Source: an optimization exercise on an open RTL-to-GDS flow (aim: small area). Production flows keep margins and buffers that such runs may drop. At most, simulation tests tie the RTL to the original design; equivalence was not proved. Some runs may be left out. An edit can pass the tests and still lose a function that they never use. The RTL of run 3 was laid out without a check of its function.

run_1/m3.png
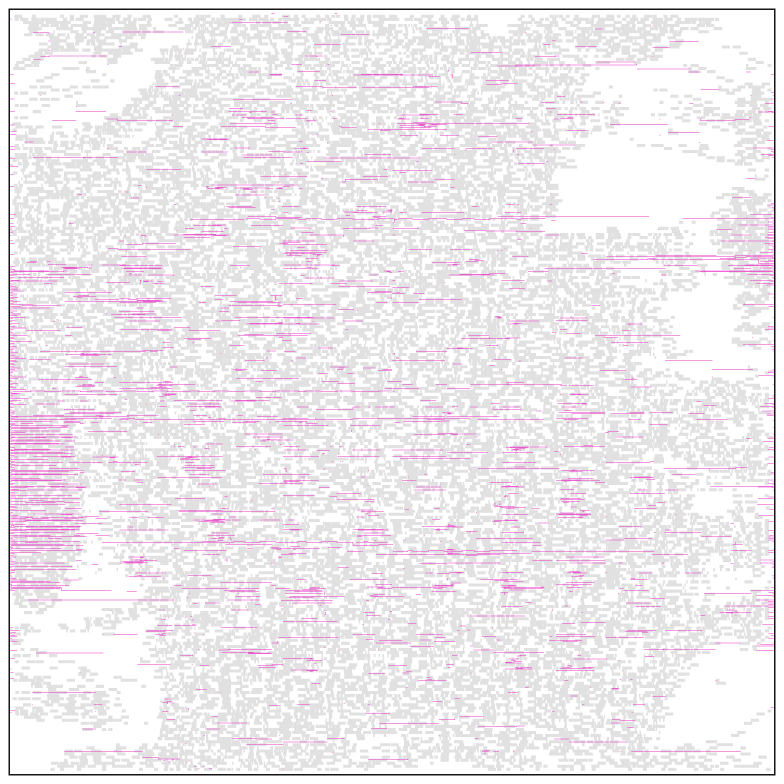
run_1/clock_nets.png
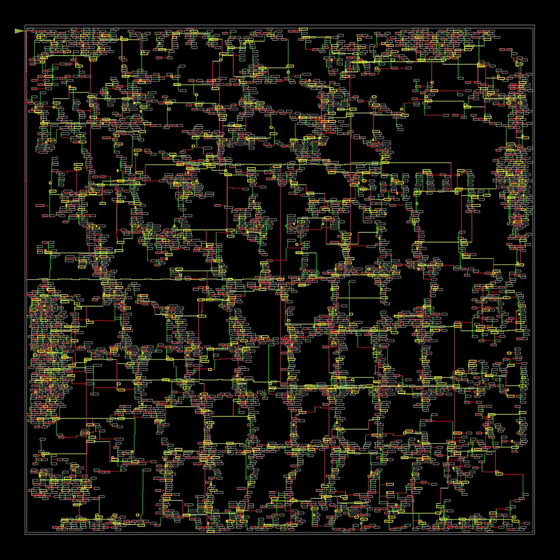
run_1/layers.png
Scale bar: 200 um. Only two layers are drawn.
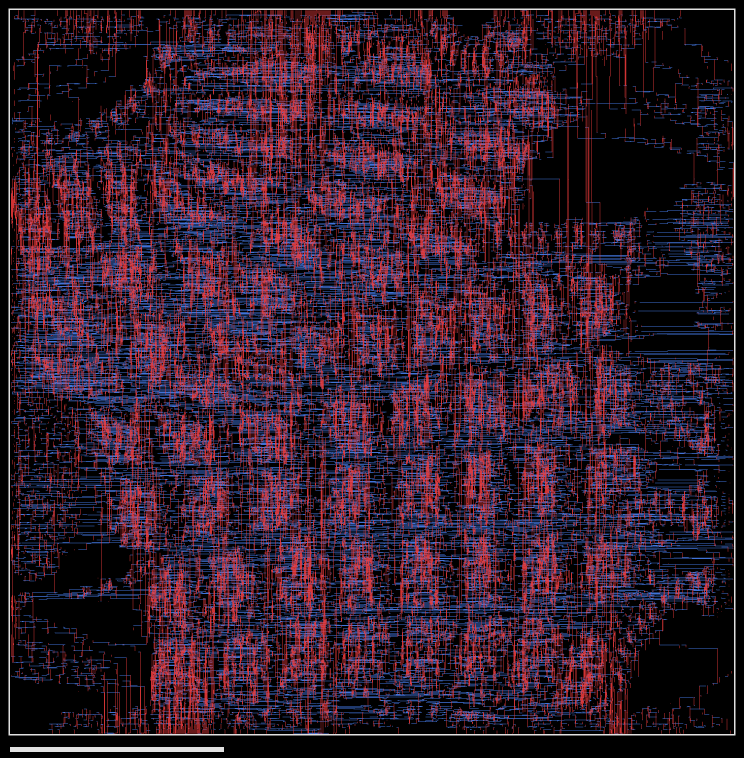
run_1/floorplan.png
Pins as bars on the die edge. Tap cells in grey.
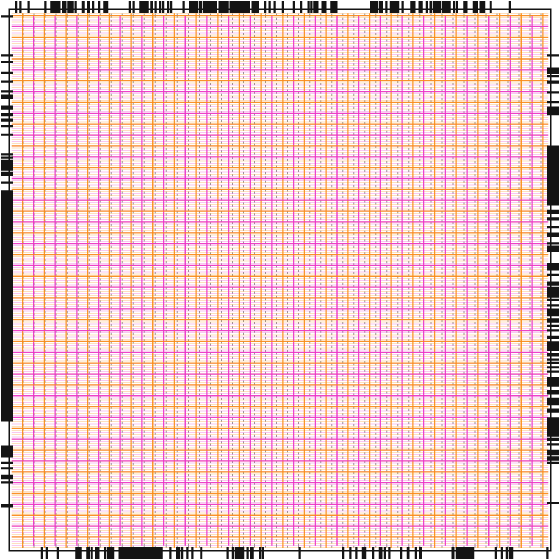
## flow/config.mk

```make
export PLATFORM = sky130hd
export DESIGN_NAME = systolic
export DESIGN_NICKNAME = systolic
export VERILOG_FILES = /design/flow/design.v
export SDC_FILE = /design/flow/constraint.sdc
export NUM_CORES = 4
export LEC_CHECK = 0
export CAP_MARGIN = 20
export CORE_MARGIN = 2
export CORE_UTILIZATION = 45
export GPL_TIMING_DRIVEN = 0
export PLACE_DENSITY = 0.6
export SLEW_MARGIN = 20
export SYNTH_HIERARCHICAL = 1
export SYNTH_MINIMUM_KEEP_SIZE = 0
```

## flow/constraint.sdc

```tcl
create_clock -name core_clock -period 8.0 [get_ports {CLK}]
set_input_delay 1.6000 -clock core_clock [delete_from_list [all_inputs] [get_ports {CLK}]]
set_output_delay 1.6000 -clock core_clock [all_outputs]
set_load 0.01 [all_outputs]
```

## flow/run.sh

```bash
#!/bin/bash
# synth_recipe.tcl (not shown) runs the flow's synth.tcl, then flattens the netlist and writes it again
# the make line also repeats each setting of config.mk as NAME=value (left out here)
make -C /OpenROAD-flow-scripts/flow DESIGN_CONFIG=/design/flow/config.mk WORK_HOME=/design/flow/orfs CLKGATE_MAP_FILE= SYNTH_SCRIPT=/design/flow/synth_recipe.tcl finish
```

## flow/design.v

```verilog
`timescale 1ns / 1ps
module mac_first_c0 (a, w, sn, dci, q, dco);
  input [7:0] a, w;
  input [23:0] sn;
  input [1:0] dci;
  output [23:0] q;
  output [1:0] dco;
  wire n1, n2, n3, n4, n5, n6, n7, n8, n9, n10, n11, n12, n13, n14, n15, n16, n17, n18, n19, n20, n21, n22, n23, n24, n25, n26, n27, n28, n29, n30, n31, n32, n33, n34, n35, n36, n37, n38, n39, n40, n41, n42, n43, n44, n45, n46, n47, n48, n49, n50, n51, n52, n53, n54, n55, n56, n57, n58, n59, n60, n61, n62, n63, n64, n65, n66, n67, n68, n69, n70, n71, n72, n73, n74, n75, n76, n77, n78, n79, n80, n81, n82, n83, n84, n85, n86, n87, n88, n89, n90, n91, n92, n93, n94, n95, n96, n97, n98, n99, n100, n101, n102, n103, n104, n105, n106, n107, n108, n109, n110, n111, n112, n113, n114, n115, n116, n117, n118, n119, n120, n121, n122, n123, n124;
  wire [3:0] one, two, neg;
  assign one[0] = w[0] ^ 1'b0;
  assign two[0] = (w[1] & ~w[0] & ~1'b0) | (~w[1] & w[0] & 1'b0);
  assign neg[0] = w[1] & ~(w[0] & 1'b0);
  wire [7:0] x0 = a ^ {8{neg[0]}};
  assign n1 = ~((one[0] & x0[0]) | (two[0] & neg[0]));
  assign n2 = ~((one[0] & x0[1]) | (two[0] & x0[0]));
  assign n3 = ~((one[0] & x0[2]) | (two[0] & x0[1]));
  assign n4 = ~((one[0] & x0[3]) | (two[0] & x0[2]));
  assign n5 = ~((one[0] & x0[4]) | (two[0] & x0[3]));
  assign n6 = ~((one[0] & x0[5]) | (two[0] & x0[4]));
  assign n7 = ~((one[0] & x0[6]) | (two[0] & x0[5]));
  assign n8 = ~((one[0] & x0[7]) | (two[0] & x0[6]));
  assign n9 = (one[0] | two[0]) & x0[7];
  assign n10 = ~neg[0];
  assign one[1] = w[2] ^ w[1];
  assign two[1] = (w[3] & ~w[2] & ~w[1]) | (~w[3] & w[2] & w[1]);
  assign neg[1] = w[3] & ~(w[2] & w[1]);
  wire [7:0] x1 = a ^ {8{neg[1]}};
  assign n11 = ~((one[1] & x1[0]) | (two[1] & neg[1]));
  assign n12 = ~((one[1] & x1[1]) | (two[1] & x1[0]));
  assign n13 = ~((one[1] & x1[2]) | (two[1] & x1[1]));
  assign n14 = ~((one[1] & x1[3]) | (two[1] & x1[2]));
  assign n15 = ~((one[1] & x1[4]) | (two[1] & x1[3]));
  assign n16 = ~((one[1] & x1[5]) | (two[1] & x1[4]));
  assign n17 = ~((one[1] & x1[6]) | (two[1] & x1[5]));
  assign n18 = ~((one[1] & x1[7]) | (two[1] & x1[6]));
  assign n19 = (one[1] | two[1]) & x1[7];
  assign n20 = ~neg[1];
  assign one[2] = w[4] ^ w[3];
  assign two[2] = (w[5] & ~w[4] & ~w[3]) | (~w[5] & w[4] & w[3]);
  assign neg[2] = w[5] & ~(w[4] & w[3]);
  wire [7:0] x2 = a ^ {8{neg[2]}};
  assign n21 = ~((one[2] & x2[0]) | (two[2] & neg[2]));
  assign n22 = ~((one[2] & x2[1]) | (two[2] & x2[0]));
  assign n23 = ~((one[2] & x2[2]) | (two[2] & x2[1]));
  assign n24 = ~((one[2] & x2[3]) | (two[2] & x2[2]));
  assign n25 = ~((one[2] & x2[4]) | (two[2] & x2[3]));
  assign n26 = ~((one[2] & x2[5]) | (two[2] & x2[4]));
  assign n27 = ~((one[2] & x2[6]) | (two[2] & x2[5]));
  assign n28 = ~((one[2] & x2[7]) | (two[2] & x2[6]));
  assign n29 = (one[2] | two[2]) & x2[7];
  assign n30 = ~neg[2];
  assign one[3] = w[6] ^ w[5];
  assign two[3] = (w[7] & ~w[6] & ~w[5]) | (~w[7] & w[6] & w[5]);
  assign neg[3] = w[7] & ~(w[6] & w[5]);
  wire [7:0] x3 = a ^ {8{neg[3]}};
  assign n31 = ~((one[3] & x3[0]) | (two[3] & neg[3]));
  assign n32 = ~((one[3] & x3[1]) | (two[3] & x3[0]));
  assign n33 = ~((one[3] & x3[2]) | (two[3] & x3[1]));
  assign n34 = ~((one[3] & x3[3]) | (two[3] & x3[2]));
  assign n35 = ~((one[3] & x3[4]) | (two[3] & x3[3]));
  assign n36 = ~((one[3] & x3[5]) | (two[3] & x3[4]));
  assign n37 = ~((one[3] & x3[6]) | (two[3] & x3[5]));
  assign n38 = ~((one[3] & x3[7]) | (two[3] & x3[6]));
  assign n39 = (one[3] | two[3]) & x3[7];
  assign n40 = ~neg[3];
  add_fa un41 (.a(n10), .b(sn[0]), .c(n1), .s(q[0]), .co(n42));
  add_fa un43 (.a(sn[1]), .b(n2), .c(n42), .s(q[1]), .co(n44));
  add_fa un45 (.a(n20), .b(sn[2]), .c(n3), .s(n45), .co(n46));
  add_fa un47 (.a(n11), .b(n45), .c(n44), .s(q[2]), .co(n48));
  add_fa un49 (.a(sn[3]), .b(n4), .c(n12), .s(n49), .co(n50));
  add_fa un51 (.a(n46), .b(n49), .c(n48), .s(q[3]), .co(n52));
  add_fa un53 (.a(n30), .b(sn[4]), .c(n5), .s(n53), .co(n54));
  add_fa un55 (.a(n13), .b(n21), .c(n50), .s(n55), .co(n56));
  add_fa un57 (.a(n53), .b(n55), .c(n52), .s(q[4]), .co(dco[0]));
  add_fa un59 (.a(sn[5]), .b(n6), .c(n14), .s(n59), .co(n60));
  add_fa un61 (.a(n22), .b(n54), .c(n59), .s(n61), .co(n62));
  add_ha un63 (.a(n56), .b(n61), .s(q[5]), .co(n64));
  add_fa un65 (.a(n40), .b(sn[6]), .c(n7), .s(n65), .co(n66));
  add_fa un67 (.a(n15), .b(n23), .c(n31), .s(n67), .co(n68));
  add_fa un69 (.a(n60), .b(n65), .c(n67), .s(n69), .co(n70));
  add_fa un71 (.a(n62), .b(n69), .c(n64), .s(q[6]), .co(n72));
  add_fa un73 (.a(sn[7]), .b(n8), .c(n16), .s(n73), .co(n74));
  add_fa un75 (.a(n24), .b(n32), .c(n66), .s(n75), .co(n76));
  add_fa un77 (.a(n68), .b(n73), .c(n70), .s(n77), .co(n78));
  add_fa un79 (.a(n75), .b(n77), .c(n72), .s(q[7]), .co(n80));
  add_fa un81 (.a(sn[8]), .b(n9), .c(n17), .s(n81), .co(n82));
  add_fa un83 (.a(n25), .b(n33), .c(n74), .s(n83), .co(n84));
  add_fa un85 (.a(n81), .b(n76), .c(n83), .s(n85), .co(n86));
  add_fa un87 (.a(n78), .b(n85), .c(n80), .s(q[8]), .co(n88));
  add_fa un89 (.a(sn[9]), .b(n18), .c(n26), .s(n89), .co(n90));
  add_fa un91 (.a(n34), .b(n82), .c(n89), .s(n91), .co(n92));
  add_fa un93 (.a(n84), .b(n91), .c(n86), .s(n93), .co(n94));
  add_ha un95 (.a(n93), .b(n88), .s(q[9]), .co(dco[1]));
  add_fa un97 (.a(sn[10]), .b(n19), .c(n27), .s(n97), .co(n98));
  add_fa un99 (.a(n35), .b(n90), .c(n97), .s(n99), .co(n100));
  add_fa un101 (.a(n92), .b(n99), .c(n94), .s(q[10]), .co(n102));
  add_fa un103 (.a(sn[11]), .b(n28), .c(n36), .s(n103), .co(n104));
  add_fa un105 (.a(n98), .b(n103), .c(n100), .s(n105), .co(n106));
  add_ha un107 (.a(n105), .b(n102), .s(q[11]), .co(n108));
  add_fa un109 (.a(sn[12]), .b(n29), .c(n37), .s(n109), .co(n110));
  add_fa un111 (.a(n104), .b(n109), .c(n106), .s(n111), .co(n112));
  add_ha un113 (.a(n111), .b(n108), .s(q[12]), .co(n114));
  add_fa un115 (.a(sn[13]), .b(n38), .c(n110), .s(n115), .co(n116));
  add_fa un117 (.a(n115), .b(n112), .c(n114), .s(q[13]), .co(n118));
  add_fa un119 (.a(sn[14]), .b(n39), .c(n116), .s(n119), .co(n120));
  add_ha un121 (.a(n119), .b(n118), .s(q[14]), .co(n122));
  add_fa un123 (.a(sn[15]), .b(n120), .c(n122), .s(q[15]), .co(n124));
  wire [7:0] h = ~sn[23:16];
  assign q[23:16] = ~(h + {7'd0, ~n124});
endmodule
module mac_mid_c0 (a, w, sn, dci, q, dco);
  input [7:0] a, w;
  input [23:0] sn;
  input [1:0] dci;
  output [23:0] q;
  output [1:0] dco;
  wire n1, n2, n3, n4, n5, n6, n7, n8, n9, n10, n11, n12, n13, n14, n15, n16, n17, n18, n19, n20, n21, n22, n23, n24, n25, n26, n27, n28, n29, n30, n31, n32, n33, n34, n35, n36, n37, n38, n39, n40, n41, n42, n43, n44, n45, n46, n47, n48, n49, n50, n51, n52, n53, n54, n55, n56, n57, n58, n59, n60, n61, n62, n63, n64, n65, n66, n67, n68, n69, n70, n71, n72, n73, n74, n75, n76, n77, n78, n79, n80, n81, n82, n83, n84, n85, n86, n87, n88, n89, n90, n91, n92, n93, n94, n95, n96, n97, n98, n99, n100, n101, n102, n103, n104, n105, n106, n107, n108, n109, n110, n111, n112, n113, n114, n115, n116, n117, n118, n119, n120, n121, n122, n123, n124, n125, n126;
  wire [3:0] one, two, neg;
  assign one[0] = w[0] ^ 1'b0;
  assign two[0] = (w[1] & ~w[0] & ~1'b0) | (~w[1] & w[0] & 1'b0);
  assign neg[0] = w[1] & ~(w[0] & 1'b0);
  wire [7:0] x0 = a ^ {8{neg[0]}};
  assign n1 = ~((one[0] & x0[0]) | (two[0] & neg[0]));
  assign n2 = ~((one[0] & x0[1]) | (two[0] & x0[0]));
  assign n3 = ~((one[0] & x0[2]) | (two[0] & x0[1]));
  assign n4 = ~((one[0] & x0[3]) | (two[0] & x0[2]));
  assign n5 = ~((one[0] & x0[4]) | (two[0] & x0[3]));
  assign n6 = ~((one[0] & x0[5]) | (two[0] & x0[4]));
  assign n7 = ~((one[0] & x0[6]) | (two[0] & x0[5]));
  assign n8 = ~((one[0] & x0[7]) | (two[0] & x0[6]));
  assign n9 = (one[0] | two[0]) & x0[7];
  assign n10 = ~neg[0];
  assign one[1] = w[2] ^ w[1];
  assign two[1] = (w[3] & ~w[2] & ~w[1]) | (~w[3] & w[2] & w[1]);
  assign neg[1] = w[3] & ~(w[2] & w[1]);
  wire [7:0] x1 = a ^ {8{neg[1]}};
  assign n11 = ~((one[1] & x1[0]) | (two[1] & neg[1]));
  assign n12 = ~((one[1] & x1[1]) | (two[1] & x1[0]));
  assign n13 = ~((one[1] & x1[2]) | (two[1] & x1[1]));
  assign n14 = ~((one[1] & x1[3]) | (two[1] & x1[2]));
  assign n15 = ~((one[1] & x1[4]) | (two[1] & x1[3]));
  assign n16 = ~((one[1] & x1[5]) | (two[1] & x1[4]));
  assign n17 = ~((one[1] & x1[6]) | (two[1] & x1[5]));
  assign n18 = ~((one[1] & x1[7]) | (two[1] & x1[6]));
  assign n19 = (one[1] | two[1]) & x1[7];
  assign n20 = ~neg[1];
  assign one[2] = w[4] ^ w[3];
  assign two[2] = (w[5] & ~w[4] & ~w[3]) | (~w[5] & w[4] & w[3]);
  assign neg[2] = w[5] & ~(w[4] & w[3]);
  wire [7:0] x2 = a ^ {8{neg[2]}};
  assign n21 = ~((one[2] & x2[0]) | (two[2] & neg[2]));
  assign n22 = ~((one[2] & x2[1]) | (two[2] & x2[0]));
  assign n23 = ~((one[2] & x2[2]) | (two[2] & x2[1]));
  assign n24 = ~((one[2] & x2[3]) | (two[2] & x2[2]));
  assign n25 = ~((one[2] & x2[4]) | (two[2] & x2[3]));
  assign n26 = ~((one[2] & x2[5]) | (two[2] & x2[4]));
  assign n27 = ~((one[2] & x2[6]) | (two[2] & x2[5]));
  assign n28 = ~((one[2] & x2[7]) | (two[2] & x2[6]));
  assign n29 = (one[2] | two[2]) & x2[7];
  assign n30 = ~neg[2];
  assign one[3] = w[6] ^ w[5];
  assign two[3] = (w[7] & ~w[6] & ~w[5]) | (~w[7] & w[6] & w[5]);
  assign neg[3] = w[7] & ~(w[6] & w[5]);
  wire [7:0] x3 = a ^ {8{neg[3]}};
  assign n31 = ~((one[3] & x3[0]) | (two[3] & neg[3]));
  assign n32 = ~((one[3] & x3[1]) | (two[3] & x3[0]));
  assign n33 = ~((one[3] & x3[2]) | (two[3] & x3[1]));
  assign n34 = ~((one[3] & x3[3]) | (two[3] & x3[2]));
  assign n35 = ~((one[3] & x3[4]) | (two[3] & x3[3]));
  assign n36 = ~((one[3] & x3[5]) | (two[3] & x3[4]));
  assign n37 = ~((one[3] & x3[6]) | (two[3] & x3[5]));
  assign n38 = ~((one[3] & x3[7]) | (two[3] & x3[6]));
  assign n39 = (one[3] | two[3]) & x3[7];
  assign n40 = ~neg[3];
  add_fa un41 (.a(sn[0]), .b(n10), .c(n1), .s(q[0]), .co(n42));
  add_fa un43 (.a(sn[1]), .b(n2), .c(n42), .s(q[1]), .co(n44));
  add_fa un45 (.a(sn[2]), .b(n20), .c(n3), .s(n45), .co(n46));
  add_fa un47 (.a(n11), .b(n45), .c(n44), .s(q[2]), .co(n48));
  add_fa un49 (.a(sn[3]), .b(n4), .c(n12), .s(n49), .co(n50));
  add_fa un51 (.a(n46), .b(n49), .c(n48), .s(q[3]), .co(n52));
  add_fa un53 (.a(sn[4]), .b(n30), .c(n5), .s(n53), .co(n54));
  add_fa un55 (.a(n13), .b(n21), .c(n50), .s(n55), .co(n56));
  add_fa un57 (.a(n53), .b(n55), .c(n52), .s(q[4]), .co(dco[0]));
  add_fa un59 (.a(sn[5]), .b(dci[0]), .c(n6), .s(n59), .co(n60));
  add_fa un61 (.a(n14), .b(n22), .c(n54), .s(n61), .co(n62));
  add_fa un63 (.a(n59), .b(n56), .c(n61), .s(q[5]), .co(n64));
  add_fa un65 (.a(sn[6]), .b(n40), .c(n7), .s(n65), .co(n66));
  add_fa un67 (.a(n15), .b(n23), .c(n31), .s(n67), .co(n68));
  add_fa un69 (.a(n60), .b(n65), .c(n67), .s(n69), .co(n70));
  add_fa un71 (.a(n62), .b(n69), .c(n64), .s(q[6]), .co(n72));
  add_fa un73 (.a(sn[7]), .b(n8), .c(n16), .s(n73), .co(n74));
  add_fa un75 (.a(n24), .b(n32), .c(n66), .s(n75), .co(n76));
  add_fa un77 (.a(n68), .b(n73), .c(n70), .s(n77), .co(n78));
  add_fa un79 (.a(n75), .b(n77), .c(n72), .s(q[7]), .co(n80));
  add_fa un81 (.a(sn[8]), .b(n9), .c(n17), .s(n81), .co(n82));
  add_fa un83 (.a(n25), .b(n33), .c(n74), .s(n83), .co(n84));
  add_fa un85 (.a(n81), .b(n76), .c(n83), .s(n85), .co(n86));
  add_fa un87 (.a(n78), .b(n85), .c(n80), .s(q[8]), .co(n88));
  add_fa un89 (.a(sn[9]), .b(n18), .c(n26), .s(n89), .co(n90));
  add_fa un91 (.a(n34), .b(n82), .c(n89), .s(n91), .co(n92));
  add_fa un93 (.a(n84), .b(n91), .c(n86), .s(n93), .co(n94));
  add_ha un95 (.a(n93), .b(n88), .s(q[9]), .co(dco[1]));
  add_fa un97 (.a(sn[10]), .b(dci[1]), .c(n19), .s(n97), .co(n98));
  add_fa un99 (.a(n27), .b(n35), .c(n90), .s(n99), .co(n100));
  add_fa un101 (.a(n97), .b(n92), .c(n99), .s(n101), .co(n102));
  add_ha un103 (.a(n101), .b(n94), .s(q[10]), .co(n104));
  add_fa un105 (.a(sn[11]), .b(n28), .c(n36), .s(n105), .co(n106));
  add_fa un107 (.a(n98), .b(n105), .c(n100), .s(n107), .co(n108));
  add_fa un109 (.a(n102), .b(n107), .c(n104), .s(q[11]), .co(n110));
  add_fa un111 (.a(sn[12]), .b(n29), .c(n37), .s(n111), .co(n112));
  add_fa un113 (.a(n106), .b(n111), .c(n108), .s(n113), .co(n114));
  add_ha un115 (.a(n113), .b(n110), .s(q[12]), .co(n116));
  add_fa un117 (.a(sn[13]), .b(n38), .c(n112), .s(n117), .co(n118));
  add_fa un119 (.a(n117), .b(n114), .c(n116), .s(q[13]), .co(n120));
  add_fa un121 (.a(sn[14]), .b(n39), .c(n118), .s(n121), .co(n122));
  add_ha un123 (.a(n121), .b(n120), .s(q[14]), .co(n124));
  add_fa un125 (.a(sn[15]), .b(n122), .c(n124), .s(q[15]), .co(n126));
  wire [7:0] h = ~sn[23:16];
  assign q[23:16] = ~(h + {7'd0, ~n126});
endmodule
module mac_last_c0 (a, w, sn, dci, q, dco);
  input [7:0] a, w;
  input [23:0] sn;
  input [1:0] dci;
  output [23:0] q;
  output [1:0] dco;
  wire n1, n2, n3, n4, n5, n6, n7, n8, n9, n10, n11, n12, n13, n14, n15, n16, n17, n18, n19, n20, n21, n22, n23, n24, n25, n26, n27, n28, n29, n30, n31, n32, n33, n34, n35, n36, n37, n38, n39, n40, n41, n42, n43, n44, n45, n46, n47, n48, n49, n50, n51, n52, n53, n54, n55, n56, n57, n58, n59, n60, n61, n62, n63, n64, n65, n66, n67, n68, n69, n70, n71, n72, n73, n74, n75, n76, n77, n78, n79, n80, n81, n82, n83, n84, n85, n86, n87, n88, n89, n90, n91, n92, n93, n94, n95, n96, n97, n98, n99, n100, n101, n102, n103, n104, n105, n106, n107, n108, n109, n110, n111, n112, n113, n114, n115, n116, n117, n118, n119, n120, n121, n122, n123, n124, n125, n126, n127, n128, n129, n130, n131, n132, n133, n134, n135, n136, n137, n138, n139, n140, n141, n142;
  wire [3:0] one, two, neg;
  assign one[0] = w[0] ^ 1'b0;
  assign two[0] = (w[1] & ~w[0] & ~1'b0) | (~w[1] & w[0] & 1'b0);
  assign neg[0] = w[1] & ~(w[0] & 1'b0);
  wire [7:0] x0 = a ^ {8{neg[0]}};
  assign n1 = ~((one[0] & x0[0]) | (two[0] & neg[0]));
  assign n2 = ~((one[0] & x0[1]) | (two[0] & x0[0]));
  assign n3 = ~((one[0] & x0[2]) | (two[0] & x0[1]));
  assign n4 = ~((one[0] & x0[3]) | (two[0] & x0[2]));
  assign n5 = ~((one[0] & x0[4]) | (two[0] & x0[3]));
  assign n6 = ~((one[0] & x0[5]) | (two[0] & x0[4]));
  assign n7 = ~((one[0] & x0[6]) | (two[0] & x0[5]));
  assign n8 = ~((one[0] & x0[7]) | (two[0] & x0[6]));
  assign n9 = (one[0] | two[0]) & x0[7];
  assign n10 = ~neg[0];
  assign one[1] = w[2] ^ w[1];
  assign two[1] = (w[3] & ~w[2] & ~w[1]) | (~w[3] & w[2] & w[1]);
  assign neg[1] = w[3] & ~(w[2] & w[1]);
  wire [7:0] x1 = a ^ {8{neg[1]}};
  assign n11 = ~((one[1] & x1[0]) | (two[1] & neg[1]));
  assign n12 = ~((one[1] & x1[1]) | (two[1] & x1[0]));
  assign n13 = ~((one[1] & x1[2]) | (two[1] & x1[1]));
  assign n14 = ~((one[1] & x1[3]) | (two[1] & x1[2]));
  assign n15 = ~((one[1] & x1[4]) | (two[1] & x1[3]));
  assign n16 = ~((one[1] & x1[5]) | (two[1] & x1[4]));
  assign n17 = ~((one[1] & x1[6]) | (two[1] & x1[5]));
  assign n18 = ~((one[1] & x1[7]) | (two[1] & x1[6]));
  assign n19 = (one[1] | two[1]) & x1[7];
  assign n20 = ~neg[1];
  assign one[2] = w[4] ^ w[3];
  assign two[2] = (w[5] & ~w[4] & ~w[3]) | (~w[5] & w[4] & w[3]);
  assign neg[2] = w[5] & ~(w[4] & w[3]);
  wire [7:0] x2 = a ^ {8{neg[2]}};
  assign n21 = ~((one[2] & x2[0]) | (two[2] & neg[2]));
  assign n22 = ~((one[2] & x2[1]) | (two[2] & x2[0]));
  assign n23 = ~((one[2] & x2[2]) | (two[2] & x2[1]));
  assign n24 = ~((one[2] & x2[3]) | (two[2] & x2[2]));
  assign n25 = ~((one[2] & x2[4]) | (two[2] & x2[3]));
  assign n26 = ~((one[2] & x2[5]) | (two[2] & x2[4]));
  assign n27 = ~((one[2] & x2[6]) | (two[2] & x2[5]));
  assign n28 = ~((one[2] & x2[7]) | (two[2] & x2[6]));
  assign n29 = (one[2] | two[2]) & x2[7];
  assign n30 = ~neg[2];
  assign one[3] = w[6] ^ w[5];
  assign two[3] = (w[7] & ~w[6] & ~w[5]) | (~w[7] & w[6] & w[5]);
  assign neg[3] = w[7] & ~(w[6] & w[5]);
  wire [7:0] x3 = a ^ {8{neg[3]}};
  assign n31 = ~((one[3] & x3[0]) | (two[3] & neg[3]));
  assign n32 = ~((one[3] & x3[1]) | (two[3] & x3[0]));
  assign n33 = ~((one[3] & x3[2]) | (two[3] & x3[1]));
  assign n34 = ~((one[3] & x3[3]) | (two[3] & x3[2]));
  assign n35 = ~((one[3] & x3[4]) | (two[3] & x3[3]));
  assign n36 = ~((one[3] & x3[5]) | (two[3] & x3[4]));
  assign n37 = ~((one[3] & x3[6]) | (two[3] & x3[5]));
  assign n38 = ~((one[3] & x3[7]) | (two[3] & x3[6]));
  assign n39 = (one[3] | two[3]) & x3[7];
  assign n40 = ~neg[3];
  add_fa un41 (.a(sn[0]), .b(n10), .c(n1), .s(n41), .co(n42));
  add_fa un43 (.a(sn[1]), .b(n2), .c(n42), .s(n43), .co(n44));
  add_fa un45 (.a(sn[2]), .b(n20), .c(n3), .s(n45), .co(n46));
  add_fa un47 (.a(n11), .b(n45), .c(n44), .s(n47), .co(n48));
  add_fa un49 (.a(sn[3]), .b(n4), .c(n12), .s(n49), .co(n50));
  add_fa un51 (.a(n46), .b(n49), .c(n48), .s(n51), .co(n52));
  assign n53 = ~(n30 ^ sn[4]);
  assign n54 = n30 | sn[4];
  add_fa un55 (.a(n53), .b(n5), .c(n13), .s(n55), .co(n56));
  add_fa un57 (.a(n21), .b(n50), .c(n55), .s(n57), .co(n58));
  add_ha un59 (.a(dci[0]), .b(sn[5]), .s(n59), .co(n60));
  add_fa un61 (.a(n59), .b(n54), .c(n6), .s(n61), .co(n62));
  add_fa un63 (.a(n14), .b(n22), .c(n56), .s(n63), .co(n64));
  add_fa un65 (.a(n61), .b(n58), .c(n63), .s(n65), .co(n66));
  add_ha un67 (.a(n40), .b(sn[6]), .s(n67), .co(n68));
  add_fa un69 (.a(n60), .b(n67), .c(n7), .s(n69), .co(n70));
  add_fa un71 (.a(n15), .b(n23), .c(n31), .s(n71), .co(n72));
  add_fa un73 (.a(n62), .b(n69), .c(n71), .s(n73), .co(n74));
  add_fa un75 (.a(n64), .b(n73), .c(n66), .s(n75), .co(n76));
  add_ha un77 (.a(n68), .b(sn[7]), .s(n77), .co(n78));
  add_fa un79 (.a(n77), .b(n8), .c(n16), .s(n79), .co(n80));
  add_fa un81 (.a(n24), .b(n32), .c(n70), .s(n81), .co(n82));
  add_fa un83 (.a(n72), .b(n79), .c(n74), .s(n83), .co(n84));
  add_fa un85 (.a(n81), .b(n83), .c(n76), .s(n85), .co(n86));
  add_ha un87 (.a(sn[8]), .b(1'b1), .s(n87), .co(n88));
  add_fa un89 (.a(n87), .b(n78), .c(n9), .s(n89), .co(n90));
  add_fa un91 (.a(n17), .b(n25), .c(n33), .s(n91), .co(n92));
  add_fa un93 (.a(n80), .b(n89), .c(n91), .s(n93), .co(n94));
  add_fa un95 (.a(n82), .b(n93), .c(n84), .s(n95), .co(n96));
  add_fa un97 (.a(sn[9]), .b(n88), .c(n18), .s(n97), .co(n98));
  add_fa un99 (.a(n26), .b(n34), .c(n90), .s(n99), .co(n100));
  add_fa un101 (.a(n92), .b(n97), .c(n94), .s(n101), .co(n102));
  add_fa un103 (.a(n99), .b(n101), .c(n96), .s(n103), .co(n104));
  add_fa un105 (.a(sn[10]), .b(dci[1]), .c(n19), .s(n105), .co(n106));
  add_fa un107 (.a(n27), .b(n35), .c(n98), .s(n107), .co(n108));
  add_fa un109 (.a(n105), .b(n100), .c(n107), .s(n109), .co(n110));
  add_fa un111 (.a(n102), .b(n109), .c(n104), .s(n111), .co(n112));
  add_ha un113 (.a(sn[11]), .b(1'b1), .s(n113), .co(n114));
  add_fa un115 (.a(n113), .b(n28), .c(n36), .s(n115), .co(n116));
  add_fa un117 (.a(n106), .b(n115), .c(n108), .s(n117), .co(n118));
  add_fa un119 (.a(n110), .b(n117), .c(n112), .s(n119), .co(n120));
  add_ha un121 (.a(n114), .b(sn[12]), .s(n121), .co(n122));
  add_fa un123 (.a(n121), .b(n29), .c(n37), .s(n123), .co(n124));
  add_fa un125 (.a(n116), .b(n123), .c(n118), .s(n125), .co(n126));
  add_ha un127 (.a(sn[13]), .b(1'b1), .s(n127), .co(n128));
  add_fa un129 (.a(n127), .b(n122), .c(n38), .s(n129), .co(n130));
  add_fa un131 (.a(n124), .b(n129), .c(n126), .s(n131), .co(n132));
  add_ha un133 (.a(sn[14]), .b(1'b1), .s(n133), .co(n134));
  add_fa un135 (.a(n128), .b(n133), .c(n39), .s(n135), .co(n136));
  add_fa un137 (.a(n130), .b(n135), .c(n132), .s(n137), .co(n138));
  add_ha un139 (.a(n134), .b(sn[15]), .s(n139), .co(n140));
  add_fa un141 (.a(n139), .b(n136), .c(n138), .s(n141), .co(n142));
  wire [7:0] h = ~sn[23:16];
  wire [23:0] base = {h + {7'd0, ~n140} + {7'd0, ~n142} + 8'd250, ~{n141, n137, n131, n125, n119, n111, n103, n95, n85, n75, n65, n57, n51, n47, n43, n41}};
  assign q = base + ({23'd0, ~n52} << 4) + ({23'd0, ~n86} << 8) + ({23'd0, ~n120} << 12);
  assign dco = 2'd0;
endmodule
module mac_first_cx (a, w, sn, dci, q, dco);
  input [7:0] a, w;
  input [23:0] sn;
  input [0:0] dci;
  output [23:0] q;
  output [0:0] dco;
  wire n1, n2, n3, n4, n5, n6, n7, n8, n9, n10, n11, n12, n13, n14, n15, n16, n17, n18, n19, n20, n21, n22, n23, n24, n25, n26, n27, n28, n29, n30, n31, n32, n33, n34, n35, n36, n37, n38, n39, n40, n41, n42, n43, n44, n45, n46, n47, n48, n49, n50, n51, n52, n53, n54, n55, n56, n57, n58, n59, n60, n61, n62, n63, n64, n65, n66, n67, n68, n69, n70, n71, n72, n73, n74, n75, n76, n77, n78, n79, n80, n81, n82, n83, n84, n85, n86, n87, n88, n89, n90, n91, n92, n93, n94, n95, n96, n97, n98, n99, n100, n101, n102, n103, n104, n105, n106, n107, n108, n109, n110, n111, n112, n113, n114, n115, n116, n117, n118, n119, n120, n121, n122, n123, n124, n125, n126;
  wire [3:0] one, two, neg;
  assign one[0] = w[0] ^ 1'b0;
  assign two[0] = (w[1] & ~w[0] & ~1'b0) | (~w[1] & w[0] & 1'b0);
  assign neg[0] = w[1] & ~(w[0] & 1'b0);
  wire [7:0] x0 = a ^ {8{neg[0]}};
  assign n1 = ~((one[0] & x0[0]) | (two[0] & neg[0]));
  assign n2 = ~((one[0] & x0[1]) | (two[0] & x0[0]));
  assign n3 = ~((one[0] & x0[2]) | (two[0] & x0[1]));
  assign n4 = ~((one[0] & x0[3]) | (two[0] & x0[2]));
  assign n5 = ~((one[0] & x0[4]) | (two[0] & x0[3]));
  assign n6 = ~((one[0] & x0[5]) | (two[0] & x0[4]));
  assign n7 = ~((one[0] & x0[6]) | (two[0] & x0[5]));
  assign n8 = ~((one[0] & x0[7]) | (two[0] & x0[6]));
  assign n9 = (one[0] | two[0]) & x0[7];
  assign n10 = ~neg[0];
  assign one[1] = w[2] ^ w[1];
  assign two[1] = (w[3] & ~w[2] & ~w[1]) | (~w[3] & w[2] & w[1]);
  assign neg[1] = w[3] & ~(w[2] & w[1]);
  wire [7:0] x1 = a ^ {8{neg[1]}};
  assign n11 = ~((one[1] & x1[0]) | (two[1] & neg[1]));
  assign n12 = ~((one[1] & x1[1]) | (two[1] & x1[0]));
  assign n13 = ~((one[1] & x1[2]) | (two[1] & x1[1]));
  assign n14 = ~((one[1] & x1[3]) | (two[1] & x1[2]));
  assign n15 = ~((one[1] & x1[4]) | (two[1] & x1[3]));
  assign n16 = ~((one[1] & x1[5]) | (two[1] & x1[4]));
  assign n17 = ~((one[1] & x1[6]) | (two[1] & x1[5]));
  assign n18 = ~((one[1] & x1[7]) | (two[1] & x1[6]));
  assign n19 = (one[1] | two[1]) & x1[7];
  assign n20 = ~neg[1];
  assign one[2] = w[4] ^ w[3];
  assign two[2] = (w[5] & ~w[4] & ~w[3]) | (~w[5] & w[4] & w[3]);
  assign neg[2] = w[5] & ~(w[4] & w[3]);
  wire [7:0] x2 = a ^ {8{neg[2]}};
  assign n21 = ~((one[2] & x2[0]) | (two[2] & neg[2]));
  assign n22 = ~((one[2] & x2[1]) | (two[2] & x2[0]));
  assign n23 = ~((one[2] & x2[2]) | (two[2] & x2[1]));
  assign n24 = ~((one[2] & x2[3]) | (two[2] & x2[2]));
  assign n25 = ~((one[2] & x2[4]) | (two[2] & x2[3]));
  assign n26 = ~((one[2] & x2[5]) | (two[2] & x2[4]));
  assign n27 = ~((one[2] & x2[6]) | (two[2] & x2[5]));
  assign n28 = ~((one[2] & x2[7]) | (two[2] & x2[6]));
  assign n29 = (one[2] | two[2]) & x2[7];
  assign n30 = ~neg[2];
  assign one[3] = w[6] ^ w[5];
  assign two[3] = (w[7] & ~w[6] & ~w[5]) | (~w[7] & w[6] & w[5]);
  assign neg[3] = w[7] & ~(w[6] & w[5]);
  wire [7:0] x3 = a ^ {8{neg[3]}};
  assign n31 = ~((one[3] & x3[0]) | (two[3] & neg[3]));
  assign n32 = ~((one[3] & x3[1]) | (two[3] & x3[0]));
  assign n33 = ~((one[3] & x3[2]) | (two[3] & x3[1]));
  assign n34 = ~((one[3] & x3[3]) | (two[3] & x3[2]));
  assign n35 = ~((one[3] & x3[4]) | (two[3] & x3[3]));
  assign n36 = ~((one[3] & x3[5]) | (two[3] & x3[4]));
  assign n37 = ~((one[3] & x3[6]) | (two[3] & x3[5]));
  assign n38 = ~((one[3] & x3[7]) | (two[3] & x3[6]));
  assign n39 = (one[3] | two[3]) & x3[7];
  assign n40 = ~neg[3];
  add_fa un41 (.a(n10), .b(n1), .c(sn[0]), .s(q[0]), .co(n42));
  add_fa un43 (.a(n2), .b(sn[1]), .c(n42), .s(q[1]), .co(n44));
  add_fa un45 (.a(n20), .b(n3), .c(n11), .s(n45), .co(n46));
  add_fa un47 (.a(sn[2]), .b(n45), .c(n44), .s(q[2]), .co(n48));
  add_fa un49 (.a(n4), .b(n12), .c(sn[3]), .s(n49), .co(n50));
  add_fa un51 (.a(n46), .b(n49), .c(n48), .s(q[3]), .co(n52));
  add_fa un53 (.a(n30), .b(n5), .c(n13), .s(n53), .co(n54));
  add_fa un55 (.a(n21), .b(sn[4]), .c(n53), .s(n55), .co(n56));
  add_fa un57 (.a(n50), .b(n55), .c(n52), .s(q[4]), .co(n58));
  add_fa un59 (.a(n6), .b(n14), .c(n22), .s(n59), .co(n60));
  add_fa un61 (.a(sn[5]), .b(n54), .c(n59), .s(n61), .co(n62));
  add_fa un63 (.a(n56), .b(n61), .c(n58), .s(q[5]), .co(n64));
  add_fa un65 (.a(n40), .b(n7), .c(n15), .s(n65), .co(n66));
  add_fa un67 (.a(n23), .b(n31), .c(sn[6]), .s(n67), .co(n68));
  add_fa un69 (.a(n60), .b(n65), .c(n67), .s(n69), .co(n70));
  add_fa un71 (.a(n62), .b(n69), .c(n64), .s(q[6]), .co(n72));
  add_fa un73 (.a(n8), .b(n16), .c(n24), .s(n73), .co(n74));
  add_fa un75 (.a(n32), .b(sn[7]), .c(n66), .s(n75), .co(n76));
  add_fa un77 (.a(n73), .b(n68), .c(n75), .s(n77), .co(n78));
  add_fa un79 (.a(n70), .b(n77), .c(n72), .s(q[7]), .co(dco[0]));
  add_fa un81 (.a(n9), .b(n17), .c(n25), .s(n81), .co(n82));
  add_fa un83 (.a(n33), .b(sn[8]), .c(n74), .s(n83), .co(n84));
  add_fa un85 (.a(n81), .b(n76), .c(n83), .s(n85), .co(n86));
  add_ha un87 (.a(n78), .b(n85), .s(q[8]), .co(n88));
  add_fa un89 (.a(n18), .b(n26), .c(n34), .s(n89), .co(n90));
  add_fa un91 (.a(sn[9]), .b(n82), .c(n89), .s(n91), .co(n92));
  add_fa un93 (.a(n84), .b(n91), .c(n86), .s(n93), .co(n94));
  add_ha un95 (.a(n88), .b(n93), .s(q[9]), .co(n96));
  add_fa un97 (.a(n19), .b(n27), .c(n35), .s(n97), .co(n98));
  add_fa un99 (.a(sn[10]), .b(n90), .c(n97), .s(n99), .co(n100));
  add_fa un101 (.a(n92), .b(n99), .c(n94), .s(n101), .co(n102));
  add_ha un103 (.a(n96), .b(n101), .s(q[10]), .co(n104));
  add_fa un105 (.a(n28), .b(n36), .c(sn[11]), .s(n105), .co(n106));
  add_fa un107 (.a(n98), .b(n105), .c(n100), .s(n107), .co(n108));
  add_fa un109 (.a(n107), .b(n102), .c(n104), .s(q[11]), .co(n110));
  add_fa un111 (.a(n29), .b(n37), .c(sn[12]), .s(n111), .co(n112));
  add_fa un113 (.a(n106), .b(n111), .c(n108), .s(n113), .co(n114));
  add_ha un115 (.a(n113), .b(n110), .s(q[12]), .co(n116));
  add_fa un117 (.a(n38), .b(sn[13]), .c(n112), .s(n117), .co(n118));
  add_fa un119 (.a(n117), .b(n114), .c(n116), .s(q[13]), .co(n120));
  add_fa un121 (.a(n39), .b(sn[14]), .c(n118), .s(n121), .co(n122));
  add_ha un123 (.a(n121), .b(n120), .s(q[14]), .co(n124));
  add_fa un125 (.a(sn[15]), .b(n122), .c(n124), .s(q[15]), .co(n126));
  wire [7:0] h = ~sn[23:16];
  assign q[23:16] = ~(h + {7'd0, ~n126});
endmodule
module mac_mid_cx (a, w, sn, dci, q, dco);
  input [7:0] a, w;
  input [23:0] sn;
  input [0:0] dci;
  output [23:0] q;
  output [0:0] dco;
  wire n1, n2, n3, n4, n5, n6, n7, n8, n9, n10, n11, n12, n13, n14, n15, n16, n17, n18, n19, n20, n21, n22, n23, n24, n25, n26, n27, n28, n29, n30, n31, n32, n33, n34, n35, n36, n37, n38, n39, n40, n41, n42, n43, n44, n45, n46, n47, n48, n49, n50, n51, n52, n53, n54, n55, n56, n57, n58, n59, n60, n61, n62, n63, n64, n65, n66, n67, n68, n69, n70, n71, n72, n73, n74, n75, n76, n77, n78, n79, n80, n81, n82, n83, n84, n85, n86, n87, n88, n89, n90, n91, n92, n93, n94, n95, n96, n97, n98, n99, n100, n101, n102, n103, n104, n105, n106, n107, n108, n109, n110, n111, n112, n113, n114, n115, n116, n117, n118, n119, n120, n121, n122, n123, n124, n125, n126;
  wire [3:0] one, two, neg;
  assign one[0] = w[0] ^ 1'b0;
  assign two[0] = (w[1] & ~w[0] & ~1'b0) | (~w[1] & w[0] & 1'b0);
  assign neg[0] = w[1] & ~(w[0] & 1'b0);
  wire [7:0] x0 = a ^ {8{neg[0]}};
  assign n1 = ~((one[0] & x0[0]) | (two[0] & neg[0]));
  assign n2 = ~((one[0] & x0[1]) | (two[0] & x0[0]));
  assign n3 = ~((one[0] & x0[2]) | (two[0] & x0[1]));
  assign n4 = ~((one[0] & x0[3]) | (two[0] & x0[2]));
  assign n5 = ~((one[0] & x0[4]) | (two[0] & x0[3]));
  assign n6 = ~((one[0] & x0[5]) | (two[0] & x0[4]));
  assign n7 = ~((one[0] & x0[6]) | (two[0] & x0[5]));
  assign n8 = ~((one[0] & x0[7]) | (two[0] & x0[6]));
  assign n9 = (one[0] | two[0]) & x0[7];
  assign n10 = ~neg[0];
  assign one[1] = w[2] ^ w[1];
  assign two[1] = (w[3] & ~w[2] & ~w[1]) | (~w[3] & w[2] & w[1]);
  assign neg[1] = w[3] & ~(w[2] & w[1]);
  wire [7:0] x1 = a ^ {8{neg[1]}};
  assign n11 = ~((one[1] & x1[0]) | (two[1] & neg[1]));
  assign n12 = ~((one[1] & x1[1]) | (two[1] & x1[0]));
  assign n13 = ~((one[1] & x1[2]) | (two[1] & x1[1]));
  assign n14 = ~((one[1] & x1[3]) | (two[1] & x1[2]));
  assign n15 = ~((one[1] & x1[4]) | (two[1] & x1[3]));
  assign n16 = ~((one[1] & x1[5]) | (two[1] & x1[4]));
  assign n17 = ~((one[1] & x1[6]) | (two[1] & x1[5]));
  assign n18 = ~((one[1] & x1[7]) | (two[1] & x1[6]));
  assign n19 = (one[1] | two[1]) & x1[7];
  assign n20 = ~neg[1];
  assign one[2] = w[4] ^ w[3];
  assign two[2] = (w[5] & ~w[4] & ~w[3]) | (~w[5] & w[4] & w[3]);
  assign neg[2] = w[5] & ~(w[4] & w[3]);
  wire [7:0] x2 = a ^ {8{neg[2]}};
  assign n21 = ~((one[2] & x2[0]) | (two[2] & neg[2]));
  assign n22 = ~((one[2] & x2[1]) | (two[2] & x2[0]));
  assign n23 = ~((one[2] & x2[2]) | (two[2] & x2[1]));
  assign n24 = ~((one[2] & x2[3]) | (two[2] & x2[2]));
  assign n25 = ~((one[2] & x2[4]) | (two[2] & x2[3]));
  assign n26 = ~((one[2] & x2[5]) | (two[2] & x2[4]));
  assign n27 = ~((one[2] & x2[6]) | (two[2] & x2[5]));
  assign n28 = ~((one[2] & x2[7]) | (two[2] & x2[6]));
  assign n29 = (one[2] | two[2]) & x2[7];
  assign n30 = ~neg[2];
  assign one[3] = w[6] ^ w[5];
  assign two[3] = (w[7] & ~w[6] & ~w[5]) | (~w[7] & w[6] & w[5]);
  assign neg[3] = w[7] & ~(w[6] & w[5]);
  wire [7:0] x3 = a ^ {8{neg[3]}};
  assign n31 = ~((one[3] & x3[0]) | (two[3] & neg[3]));
  assign n32 = ~((one[3] & x3[1]) | (two[3] & x3[0]));
  assign n33 = ~((one[3] & x3[2]) | (two[3] & x3[1]));
  assign n34 = ~((one[3] & x3[3]) | (two[3] & x3[2]));
  assign n35 = ~((one[3] & x3[4]) | (two[3] & x3[3]));
  assign n36 = ~((one[3] & x3[5]) | (two[3] & x3[4]));
  assign n37 = ~((one[3] & x3[6]) | (two[3] & x3[5]));
  assign n38 = ~((one[3] & x3[7]) | (two[3] & x3[6]));
  assign n39 = (one[3] | two[3]) & x3[7];
  assign n40 = ~neg[3];
  add_fa un41 (.a(sn[0]), .b(n10), .c(n1), .s(q[0]), .co(n42));
  add_fa un43 (.a(sn[1]), .b(n2), .c(n42), .s(q[1]), .co(n44));
  add_fa un45 (.a(sn[2]), .b(n20), .c(n3), .s(n45), .co(n46));
  add_fa un47 (.a(n11), .b(n45), .c(n44), .s(q[2]), .co(n48));
  add_fa un49 (.a(sn[3]), .b(n4), .c(n12), .s(n49), .co(n50));
  add_fa un51 (.a(n46), .b(n49), .c(n48), .s(q[3]), .co(n52));
  add_fa un53 (.a(sn[4]), .b(n30), .c(n5), .s(n53), .co(n54));
  add_fa un55 (.a(n13), .b(n21), .c(n50), .s(n55), .co(n56));
  add_fa un57 (.a(n53), .b(n55), .c(n52), .s(q[4]), .co(n58));
  add_fa un59 (.a(sn[5]), .b(n6), .c(n14), .s(n59), .co(n60));
  add_fa un61 (.a(n22), .b(n54), .c(n59), .s(n61), .co(n62));
  add_fa un63 (.a(n56), .b(n61), .c(n58), .s(q[5]), .co(n64));
  add_fa un65 (.a(sn[6]), .b(n40), .c(n7), .s(n65), .co(n66));
  add_fa un67 (.a(n15), .b(n23), .c(n31), .s(n67), .co(n68));
  add_fa un69 (.a(n60), .b(n65), .c(n67), .s(n69), .co(n70));
  add_fa un71 (.a(n62), .b(n69), .c(n64), .s(q[6]), .co(n72));
  add_fa un73 (.a(sn[7]), .b(n8), .c(n16), .s(n73), .co(n74));
  add_fa un75 (.a(n24), .b(n32), .c(n66), .s(n75), .co(n76));
  add_fa un77 (.a(n68), .b(n73), .c(n70), .s(n77), .co(n78));
  add_fa un79 (.a(n75), .b(n77), .c(n72), .s(q[7]), .co(dco[0]));
  add_fa un81 (.a(sn[8]), .b(dci[0]), .c(n9), .s(n81), .co(n82));
  add_fa un83 (.a(n17), .b(n25), .c(n33), .s(n83), .co(n84));
  add_fa un85 (.a(n74), .b(n81), .c(n83), .s(n85), .co(n86));
  add_fa un87 (.a(n76), .b(n85), .c(n78), .s(q[8]), .co(n88));
  add_fa un89 (.a(sn[9]), .b(n18), .c(n26), .s(n89), .co(n90));
  add_fa un91 (.a(n34), .b(n82), .c(n84), .s(n91), .co(n92));
  add_fa un93 (.a(n89), .b(n86), .c(n91), .s(n93), .co(n94));
  add_ha un95 (.a(n93), .b(n88), .s(q[9]), .co(n96));
  add_fa un97 (.a(sn[10]), .b(n19), .c(n27), .s(n97), .co(n98));
  add_fa un99 (.a(n35), .b(n90), .c(n97), .s(n99), .co(n100));
  add_fa un101 (.a(n92), .b(n99), .c(n94), .s(n101), .co(n102));
  add_ha un103 (.a(n101), .b(n96), .s(q[10]), .co(n104));
  add_fa un105 (.a(sn[11]), .b(n28), .c(n36), .s(n105), .co(n106));
  add_fa un107 (.a(n98), .b(n105), .c(n100), .s(n107), .co(n108));
  add_fa un109 (.a(n107), .b(n102), .c(n104), .s(q[11]), .co(n110));
  add_fa un111 (.a(sn[12]), .b(n29), .c(n37), .s(n111), .co(n112));
  add_fa un113 (.a(n106), .b(n111), .c(n108), .s(n113), .co(n114));
  add_ha un115 (.a(n113), .b(n110), .s(q[12]), .co(n116));
  add_fa un117 (.a(sn[13]), .b(n38), .c(n112), .s(n117), .co(n118));
  add_fa un119 (.a(n117), .b(n114), .c(n116), .s(q[13]), .co(n120));
  add_fa un121 (.a(sn[14]), .b(n39), .c(n118), .s(n121), .co(n122));
  add_ha un123 (.a(n121), .b(n120), .s(q[14]), .co(n124));
  add_fa un125 (.a(sn[15]), .b(n122), .c(n124), .s(q[15]), .co(n126));
  wire [7:0] h = ~sn[23:16];
  assign q[23:16] = ~(h + {7'd0, ~n126});
endmodule
module mac_last_cx (a, w, sn, dci, q, dco);
  input [7:0] a, w;
  input [23:0] sn;
  input [0:0] dci;
  output [23:0] q;
  output [0:0] dco;
  wire n1, n2, n3, n4, n5, n6, n7, n8, n9, n10, n11, n12, n13, n14, n15, n16, n17, n18, n19, n20, n21, n22, n23, n24, n25, n26, n27, n28, n29, n30, n31, n32, n33, n34, n35, n36, n37, n38, n39, n40, n41, n42, n43, n44, n45, n46, n47, n48, n49, n50, n51, n52, n53, n54, n55, n56, n57, n58, n59, n60, n61, n62, n63, n64, n65, n66, n67, n68, n69, n70, n71, n72, n73, n74, n75, n76, n77, n78, n79, n80, n81, n82, n83, n84, n85, n86, n87, n88, n89, n90, n91, n92, n93, n94, n95, n96, n97, n98, n99, n100, n101, n102, n103, n104, n105, n106, n107, n108, n109, n110, n111, n112, n113, n114, n115, n116, n117, n118, n119, n120, n121, n122, n123, n124, n125, n126, n127, n128, n129, n130, n131, n132, n133, n134, n135, n136, n137, n138;
  wire [3:0] one, two, neg;
  assign one[0] = w[0] ^ 1'b0;
  assign two[0] = (w[1] & ~w[0] & ~1'b0) | (~w[1] & w[0] & 1'b0);
  assign neg[0] = w[1] & ~(w[0] & 1'b0);
  wire [7:0] x0 = a ^ {8{neg[0]}};
  assign n1 = ~((one[0] & x0[0]) | (two[0] & neg[0]));
  assign n2 = ~((one[0] & x0[1]) | (two[0] & x0[0]));
  assign n3 = ~((one[0] & x0[2]) | (two[0] & x0[1]));
  assign n4 = ~((one[0] & x0[3]) | (two[0] & x0[2]));
  assign n5 = ~((one[0] & x0[4]) | (two[0] & x0[3]));
  assign n6 = ~((one[0] & x0[5]) | (two[0] & x0[4]));
  assign n7 = ~((one[0] & x0[6]) | (two[0] & x0[5]));
  assign n8 = ~((one[0] & x0[7]) | (two[0] & x0[6]));
  assign n9 = (one[0] | two[0]) & x0[7];
  assign n10 = ~neg[0];
  assign one[1] = w[2] ^ w[1];
  assign two[1] = (w[3] & ~w[2] & ~w[1]) | (~w[3] & w[2] & w[1]);
  assign neg[1] = w[3] & ~(w[2] & w[1]);
  wire [7:0] x1 = a ^ {8{neg[1]}};
  assign n11 = ~((one[1] & x1[0]) | (two[1] & neg[1]));
  assign n12 = ~((one[1] & x1[1]) | (two[1] & x1[0]));
  assign n13 = ~((one[1] & x1[2]) | (two[1] & x1[1]));
  assign n14 = ~((one[1] & x1[3]) | (two[1] & x1[2]));
  assign n15 = ~((one[1] & x1[4]) | (two[1] & x1[3]));
  assign n16 = ~((one[1] & x1[5]) | (two[1] & x1[4]));
  assign n17 = ~((one[1] & x1[6]) | (two[1] & x1[5]));
  assign n18 = ~((one[1] & x1[7]) | (two[1] & x1[6]));
  assign n19 = (one[1] | two[1]) & x1[7];
  assign n20 = ~neg[1];
  assign one[2] = w[4] ^ w[3];
  assign two[2] = (w[5] & ~w[4] & ~w[3]) | (~w[5] & w[4] & w[3]);
  assign neg[2] = w[5] & ~(w[4] & w[3]);
  wire [7:0] x2 = a ^ {8{neg[2]}};
  assign n21 = ~((one[2] & x2[0]) | (two[2] & neg[2]));
  assign n22 = ~((one[2] & x2[1]) | (two[2] & x2[0]));
  assign n23 = ~((one[2] & x2[2]) | (two[2] & x2[1]));
  assign n24 = ~((one[2] & x2[3]) | (two[2] & x2[2]));
  assign n25 = ~((one[2] & x2[4]) | (two[2] & x2[3]));
  assign n26 = ~((one[2] & x2[5]) | (two[2] & x2[4]));
  assign n27 = ~((one[2] & x2[6]) | (two[2] & x2[5]));
  assign n28 = ~((one[2] & x2[7]) | (two[2] & x2[6]));
  assign n29 = (one[2] | two[2]) & x2[7];
  assign n30 = ~neg[2];
  assign one[3] = w[6] ^ w[5];
  assign two[3] = (w[7] & ~w[6] & ~w[5]) | (~w[7] & w[6] & w[5]);
  assign neg[3] = w[7] & ~(w[6] & w[5]);
  wire [7:0] x3 = a ^ {8{neg[3]}};
  assign n31 = ~((one[3] & x3[0]) | (two[3] & neg[3]));
  assign n32 = ~((one[3] & x3[1]) | (two[3] & x3[0]));
  assign n33 = ~((one[3] & x3[2]) | (two[3] & x3[1]));
  assign n34 = ~((one[3] & x3[3]) | (two[3] & x3[2]));
  assign n35 = ~((one[3] & x3[4]) | (two[3] & x3[3]));
  assign n36 = ~((one[3] & x3[5]) | (two[3] & x3[4]));
  assign n37 = ~((one[3] & x3[6]) | (two[3] & x3[5]));
  assign n38 = ~((one[3] & x3[7]) | (two[3] & x3[6]));
  assign n39 = (one[3] | two[3]) & x3[7];
  assign n40 = ~neg[3];
  add_fa un41 (.a(sn[0]), .b(n10), .c(n1), .s(n41), .co(n42));
  add_fa un43 (.a(sn[1]), .b(n2), .c(n42), .s(n43), .co(n44));
  add_fa un45 (.a(sn[2]), .b(n20), .c(n3), .s(n45), .co(n46));
  add_fa un47 (.a(n11), .b(n45), .c(n44), .s(n47), .co(n48));
  add_fa un49 (.a(sn[3]), .b(n4), .c(n12), .s(n49), .co(n50));
  add_fa un51 (.a(n46), .b(n49), .c(n48), .s(n51), .co(n52));
  add_fa un53 (.a(sn[4]), .b(n30), .c(n5), .s(n53), .co(n54));
  add_fa un55 (.a(n13), .b(n21), .c(n50), .s(n55), .co(n56));
  add_fa un57 (.a(n53), .b(n55), .c(n52), .s(n57), .co(n58));
  assign n59 = ~(n6 ^ sn[5]);
  assign n60 = n6 | sn[5];
  add_fa un61 (.a(n14), .b(n22), .c(n54), .s(n61), .co(n62));
  add_fa un63 (.a(n59), .b(n56), .c(n61), .s(n63), .co(n64));
  add_fa un65 (.a(sn[6]), .b(n40), .c(n7), .s(n65), .co(n66));
  add_fa un67 (.a(n15), .b(n23), .c(n31), .s(n67), .co(n68));
  add_fa un69 (.a(n60), .b(n65), .c(n67), .s(n69), .co(n70));
  add_fa un71 (.a(n62), .b(n69), .c(n64), .s(n71), .co(n72));
  add_fa un73 (.a(sn[7]), .b(n8), .c(n16), .s(n73), .co(n74));
  add_fa un75 (.a(n24), .b(n32), .c(n66), .s(n75), .co(n76));
  add_fa un77 (.a(n68), .b(n73), .c(n70), .s(n77), .co(n78));
  add_fa un79 (.a(n75), .b(n77), .c(n72), .s(n79), .co(n80));
  add_ha un81 (.a(dci[0]), .b(sn[8]), .s(n81), .co(n82));
  add_fa un83 (.a(n81), .b(n9), .c(n17), .s(n83), .co(n84));
  add_fa un85 (.a(n25), .b(n33), .c(n74), .s(n85), .co(n86));
  add_fa un87 (.a(n83), .b(n76), .c(n85), .s(n87), .co(n88));
  add_fa un89 (.a(n78), .b(n87), .c(n80), .s(n89), .co(n90));
  add_fa un91 (.a(sn[9]), .b(n82), .c(n18), .s(n91), .co(n92));
  add_fa un93 (.a(n26), .b(n34), .c(n84), .s(n93), .co(n94));
  add_fa un95 (.a(n91), .b(n86), .c(n93), .s(n95), .co(n96));
  add_fa un97 (.a(n88), .b(n95), .c(n90), .s(n97), .co(n98));
  add_ha un99 (.a(sn[10]), .b(1'b1), .s(n99), .co(n100));
  add_fa un101 (.a(n99), .b(n19), .c(n27), .s(n101), .co(n102));
  add_fa un103 (.a(n35), .b(n92), .c(n101), .s(n103), .co(n104));
  add_fa un105 (.a(n94), .b(n103), .c(n96), .s(n105), .co(n106));
  add_ha un107 (.a(sn[11]), .b(1'b1), .s(n107), .co(n108));
  add_fa un109 (.a(n100), .b(n107), .c(n28), .s(n109), .co(n110));
  add_fa un111 (.a(n36), .b(n102), .c(n109), .s(n111), .co(n112));
  add_fa un113 (.a(n104), .b(n111), .c(n106), .s(n113), .co(n114));
  add_ha un115 (.a(sn[12]), .b(1'b1), .s(n115), .co(n116));
  add_fa un117 (.a(n108), .b(n115), .c(n29), .s(n117), .co(n118));
  add_fa un119 (.a(n37), .b(n110), .c(n117), .s(n119), .co(n120));
  add_fa un121 (.a(n112), .b(n119), .c(n114), .s(n121), .co(n122));
  add_ha un123 (.a(n116), .b(sn[13]), .s(n123), .co(n124));
  add_fa un125 (.a(n123), .b(n38), .c(n118), .s(n125), .co(n126));
  add_fa un127 (.a(n120), .b(n125), .c(n122), .s(n127), .co(n128));
  add_ha un129 (.a(sn[14]), .b(1'b1), .s(n129), .co(n130));
  add_fa un131 (.a(n129), .b(n124), .c(n39), .s(n131), .co(n132));
  add_fa un133 (.a(n131), .b(n126), .c(n128), .s(n133), .co(n134));
  add_ha un135 (.a(n130), .b(sn[15]), .s(n135), .co(n136));
  add_fa un137 (.a(n135), .b(n132), .c(n134), .s(n137), .co(n138));
  wire [7:0] h = ~sn[23:16];
  wire [23:0] base = {h + {7'd0, ~n136} + {7'd0, ~n138} + 8'd250, ~{n137, n133, n127, n121, n113, n105, n97, n89, n79, n71, n63, n57, n51, n47, n43, n41}};
  assign q = base + ({23'd0, ~n58} << 5) + ({23'd0, ~n98} << 10);
  assign dco = 1'd0;
endmodule
module add_fa (a, b, c, s, co);
  input a, b, c;
  output s, co;
  assign s = a ^ b ^ c;
  assign co = (a & b) | (a & c) | (b & c);
endmodule
module add_ha (a, b, s, co);
  input a, b;
  output s, co;
  assign s = a ^ b;
  assign co = a & b;
endmodule
`timescale 1ns / 1ps
module systolic ( CLK, i_Data_I_In, i_Data_W_In, i_EN_W_In, i_EN_ID_In, i_Psum_In, o_Psum_Out,
i_Addr_P_In, i_Valid_P_In, o_Addr_P_Out, o_Valid_P_Out
 );
input CLK;
input [8*8-1:0] i_Data_I_In;
input [8*8-1:0] i_Data_W_In;
input [8-1:0] i_EN_W_In;
input [6-1:0] i_EN_ID_In;
input [8*24-1:0] i_Psum_In;
output [8*24-1:0] o_Psum_Out;
input  [8*14-1:0] i_Addr_P_In;
input  [8*1-1:0] i_Valid_P_In;
output [8*14-1:0] o_Addr_P_Out;
output [8*1-1:0] o_Valid_P_Out;
genvar r, c;
wire [3:0] ld_e0 = (i_EN_ID_In[5:3] == 3'd0) ? {1'b0, i_EN_ID_In[2:0]} + 4'd1 : 4'd0;
reg  [2:0] ld_e1, ld_e2, ld_e3, ld_e4;
reg  [1:0] ld_e5, ld_e6;
reg        ld_e7;
always @(posedge CLK) begin
    ld_e1 <= (i_EN_ID_In[5:3] == 3'd0) ? i_EN_ID_In[2:0] : 3'd0;
    ld_e2 <= (ld_e1 == 3'd0) ? 3'd0 : ld_e1 - 3'd1;
    ld_e3 <= (ld_e2 == 3'd0) ? 3'd0 : ld_e2 - 3'd1;
    ld_e4 <= (ld_e3 == 3'd0) ? 3'd0 : ld_e3 - 3'd1;
    ld_e5 <= (ld_e4 == 3'd0) ? 2'd0 : ld_e4[1:0] - 2'd1;
    ld_e6 <= (ld_e5 == 2'd0) ? 2'd0 : ld_e5 - 2'd1;
    ld_e7 <= (ld_e6 == 2'd2);
end
wire [7:0] load;
assign load[0] = (ld_e0 == 4'd1);
assign load[1] = (ld_e1 == 3'd1);
assign load[2] = (ld_e2 == 3'd1);
assign load[3] = (ld_e3 == 3'd1);
assign load[4] = (ld_e4 == 3'd1);
assign load[5] = (ld_e5 == 2'd1);
assign load[6] = (ld_e6 == 2'd1);
assign load[7] = ld_e7;
wire [8*8-1:0] wd [0:7];
assign wd[0] = i_Data_W_In & {{8{i_EN_W_In[7]}}, {8{i_EN_W_In[6]}}, {8{i_EN_W_In[5]}}, {8{i_EN_W_In[4]}},
                              {8{i_EN_W_In[3]}}, {8{i_EN_W_In[2]}}, {8{i_EN_W_In[1]}}, {8{i_EN_W_In[0]}}};
generate
    for (r = 1; r < 8; r = r + 1) begin : g_wd
        reg [8*8-1:0] q;
        always @(posedge CLK) q <= wd[r-1];
        assign wd[r] = q;
    end
endgenerate
wire [7:0] act [0:7][0:7];
generate
    for (r = 0; r < 8; r = r + 1) begin : g_act
        assign act[r][0] = i_Data_I_In[8*r +: 8];
        for (c = 1; c < 8; c = c + 1) begin : g_col
            reg [7:0] q;
            always @(posedge CLK) q <= act[r][c-1];
            assign act[r][c] = q;
        end
    end
endgenerate
wire [23:0] psn [0:7][0:7];
generate
    for (c = 0; c < 8; c = c + 1) begin : g_c
        localparam ND = (c == 0) ? 2 : 1;
        wire [ND-1:0] dc [0:7];
        for (r = 0; r < 8; r = r + 1) begin : g_r
            reg [7:0] wq;
            always @(posedge CLK) if (load[r]) wq <= wd[r][8*c +: 8];
            wire [23:0] sn;
            wire [ND-1:0] dci;
            if (r == 0) begin
                assign sn = ~i_Psum_In[24*c +: 24];
                assign dci = {ND{1'b0}};
            end else begin
                assign sn = psn[r-1][c];
                assign dci = dc[r-1];
            end
            wire [23:0] q;
            wire [ND-1:0] dco;
            if (r == 0 && c == 0)      mac_first_c0 u_mac (.a(act[r][c]), .w(wq), .sn(sn), .dci(dci), .q(q), .dco(dco));
            else if (r == 0)           mac_first_cx u_mac (.a(act[r][c]), .w(wq), .sn(sn), .dci(dci), .q(q), .dco(dco));
            else if (r == 7 && c == 0) mac_last_c0  u_mac (.a(act[r][c]), .w(wq), .sn(sn), .dci(dci), .q(q), .dco(dco));
            else if (r == 7)           mac_last_cx  u_mac (.a(act[r][c]), .w(wq), .sn(sn), .dci(dci), .q(q), .dco(dco));
            else if (c == 0)           mac_mid_c0   u_mac (.a(act[r][c]), .w(wq), .sn(sn), .dci(dci), .q(q), .dco(dco));
            else                       mac_mid_cx   u_mac (.a(act[r][c]), .w(wq), .sn(sn), .dci(dci), .q(q), .dco(dco));
            reg [23:0] pq;
            always @(posedge CLK) pq <= q;
            assign psn[r][c] = pq;
            if (r < 7) begin : g_dc
                reg [ND-1:0] dq;
                always @(posedge CLK) dq <= dco;
                assign dc[r] = dq;
            end
        end
        assign o_Psum_Out[24*c +: 24] = psn[7][c];
    end
endgenerate
wire [8*(14+1)-1:0] tag [0:8];
assign tag[0] = {i_Valid_P_In, i_Addr_P_In};
generate
    for (r = 1; r < 9; r = r + 1) begin : g_tag
        reg [8*(14+1)-1:0] q;
        always @(posedge CLK) q <= tag[r-1];
        assign tag[r] = q;
    end
endgenerate
assign {o_Valid_P_Out, o_Addr_P_Out} = tag[8];
endmodule
```

==> out/results.ini, run 1 <==
[floorplanning]
cell_rows = 246
floorplan.die_area_sq_um = 457100
coreArea_sq_um = 449400
boundaryPins = 767
initial_utilization_pct = 45.23
floorplan.die.width_um = 676.1

[drt]
detail_route.drc_violations = 0
detailedRoute.firstIterationViolations = 7282
firstDrtPassIters = 5
final_antenna_net_count = 0

[sta]
relSlewSlack_pct = 30.29
period_share_pct = 95.31
transition_time_at_the_pin_with_the_least_slew_margin_ns = 1.043
slew_viol_final = 0
final.hold.worst_slack_ns = 0.2968
setup_violations = 0
timing.fmax_mhz = 131.1
final_critical_delay_including_setup_and_external_delays_ns = 7.625
setup_slack_after_layout_ns = 0.3748

[finish]
area_growth_syn_to_layout_pct = 14.93
drive_gt1_share_pct = 6.087
layout.cells.most_common = sky130_fd_sc_hd__dfxtp_1
regMostFlops = g_c.g_r.pq
most-common-layout-cells = 3471 x sky130_fd_sc_hd__dfxtp_1, 2511 x sky130_fd_sc_hd__fa_1, 1873 x sky130_fd_sc_hd__xnor2_1
largest_register_ff_count = 1536
reg_top3 = g_c.g_r.pq (1536), g_tag.q (960), g_c.g_r.wq (512)
final-instance-count-excl-fill = 23920
finalCoreUtilization_pct = 51.98

[worst_setup_path]
cp_data_arrival_time_ns = 8.47
crit-reg2reg-launch = g_c[5].g_r[7].wq[1]
critPathLaunchType = register
startpoint = g_c[5].g_r[7].wq[1]
required_time_reported_for_the_critical_path_endpoint_ns = 8.84
crit_path_frequent_cell = sky130_fd_sc_hd__fa_1
cp_cell_sequence = clkbuf_1 -> nor3b_1 -> a21oi_1 -> nand2b_1 -> a21boi_0 -> fa_1 -> fa_1 -> fa_1 -> fa_1 -> fa_1 -> fa_1 -> fa_1 -> fa_1 -> fa_1 -> fa_1 -> ha_1 -> or3_1 -> or3_4 -> o32ai_2 -> o21ba_1 -> xnor2_1
crit_family = adder cells

[placement]
place_congestion = 0.9183
port_buffers = 766
preCtsSetupSlack_ns = 0.1498
place.detailed.instances = 23110
detailed_place_hpwl_mm = 381.7

[worst_hold_path]
worst_hold_path_type = register to register
min_from = g_tag[7].q[36]

[clock_tree]
root_buffer = sky130_fd_sc_hd__clkbuf_16
numCtsBuffers = 419
path_clk_slew_ns = 0.06
ctsHtreeMaxLevel = 5
hold_buffers = 0
cts.path.max_buffers = 4

[synth]
synthesis.instances = 16340
post_syn_area_sq_um = 203300
post_synthesis_average_cell_area_sq_um = 12.44

[global_route]
antenna_found_initial = 78
grt_overflow_total = 0

[run_status]
run_status = timing/DRC/antenna clean

Back to the opening pictures, m3.png:
- wire length on this layer: 26.7 mm
- share of all routed wire: 5.8%
Detailed Route WL: 462.5 mm
met3 layer usage reported by global route: 3.349%
total number of vias: 119200

Back to the opening pictures, clock_nets.png:
Layout clock buffers: 574
seq_cells: 3984
Worst Skew: 0.05215 ns

Back to the opening pictures, layers.png:
- M2: red (wire length 201 mm)
- M1: blue (wire length 222 mm)
routed length per placed instance: 19.34 um
Tot GR Track Use: 20.18%

Back to the opening pictures, floorplan.png:
- VSS: orange
- VDD: magenta
- signal pins: 767
- met5 straps: 49
- met1 rails: 247

-- run 1: worst paths after layout --
check	end	cells past startpoint	slack [ns]
worst max-delay path	g_c[5].g_r[7].pq[20]	21	0.37
worst min register to register	g_tag[8].q[36]	0	0.30
worst min-delay path	g_tag[8].q[36]	0	0.30
worst max register to register	g_c[5].g_r[7].pq[20]	21	0.37
-- run 1: routing by layer --
metal / up-vias / GRT usage, % / routed length, um
met1: 58740 / 29.73 / 222300
met3: 669 / 3.349 / 26730
li1: 56910 / - / -
met4: 66 / 4.985 / 12350
met2: 2813 / 31.01 / 200700
met5: - / 0 / 409
-- run 1: stage by stage --
step	instance area (sq um)	TNS, ns
3_5_place_dp	219000	0
4_1_cts	233500	0
6_report	233600	0
3_3_place_gp	218500	-137.73
5_1_grt	233600	0
2_1_floorplan	203300	0
-- run 1: cell type report --
class,count,area (sq um)
fillers,39240,215800
multi-input cells,10400,110700
flip-flops and latches,3984,84890
clock buffers,574,11900
repair buffers,792,8182
well taps,5952,7447
plain buffers,1140,4661
inverters,845,3172
clock inverters,207,2577
diodes,29,72.57
## Run 2: what changed since run 1
--- a/flow/config.mk
+++ b/flow/config.mk
@@ -10,2 +10,3 @@
 export CORE_UTILIZATION = 45
+export CTS_BUF_LIST = sky130_fd_sc_hd__clkbuf_8
 export GPL_TIMING_DRIVEN = 0
run_2/layers.png
Scale bar: 200 um. Only two layers are drawn.
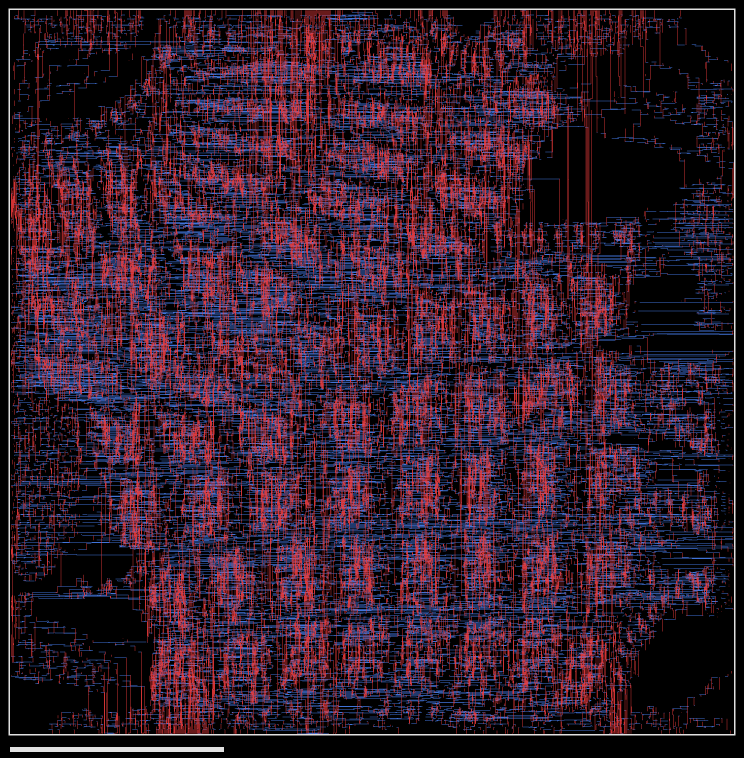
- M1: blue (wire length 223 mm)
- M2: red (wire length 202 mm)

run_2/clock_nets.png
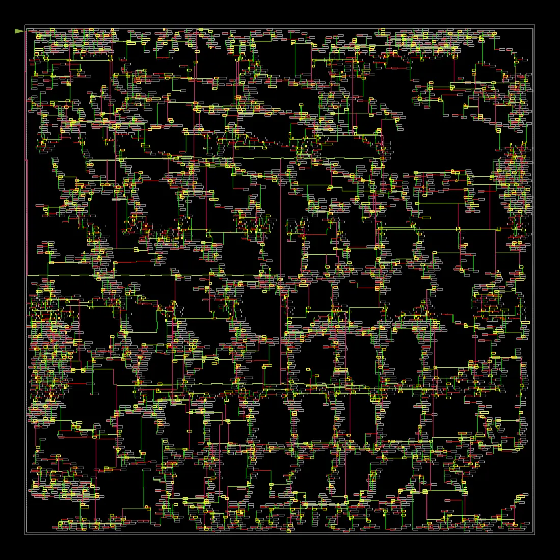
number of buffers created by CTS: 662
clock network latency to the later pin of the worst-skew pair: 1.27 ns

==> out/results.ini, run 2 <==
[drt]
wl_met1_mm = 222.7  ; +0.15%
final_antenna_net_count = 0  ; unchanged
firstDrtPassIters = 6  ; +1
detail_route.drc_violations = 0  ; unchanged
dr_wl_met2_mm = 201.9  ; +0.62%

[finish]
final-instance-count-excl-fill = 24360  ; +1.8%
drive_gt1_share_pct = 7.874  ; +1.8 points
layout.cells.most_common = sky130_fd_sc_hd__dfxtp_1
most-common-layout-cells = 3471 x sky130_fd_sc_hd__dfxtp_1, 2511 x sky130_fd_sc_hd__fa_1, 1873 x sky130_fd_sc_hd__xnor2_1
reg_top3 = g_c.g_r.pq (1536), g_tag.q (960), g_c.g_r.wq (512)
largest_register_ff_count = 1536  ; unchanged
regMostFlops = g_c.g_r.pq

[sta]
period_share_pct = 94.98  ; -0.33 points
final.hold.worst_slack_ns = 0.2951  ; -0.001737 ns
transition_time_at_the_pin_with_the_least_slew_margin_ns = 0.9960  ; -0.04658 ns
slew_viol_final = 0  ; unchanged

[synth]
post_syn_area_sq_um = 203300  ; unchanged
synthesis.instances = 16340  ; unchanged
post_synthesis_average_cell_area_sq_um = 12.44  ; unchanged

[clock_tree]
hold_buffers = 0  ; unchanged
path_clk_slew_ns = 0.06  ; about the same
root_buffer = sky130_fd_sc_hd__clkbuf_8
cts.path.max_buffers = 4  ; unchanged

[run_status]
run_status = timing/DRC/antenna clean

[floorplanning]
boundaryPins = 767  ; unchanged
cell_rows = 246  ; unchanged
coreArea_sq_um = 449400  ; unchanged

[worst_setup_path]
cp_data_arrival_time_ns = 8.71  ; +0.24 ns
crit_family = adder cells
critPathLaunchType = register

[global_route]
met2_usage_grt_pct = 31.07  ; +0.066 points
grt_overflow_total = 0  ; unchanged

[placement]
place.detailed.instances = 23110  ; unchanged

run_2/m3.png
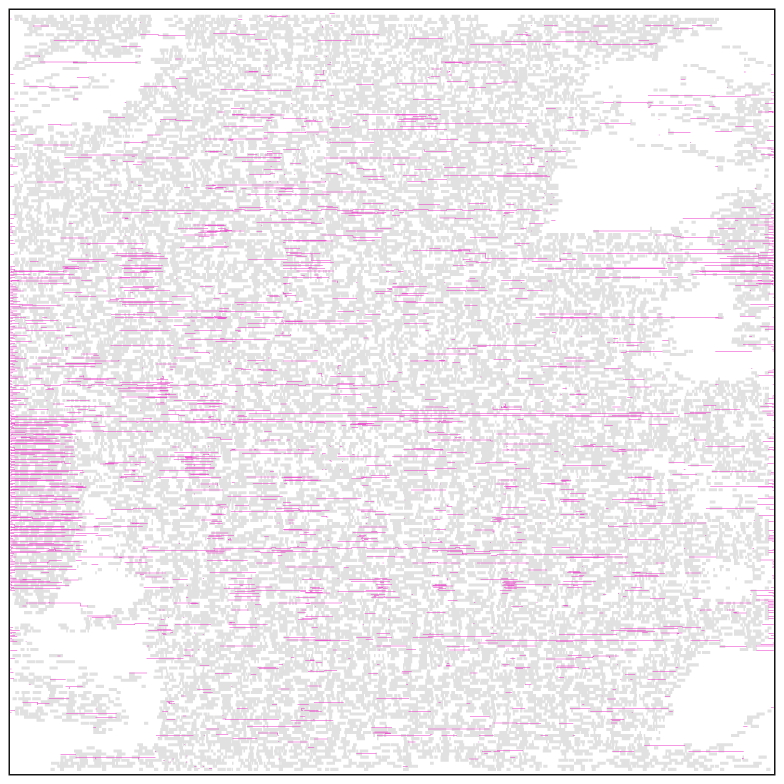
- main direction: horizontal
- longest straight run: 376 um
- nets with wire on the layer: 1298
- wire length on this layer: 28.1 mm
Detailed Route WL: 465.9 mm
total number of vias: 120400
met3 layer usage reported by global route: 3.725%

run 2: per-stage QoR:
stage / worst slack, ns / TNS [ns] / instance area (sq um) / util [%]
global placement: -2.180 / -137.73 / 218500 / 48.61
CTS: 0.3376 / 0 / 233500 / 51.97
finish: 0.4013 / 0 / 233600 / 51.99
detailed placement: 0.1498 / 0 / 219000 / 48.74
global route: 0.01500 / 0 / 233600 / 51.98
floorplan: 1.039 / 0 / 203300 / -
run 2: final timing paths:
kind | slack [ns] | endpoint | start | cells after the start
worst max-delay path | 0.40 | g_c[5].g_r[7].pq[20] | g_c[5].g_r[7].wq[1] | 21
worst min-delay path | 0.30 | g_tag[4].q[93] | g_tag[3].q[93] | 0
worst max register to register | 0.40 | g_c[5].g_r[7].pq[20] | g_c[5].g_r[7].wq[1] | 21
worst min register to register | 0.30 | g_tag[4].q[93] | g_tag[3].q[93] | 0
run 2: final cells by class:
cell class,count,area [sq um]
Timing Repair Buffer,792,8182
Clock buffer,798,10980
Buffer,1140,4661
Antenna cell,31,77.57
Clock inverter,422,3520
Sequential cell,3984,84890
Fill cell,39420,215800
Inverter,845,3172
Multi-Input combinational cell,10400,110700
Tap cell,5952,7447
## Run 3: files that changed since run 2, shown whole
==> flow/design.v <==
`timescale 1ns / 1ps
module pe( CLK, Row_ID, Data_I_In, Data_I_Out, Data_W_In, Data_W_Out, EN_W_In, EN_W_Out, EN_ID_In, EN_ID_Out, Psum_In, Psum_Out,
Addr_P_In,
Valid_P_In,
Addr_P_Out,
Valid_P_Out );
input CLK;
input [6-1:0] Row_ID;
input signed [8-1:0] Data_I_In, Data_W_In;
output reg signed [8-1:0] Data_I_Out, Data_W_Out;
input EN_W_In;
output reg EN_W_Out;
input [6-1:0] EN_ID_In;
output reg [6-1:0] EN_ID_Out;
input signed [24-1:0] Psum_In;
output reg signed [24-1:0] Psum_Out;
input [14-1:0]   Addr_P_In;
input [1-1:0]  Valid_P_In;
output reg [14-1:0] Addr_P_Out;
output reg [1-1:0] Valid_P_Out;
reg signed [8-1:0] Data_W_Buf;
always @(posedge CLK) begin
    Data_I_Out <= Data_I_In;
    Data_W_Out <= Data_W_In;
    EN_W_Out <= EN_W_In;
    EN_ID_Out <= EN_ID_In;
    Addr_P_Out <= Addr_P_In;
    Valid_P_Out <= Valid_P_In;
    if (EN_W_In & (EN_ID_In == Row_ID)) begin
        Data_W_Buf <= Data_W_In;
    end
    else if (!EN_W_In & (EN_ID_In == Row_ID)) begin
        Data_W_Buf <= 0;
    end
    Psum_Out <= Data_I_In * Data_W_Buf + Psum_In;
end
endmodule
`timescale 1ns / 1ps
module systolic ( CLK, i_Data_I_In, i_Data_W_In, i_EN_W_In, i_EN_ID_In, i_Psum_In, o_Psum_Out,
i_Addr_P_In, i_Valid_P_In, o_Addr_P_Out, o_Valid_P_Out
 );
input CLK;
input [8*8-1:0] i_Data_I_In;
input [8*8-1:0] i_Data_W_In;
input [8-1:0] i_EN_W_In;
input [6-1:0] i_EN_ID_In;
input [8*24-1:0] i_Psum_In;
output [8*24-1:0] o_Psum_Out;
input  [8*14-1:0] i_Addr_P_In;
input  [8*1-1:0] i_Valid_P_In;
output [8*14-1:0] o_Addr_P_Out;
output [8*1-1:0] o_Valid_P_Out;
wire [8*8*8-1:0] Data_I_In;
wire [8*8*8-1:0] Data_I_Out;
wire [8*8*8-1:0] Data_W_In;
wire [8*8*8-1:0] Data_W_Out;
wire [8*8-1:0] EN_W_In;
wire [8*8-1:0] EN_W_Out;
wire [8*8*6-1:0] EN_ID_In;
wire [8*8*6-1:0] EN_ID_Out;
wire [8*8*24-1:0] Psum_In;
wire [8*8*24-1:0] Psum_Out;
wire [8*8*14-1:0] Addr_P_In;
wire [8*8*1-1:0] Valid_P_In;
wire [8*8*14-1:0] Addr_P_Out;
wire [8*8*1-1:0] Valid_P_Out;
genvar i, j;
generate
    for(i=0;i<8;i=i+1) begin:loop_pe_col
        assign o_Addr_P_Out[14*i+:14] = Addr_P_Out[14*i+14*8*(8-1)+:14];
        assign o_Valid_P_Out[1*i+:1] = Valid_P_Out[1*i+1*8*(8-1)+:1];
        assign o_Psum_Out[24*i+:24] = Psum_Out[24*i+24*8*(8-1)+:24];
        for(j=0;j<8;j=j+1) begin:loop_pe_row
            pe pe ( .CLK(CLK),
                    .Row_ID(j),
                    .Data_I_In(Data_I_In[8*i+8*8*j+:8]),
                    .Data_I_Out(Data_I_Out[8*i+8*8*j+:8]),
                    .Data_W_In(Data_W_In[8*i+8*8*j+:8]),
                    .Data_W_Out(Data_W_Out[8*i+8*8*j+:8]),
                    .EN_W_In(EN_W_In[i+8*j]),
                    .EN_W_Out(EN_W_Out[i+8*j]),
                    .EN_ID_In(EN_ID_In[6*i+6*8*j+:6]),
                    .EN_ID_Out(EN_ID_Out[6*i+6*8*j+:6]),
                    .Psum_In(Psum_In[24*i+24*8*j+:24]),
                    .Psum_Out(Psum_Out[24*i+24*8*j+:24]),
                    .Addr_P_In(Addr_P_In[14*i+14*8*j+:14]),
                    .Valid_P_In(Valid_P_In[1*i+1*8*j+:1]),
                    .Addr_P_Out(Addr_P_Out[14*i+14*8*j+:14]),
                    .Valid_P_Out(Valid_P_Out[1*i+1*8*j+:1])
            );
       if (j>0) begin
                assign Data_W_In[8*i+8*8*j+:8] = Data_W_Out[8*i+8*8*(j-1)+:8];
                assign EN_W_In[i+8*j] = EN_W_Out[i+8*(j-1)];
                assign EN_ID_In[6*i+6*8*j+:6] = EN_ID_Out[6*i+6*8*(j-1)+:6];
                assign Psum_In[24*i+24*8*j+:24] = Psum_Out[24*i+24*8*(j-1)+:24];
                assign Addr_P_In[14*i+14*8*j+:14] = Addr_P_Out[14*i+14*8*(j-1)+:14];
                assign Valid_P_In[1*i+1*8*j+:1] = Valid_P_Out[1*i+1*8*(j-1)+:1];
            end
            else begin
                assign Data_W_In[8*i+8*8*j+:8] = i_Data_W_In[8*i+:8];
                assign EN_W_In[i+8*j] = i_EN_W_In[i];
                assign EN_ID_In[6*i+6*8*j+:6] = i_EN_ID_In[6*0+:6];
                assign Psum_In[24*i+24*8*j+:24] = i_Psum_In[24*i+:24];
                assign Addr_P_In[14*i+14*8*j+:14] = i_Addr_P_In[14*i+:14];
                assign Valid_P_In[1*i+1*8*j+:1] = i_Valid_P_In[1*i+:1];
            end
            if (i>0) begin
                assign Data_I_In[8*i+8*8*j+:8] = Data_I_Out[8*(i-1)+8*8*j+:8];                
            end
            else begin
                assign Data_I_In[8*i+8*8*j+:8] = i_Data_I_In[8*j+:8];
            end
        end
    end
endgenerate
endmodule
==> flow/config.mk <==
export PLATFORM = sky130hd
export DESIGN_NAME = systolic
export DESIGN_NICKNAME = systolic
export VERILOG_FILES = /design/flow/design.v
export SDC_FILE = /design/flow/constraint.sdc
export NUM_CORES = 4
export LEC_CHECK = 0
export CAP_MARGIN = 20
export CORE_MARGIN = 2
export CORE_UTILIZATION = 45
export PLACE_DENSITY = 0.6
export SLEW_MARGIN = 20
run_3/clock_nets.png
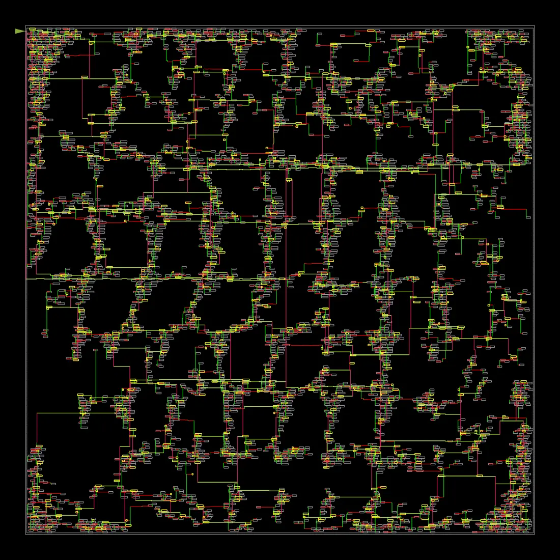
Layout clock buffers: 583
seq_cells: 4002
Num Clock Sinks: 4002
clock network latency to the later pin of the worst-skew pair: 1.12 ns

run_3/floorplan.png
Pins as bars on the die edge. Tap cells in grey.
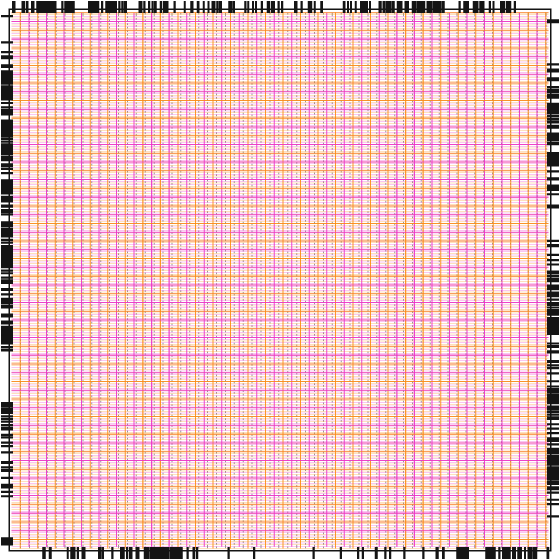
- VDD: magenta
- VSS: orange
- met5 straps: 61
- signal pins: 767
- rows: 305

run_3/m3.png
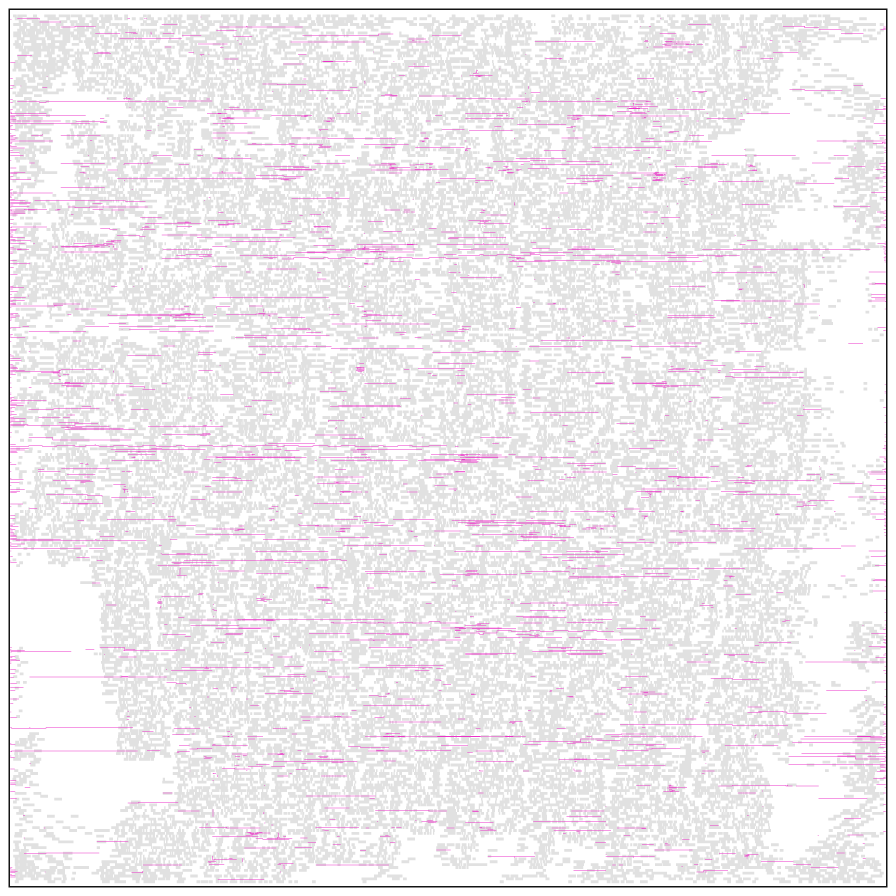
met3 layer usage reported by global route: 2.428%
total number of vias: 207400
Detailed Route WL: 718.9 mm

==> out/results.ini, run 3 <==
[sta]
final.hold.worst_slack_ns = 0.2849  ; -0.01024 ns
period_share_pct = 92.62  ; -2.4 points
transition_time_at_the_pin_with_the_least_slew_margin_ns = 1.068  ; +0.07182 ns
setup_slack_after_layout_ns = 0.5901  ; +0.1888 ns
finalSetupTns_ns = 0  ; unchanged

[clock_tree]
path_clk_slew_ns = 0.07  ; about the same
root_buffer = sky130_fd_sc_hd__clkbuf_16
numCtsBuffers = 455  ; -31%
cts.path.max_buffers = 4  ; unchanged

[finish]
nMultiInputCombCells = 21310  ; +100%
seq_area_sq_um = 85240  ; +0.42%
regMostFlops = loop_pe_col.loop_pe_row.pe.Psum_Out
non_clock_buffer_count = 947  ; -51%
sh_seq_area_pct = 24.44  ; -12 points
nonClockInverterCount = 5681  ; +570%
final-instance-count-excl-fill = 42070  ; +73%
drive_gt1_share_pct = 3.759  ; -4.1 points
area_share_clock_buf_inv_pct = 4.680  ; -1.5 points
fraction_of_area_in_multi_input_gates_pct = 58.84  ; +11 points
most-common-layout-cells = 5681 x sky130_fd_sc_hd__inv_1, 3584 x sky130_fd_sc_hd__fa_1, 3490 x sky130_fd_sc_hd__dfxtp_1
largest_register_ff_count = 1536  ; unchanged
layout.cells.most_common = sky130_fd_sc_hd__inv_1
fillers = 62950  ; +60%
finish.instance_area_sq_um = 348800  ; +49%
antennaDiodeCount = 57  ; +84%
reg_top3 = loop_pe_col.loop_pe_row.pe.Psum_Out (1536), loop_pe_col.loop_pe_row.pe.Addr_P_Out (896), loop_pe_col.loop_pe_row.pe.Data_W_Buf (512)
area_of_the_multi_input_gates_sq_um = 205200  ; +85%

[worst_setup_path]
worst_r2r_path_depth = 27  ; +29%
crit-reg2reg-capture = loop_pe_col[7].loop_pe_row[1].pe.Psum_Out[22]
cp_data_arrival_time_ns = 8.32  ; -0.39 ns
critPathLaunchType = register
crit-reg2reg-launch = loop_pe_col[7].loop_pe_row[1].pe.Data_W_Buf[1]
worst_setup_path_endpoint = loop_pe_col[7].loop_pe_row[1].pe.Psum_Out[22]
timing.reg2reg.setup_slack_ns = 0.59  ; +0.19 ns
startpoint = loop_pe_col[7].loop_pe_row[1].pe.Data_W_Buf[1]

[drt]
detail_route.drc_violations = 0  ; unchanged
firstDrtPassIters = 8  ; +2

[synth]
post_synthesis_average_cell_area_sq_um = 10.04  ; -19%
post_syn_area_sq_um = 312000  ; +53%
synthesis.instances = 31090  ; +90%

[worst_hold_path]
min_from = loop_pe_col[5].loop_pe_row[1].pe.Addr_P_Out[11]
timing.hold.worst_path_depth = 0  ; unchanged

[run_status]
run_status = timing/DRC/antenna clean

[placement]
preCtsSetupSlack_ns = -0.2359  ; -0.3857 ns
placed_area_sq_um = 332300  ; +52%

[floorplanning]
coreArea_sq_um = 690300  ; +54%

[global_route]
grt_overflow_total = 0  ; unchanged

==> run 3: kinds of logic after synthesis <==
| group | Yosys count | share of synthesized area [%] |
|---|---|---|
| AND/OR/NAND/NOR | 7752 | 13.46 |
| multiplexers | 65 | 0.2342 |
| adder cells (fa/ha/maj) | 7027 | 36.81 |
| XOR/XNOR | 2387 | 6.801 |
| buffers and inverters | 5775 | 6.958 |
| AO/OA/AOI/OAI | 4080 | 8.420 |
| flip-flops | 4002 | 27.32 |
==> run 3: layer usage <==
metal  track usage, %  share of wire (%)  vias up
met5                0              0.013        -
met4            3.508                1.8       16
met3            2.428                4.3      666
met2            30.66                 42     3459
met1            31.54                 52   101300
li1                 -                  -   102000
==> run 3: critical path: cells and delay by family, from the launching register on <==
| kind | cells | cell delay [ns] |
|---|---|---|
| AO/OA/AOI/OAI | 10 | 2.59 |
| XOR/XNOR | 2 | 0.29 |
| adder cells (fa/ha/maj) | 6 | 2.67 |
| buffers and inverters | 5 | 0.39 |
| flip-flops | 1 | 0.52 |
| AND/OR/NAND/NOR | 4 | 0.81 |
==> run 3: repair_timing <==
item,in CTS,in global routing
resized for setup,0,1
endpoints found under the setup margin,0,1
endpoints found under the hold margin,0,0

separate check: timing with driven ports:
Ports are ideal in the flow. The routed layouts listed here were re-timed in OpenROAD.
Step 1 sets driving cells, clkbuf_16 on the clock port and buf_2 on the other inputs (assumed; they add their load-dependent delay and slew).
Step 2 moves the port delays by t, midway between the first and last clock arrival at a register: inputs arrive t later, outputs are due t later. That takes back most of the time a late clock gives input paths.
Three values: no drivers, after step 1, after step 2; two values: the first two.
| run | t (ns) | slack for setup (ns) | hold WS [ns] | worst setup path at the end |
|---|---|---|---|---|
| run 1 | 1.105 | 0.375 / 0.375 / 0.171 | 0.297 / 0.297 / 0.297 | input to register |
| run 2 | 1.363 | 0.401 / 0.401 / 0.193 | 0.295 / 0.295 / 0.295 | input to register |
| run 3 | 1.196 | 0.590 / 0.590 / -0.305 | 0.285 / 0.285 / 0.285 | input to register |
Met with ideal ports but missed after step 2: setup timing in run 3. For run 3, which loses most, drivers alone change the setup slack by 0.000 ns; drivers and shift together by -0.895 ns.
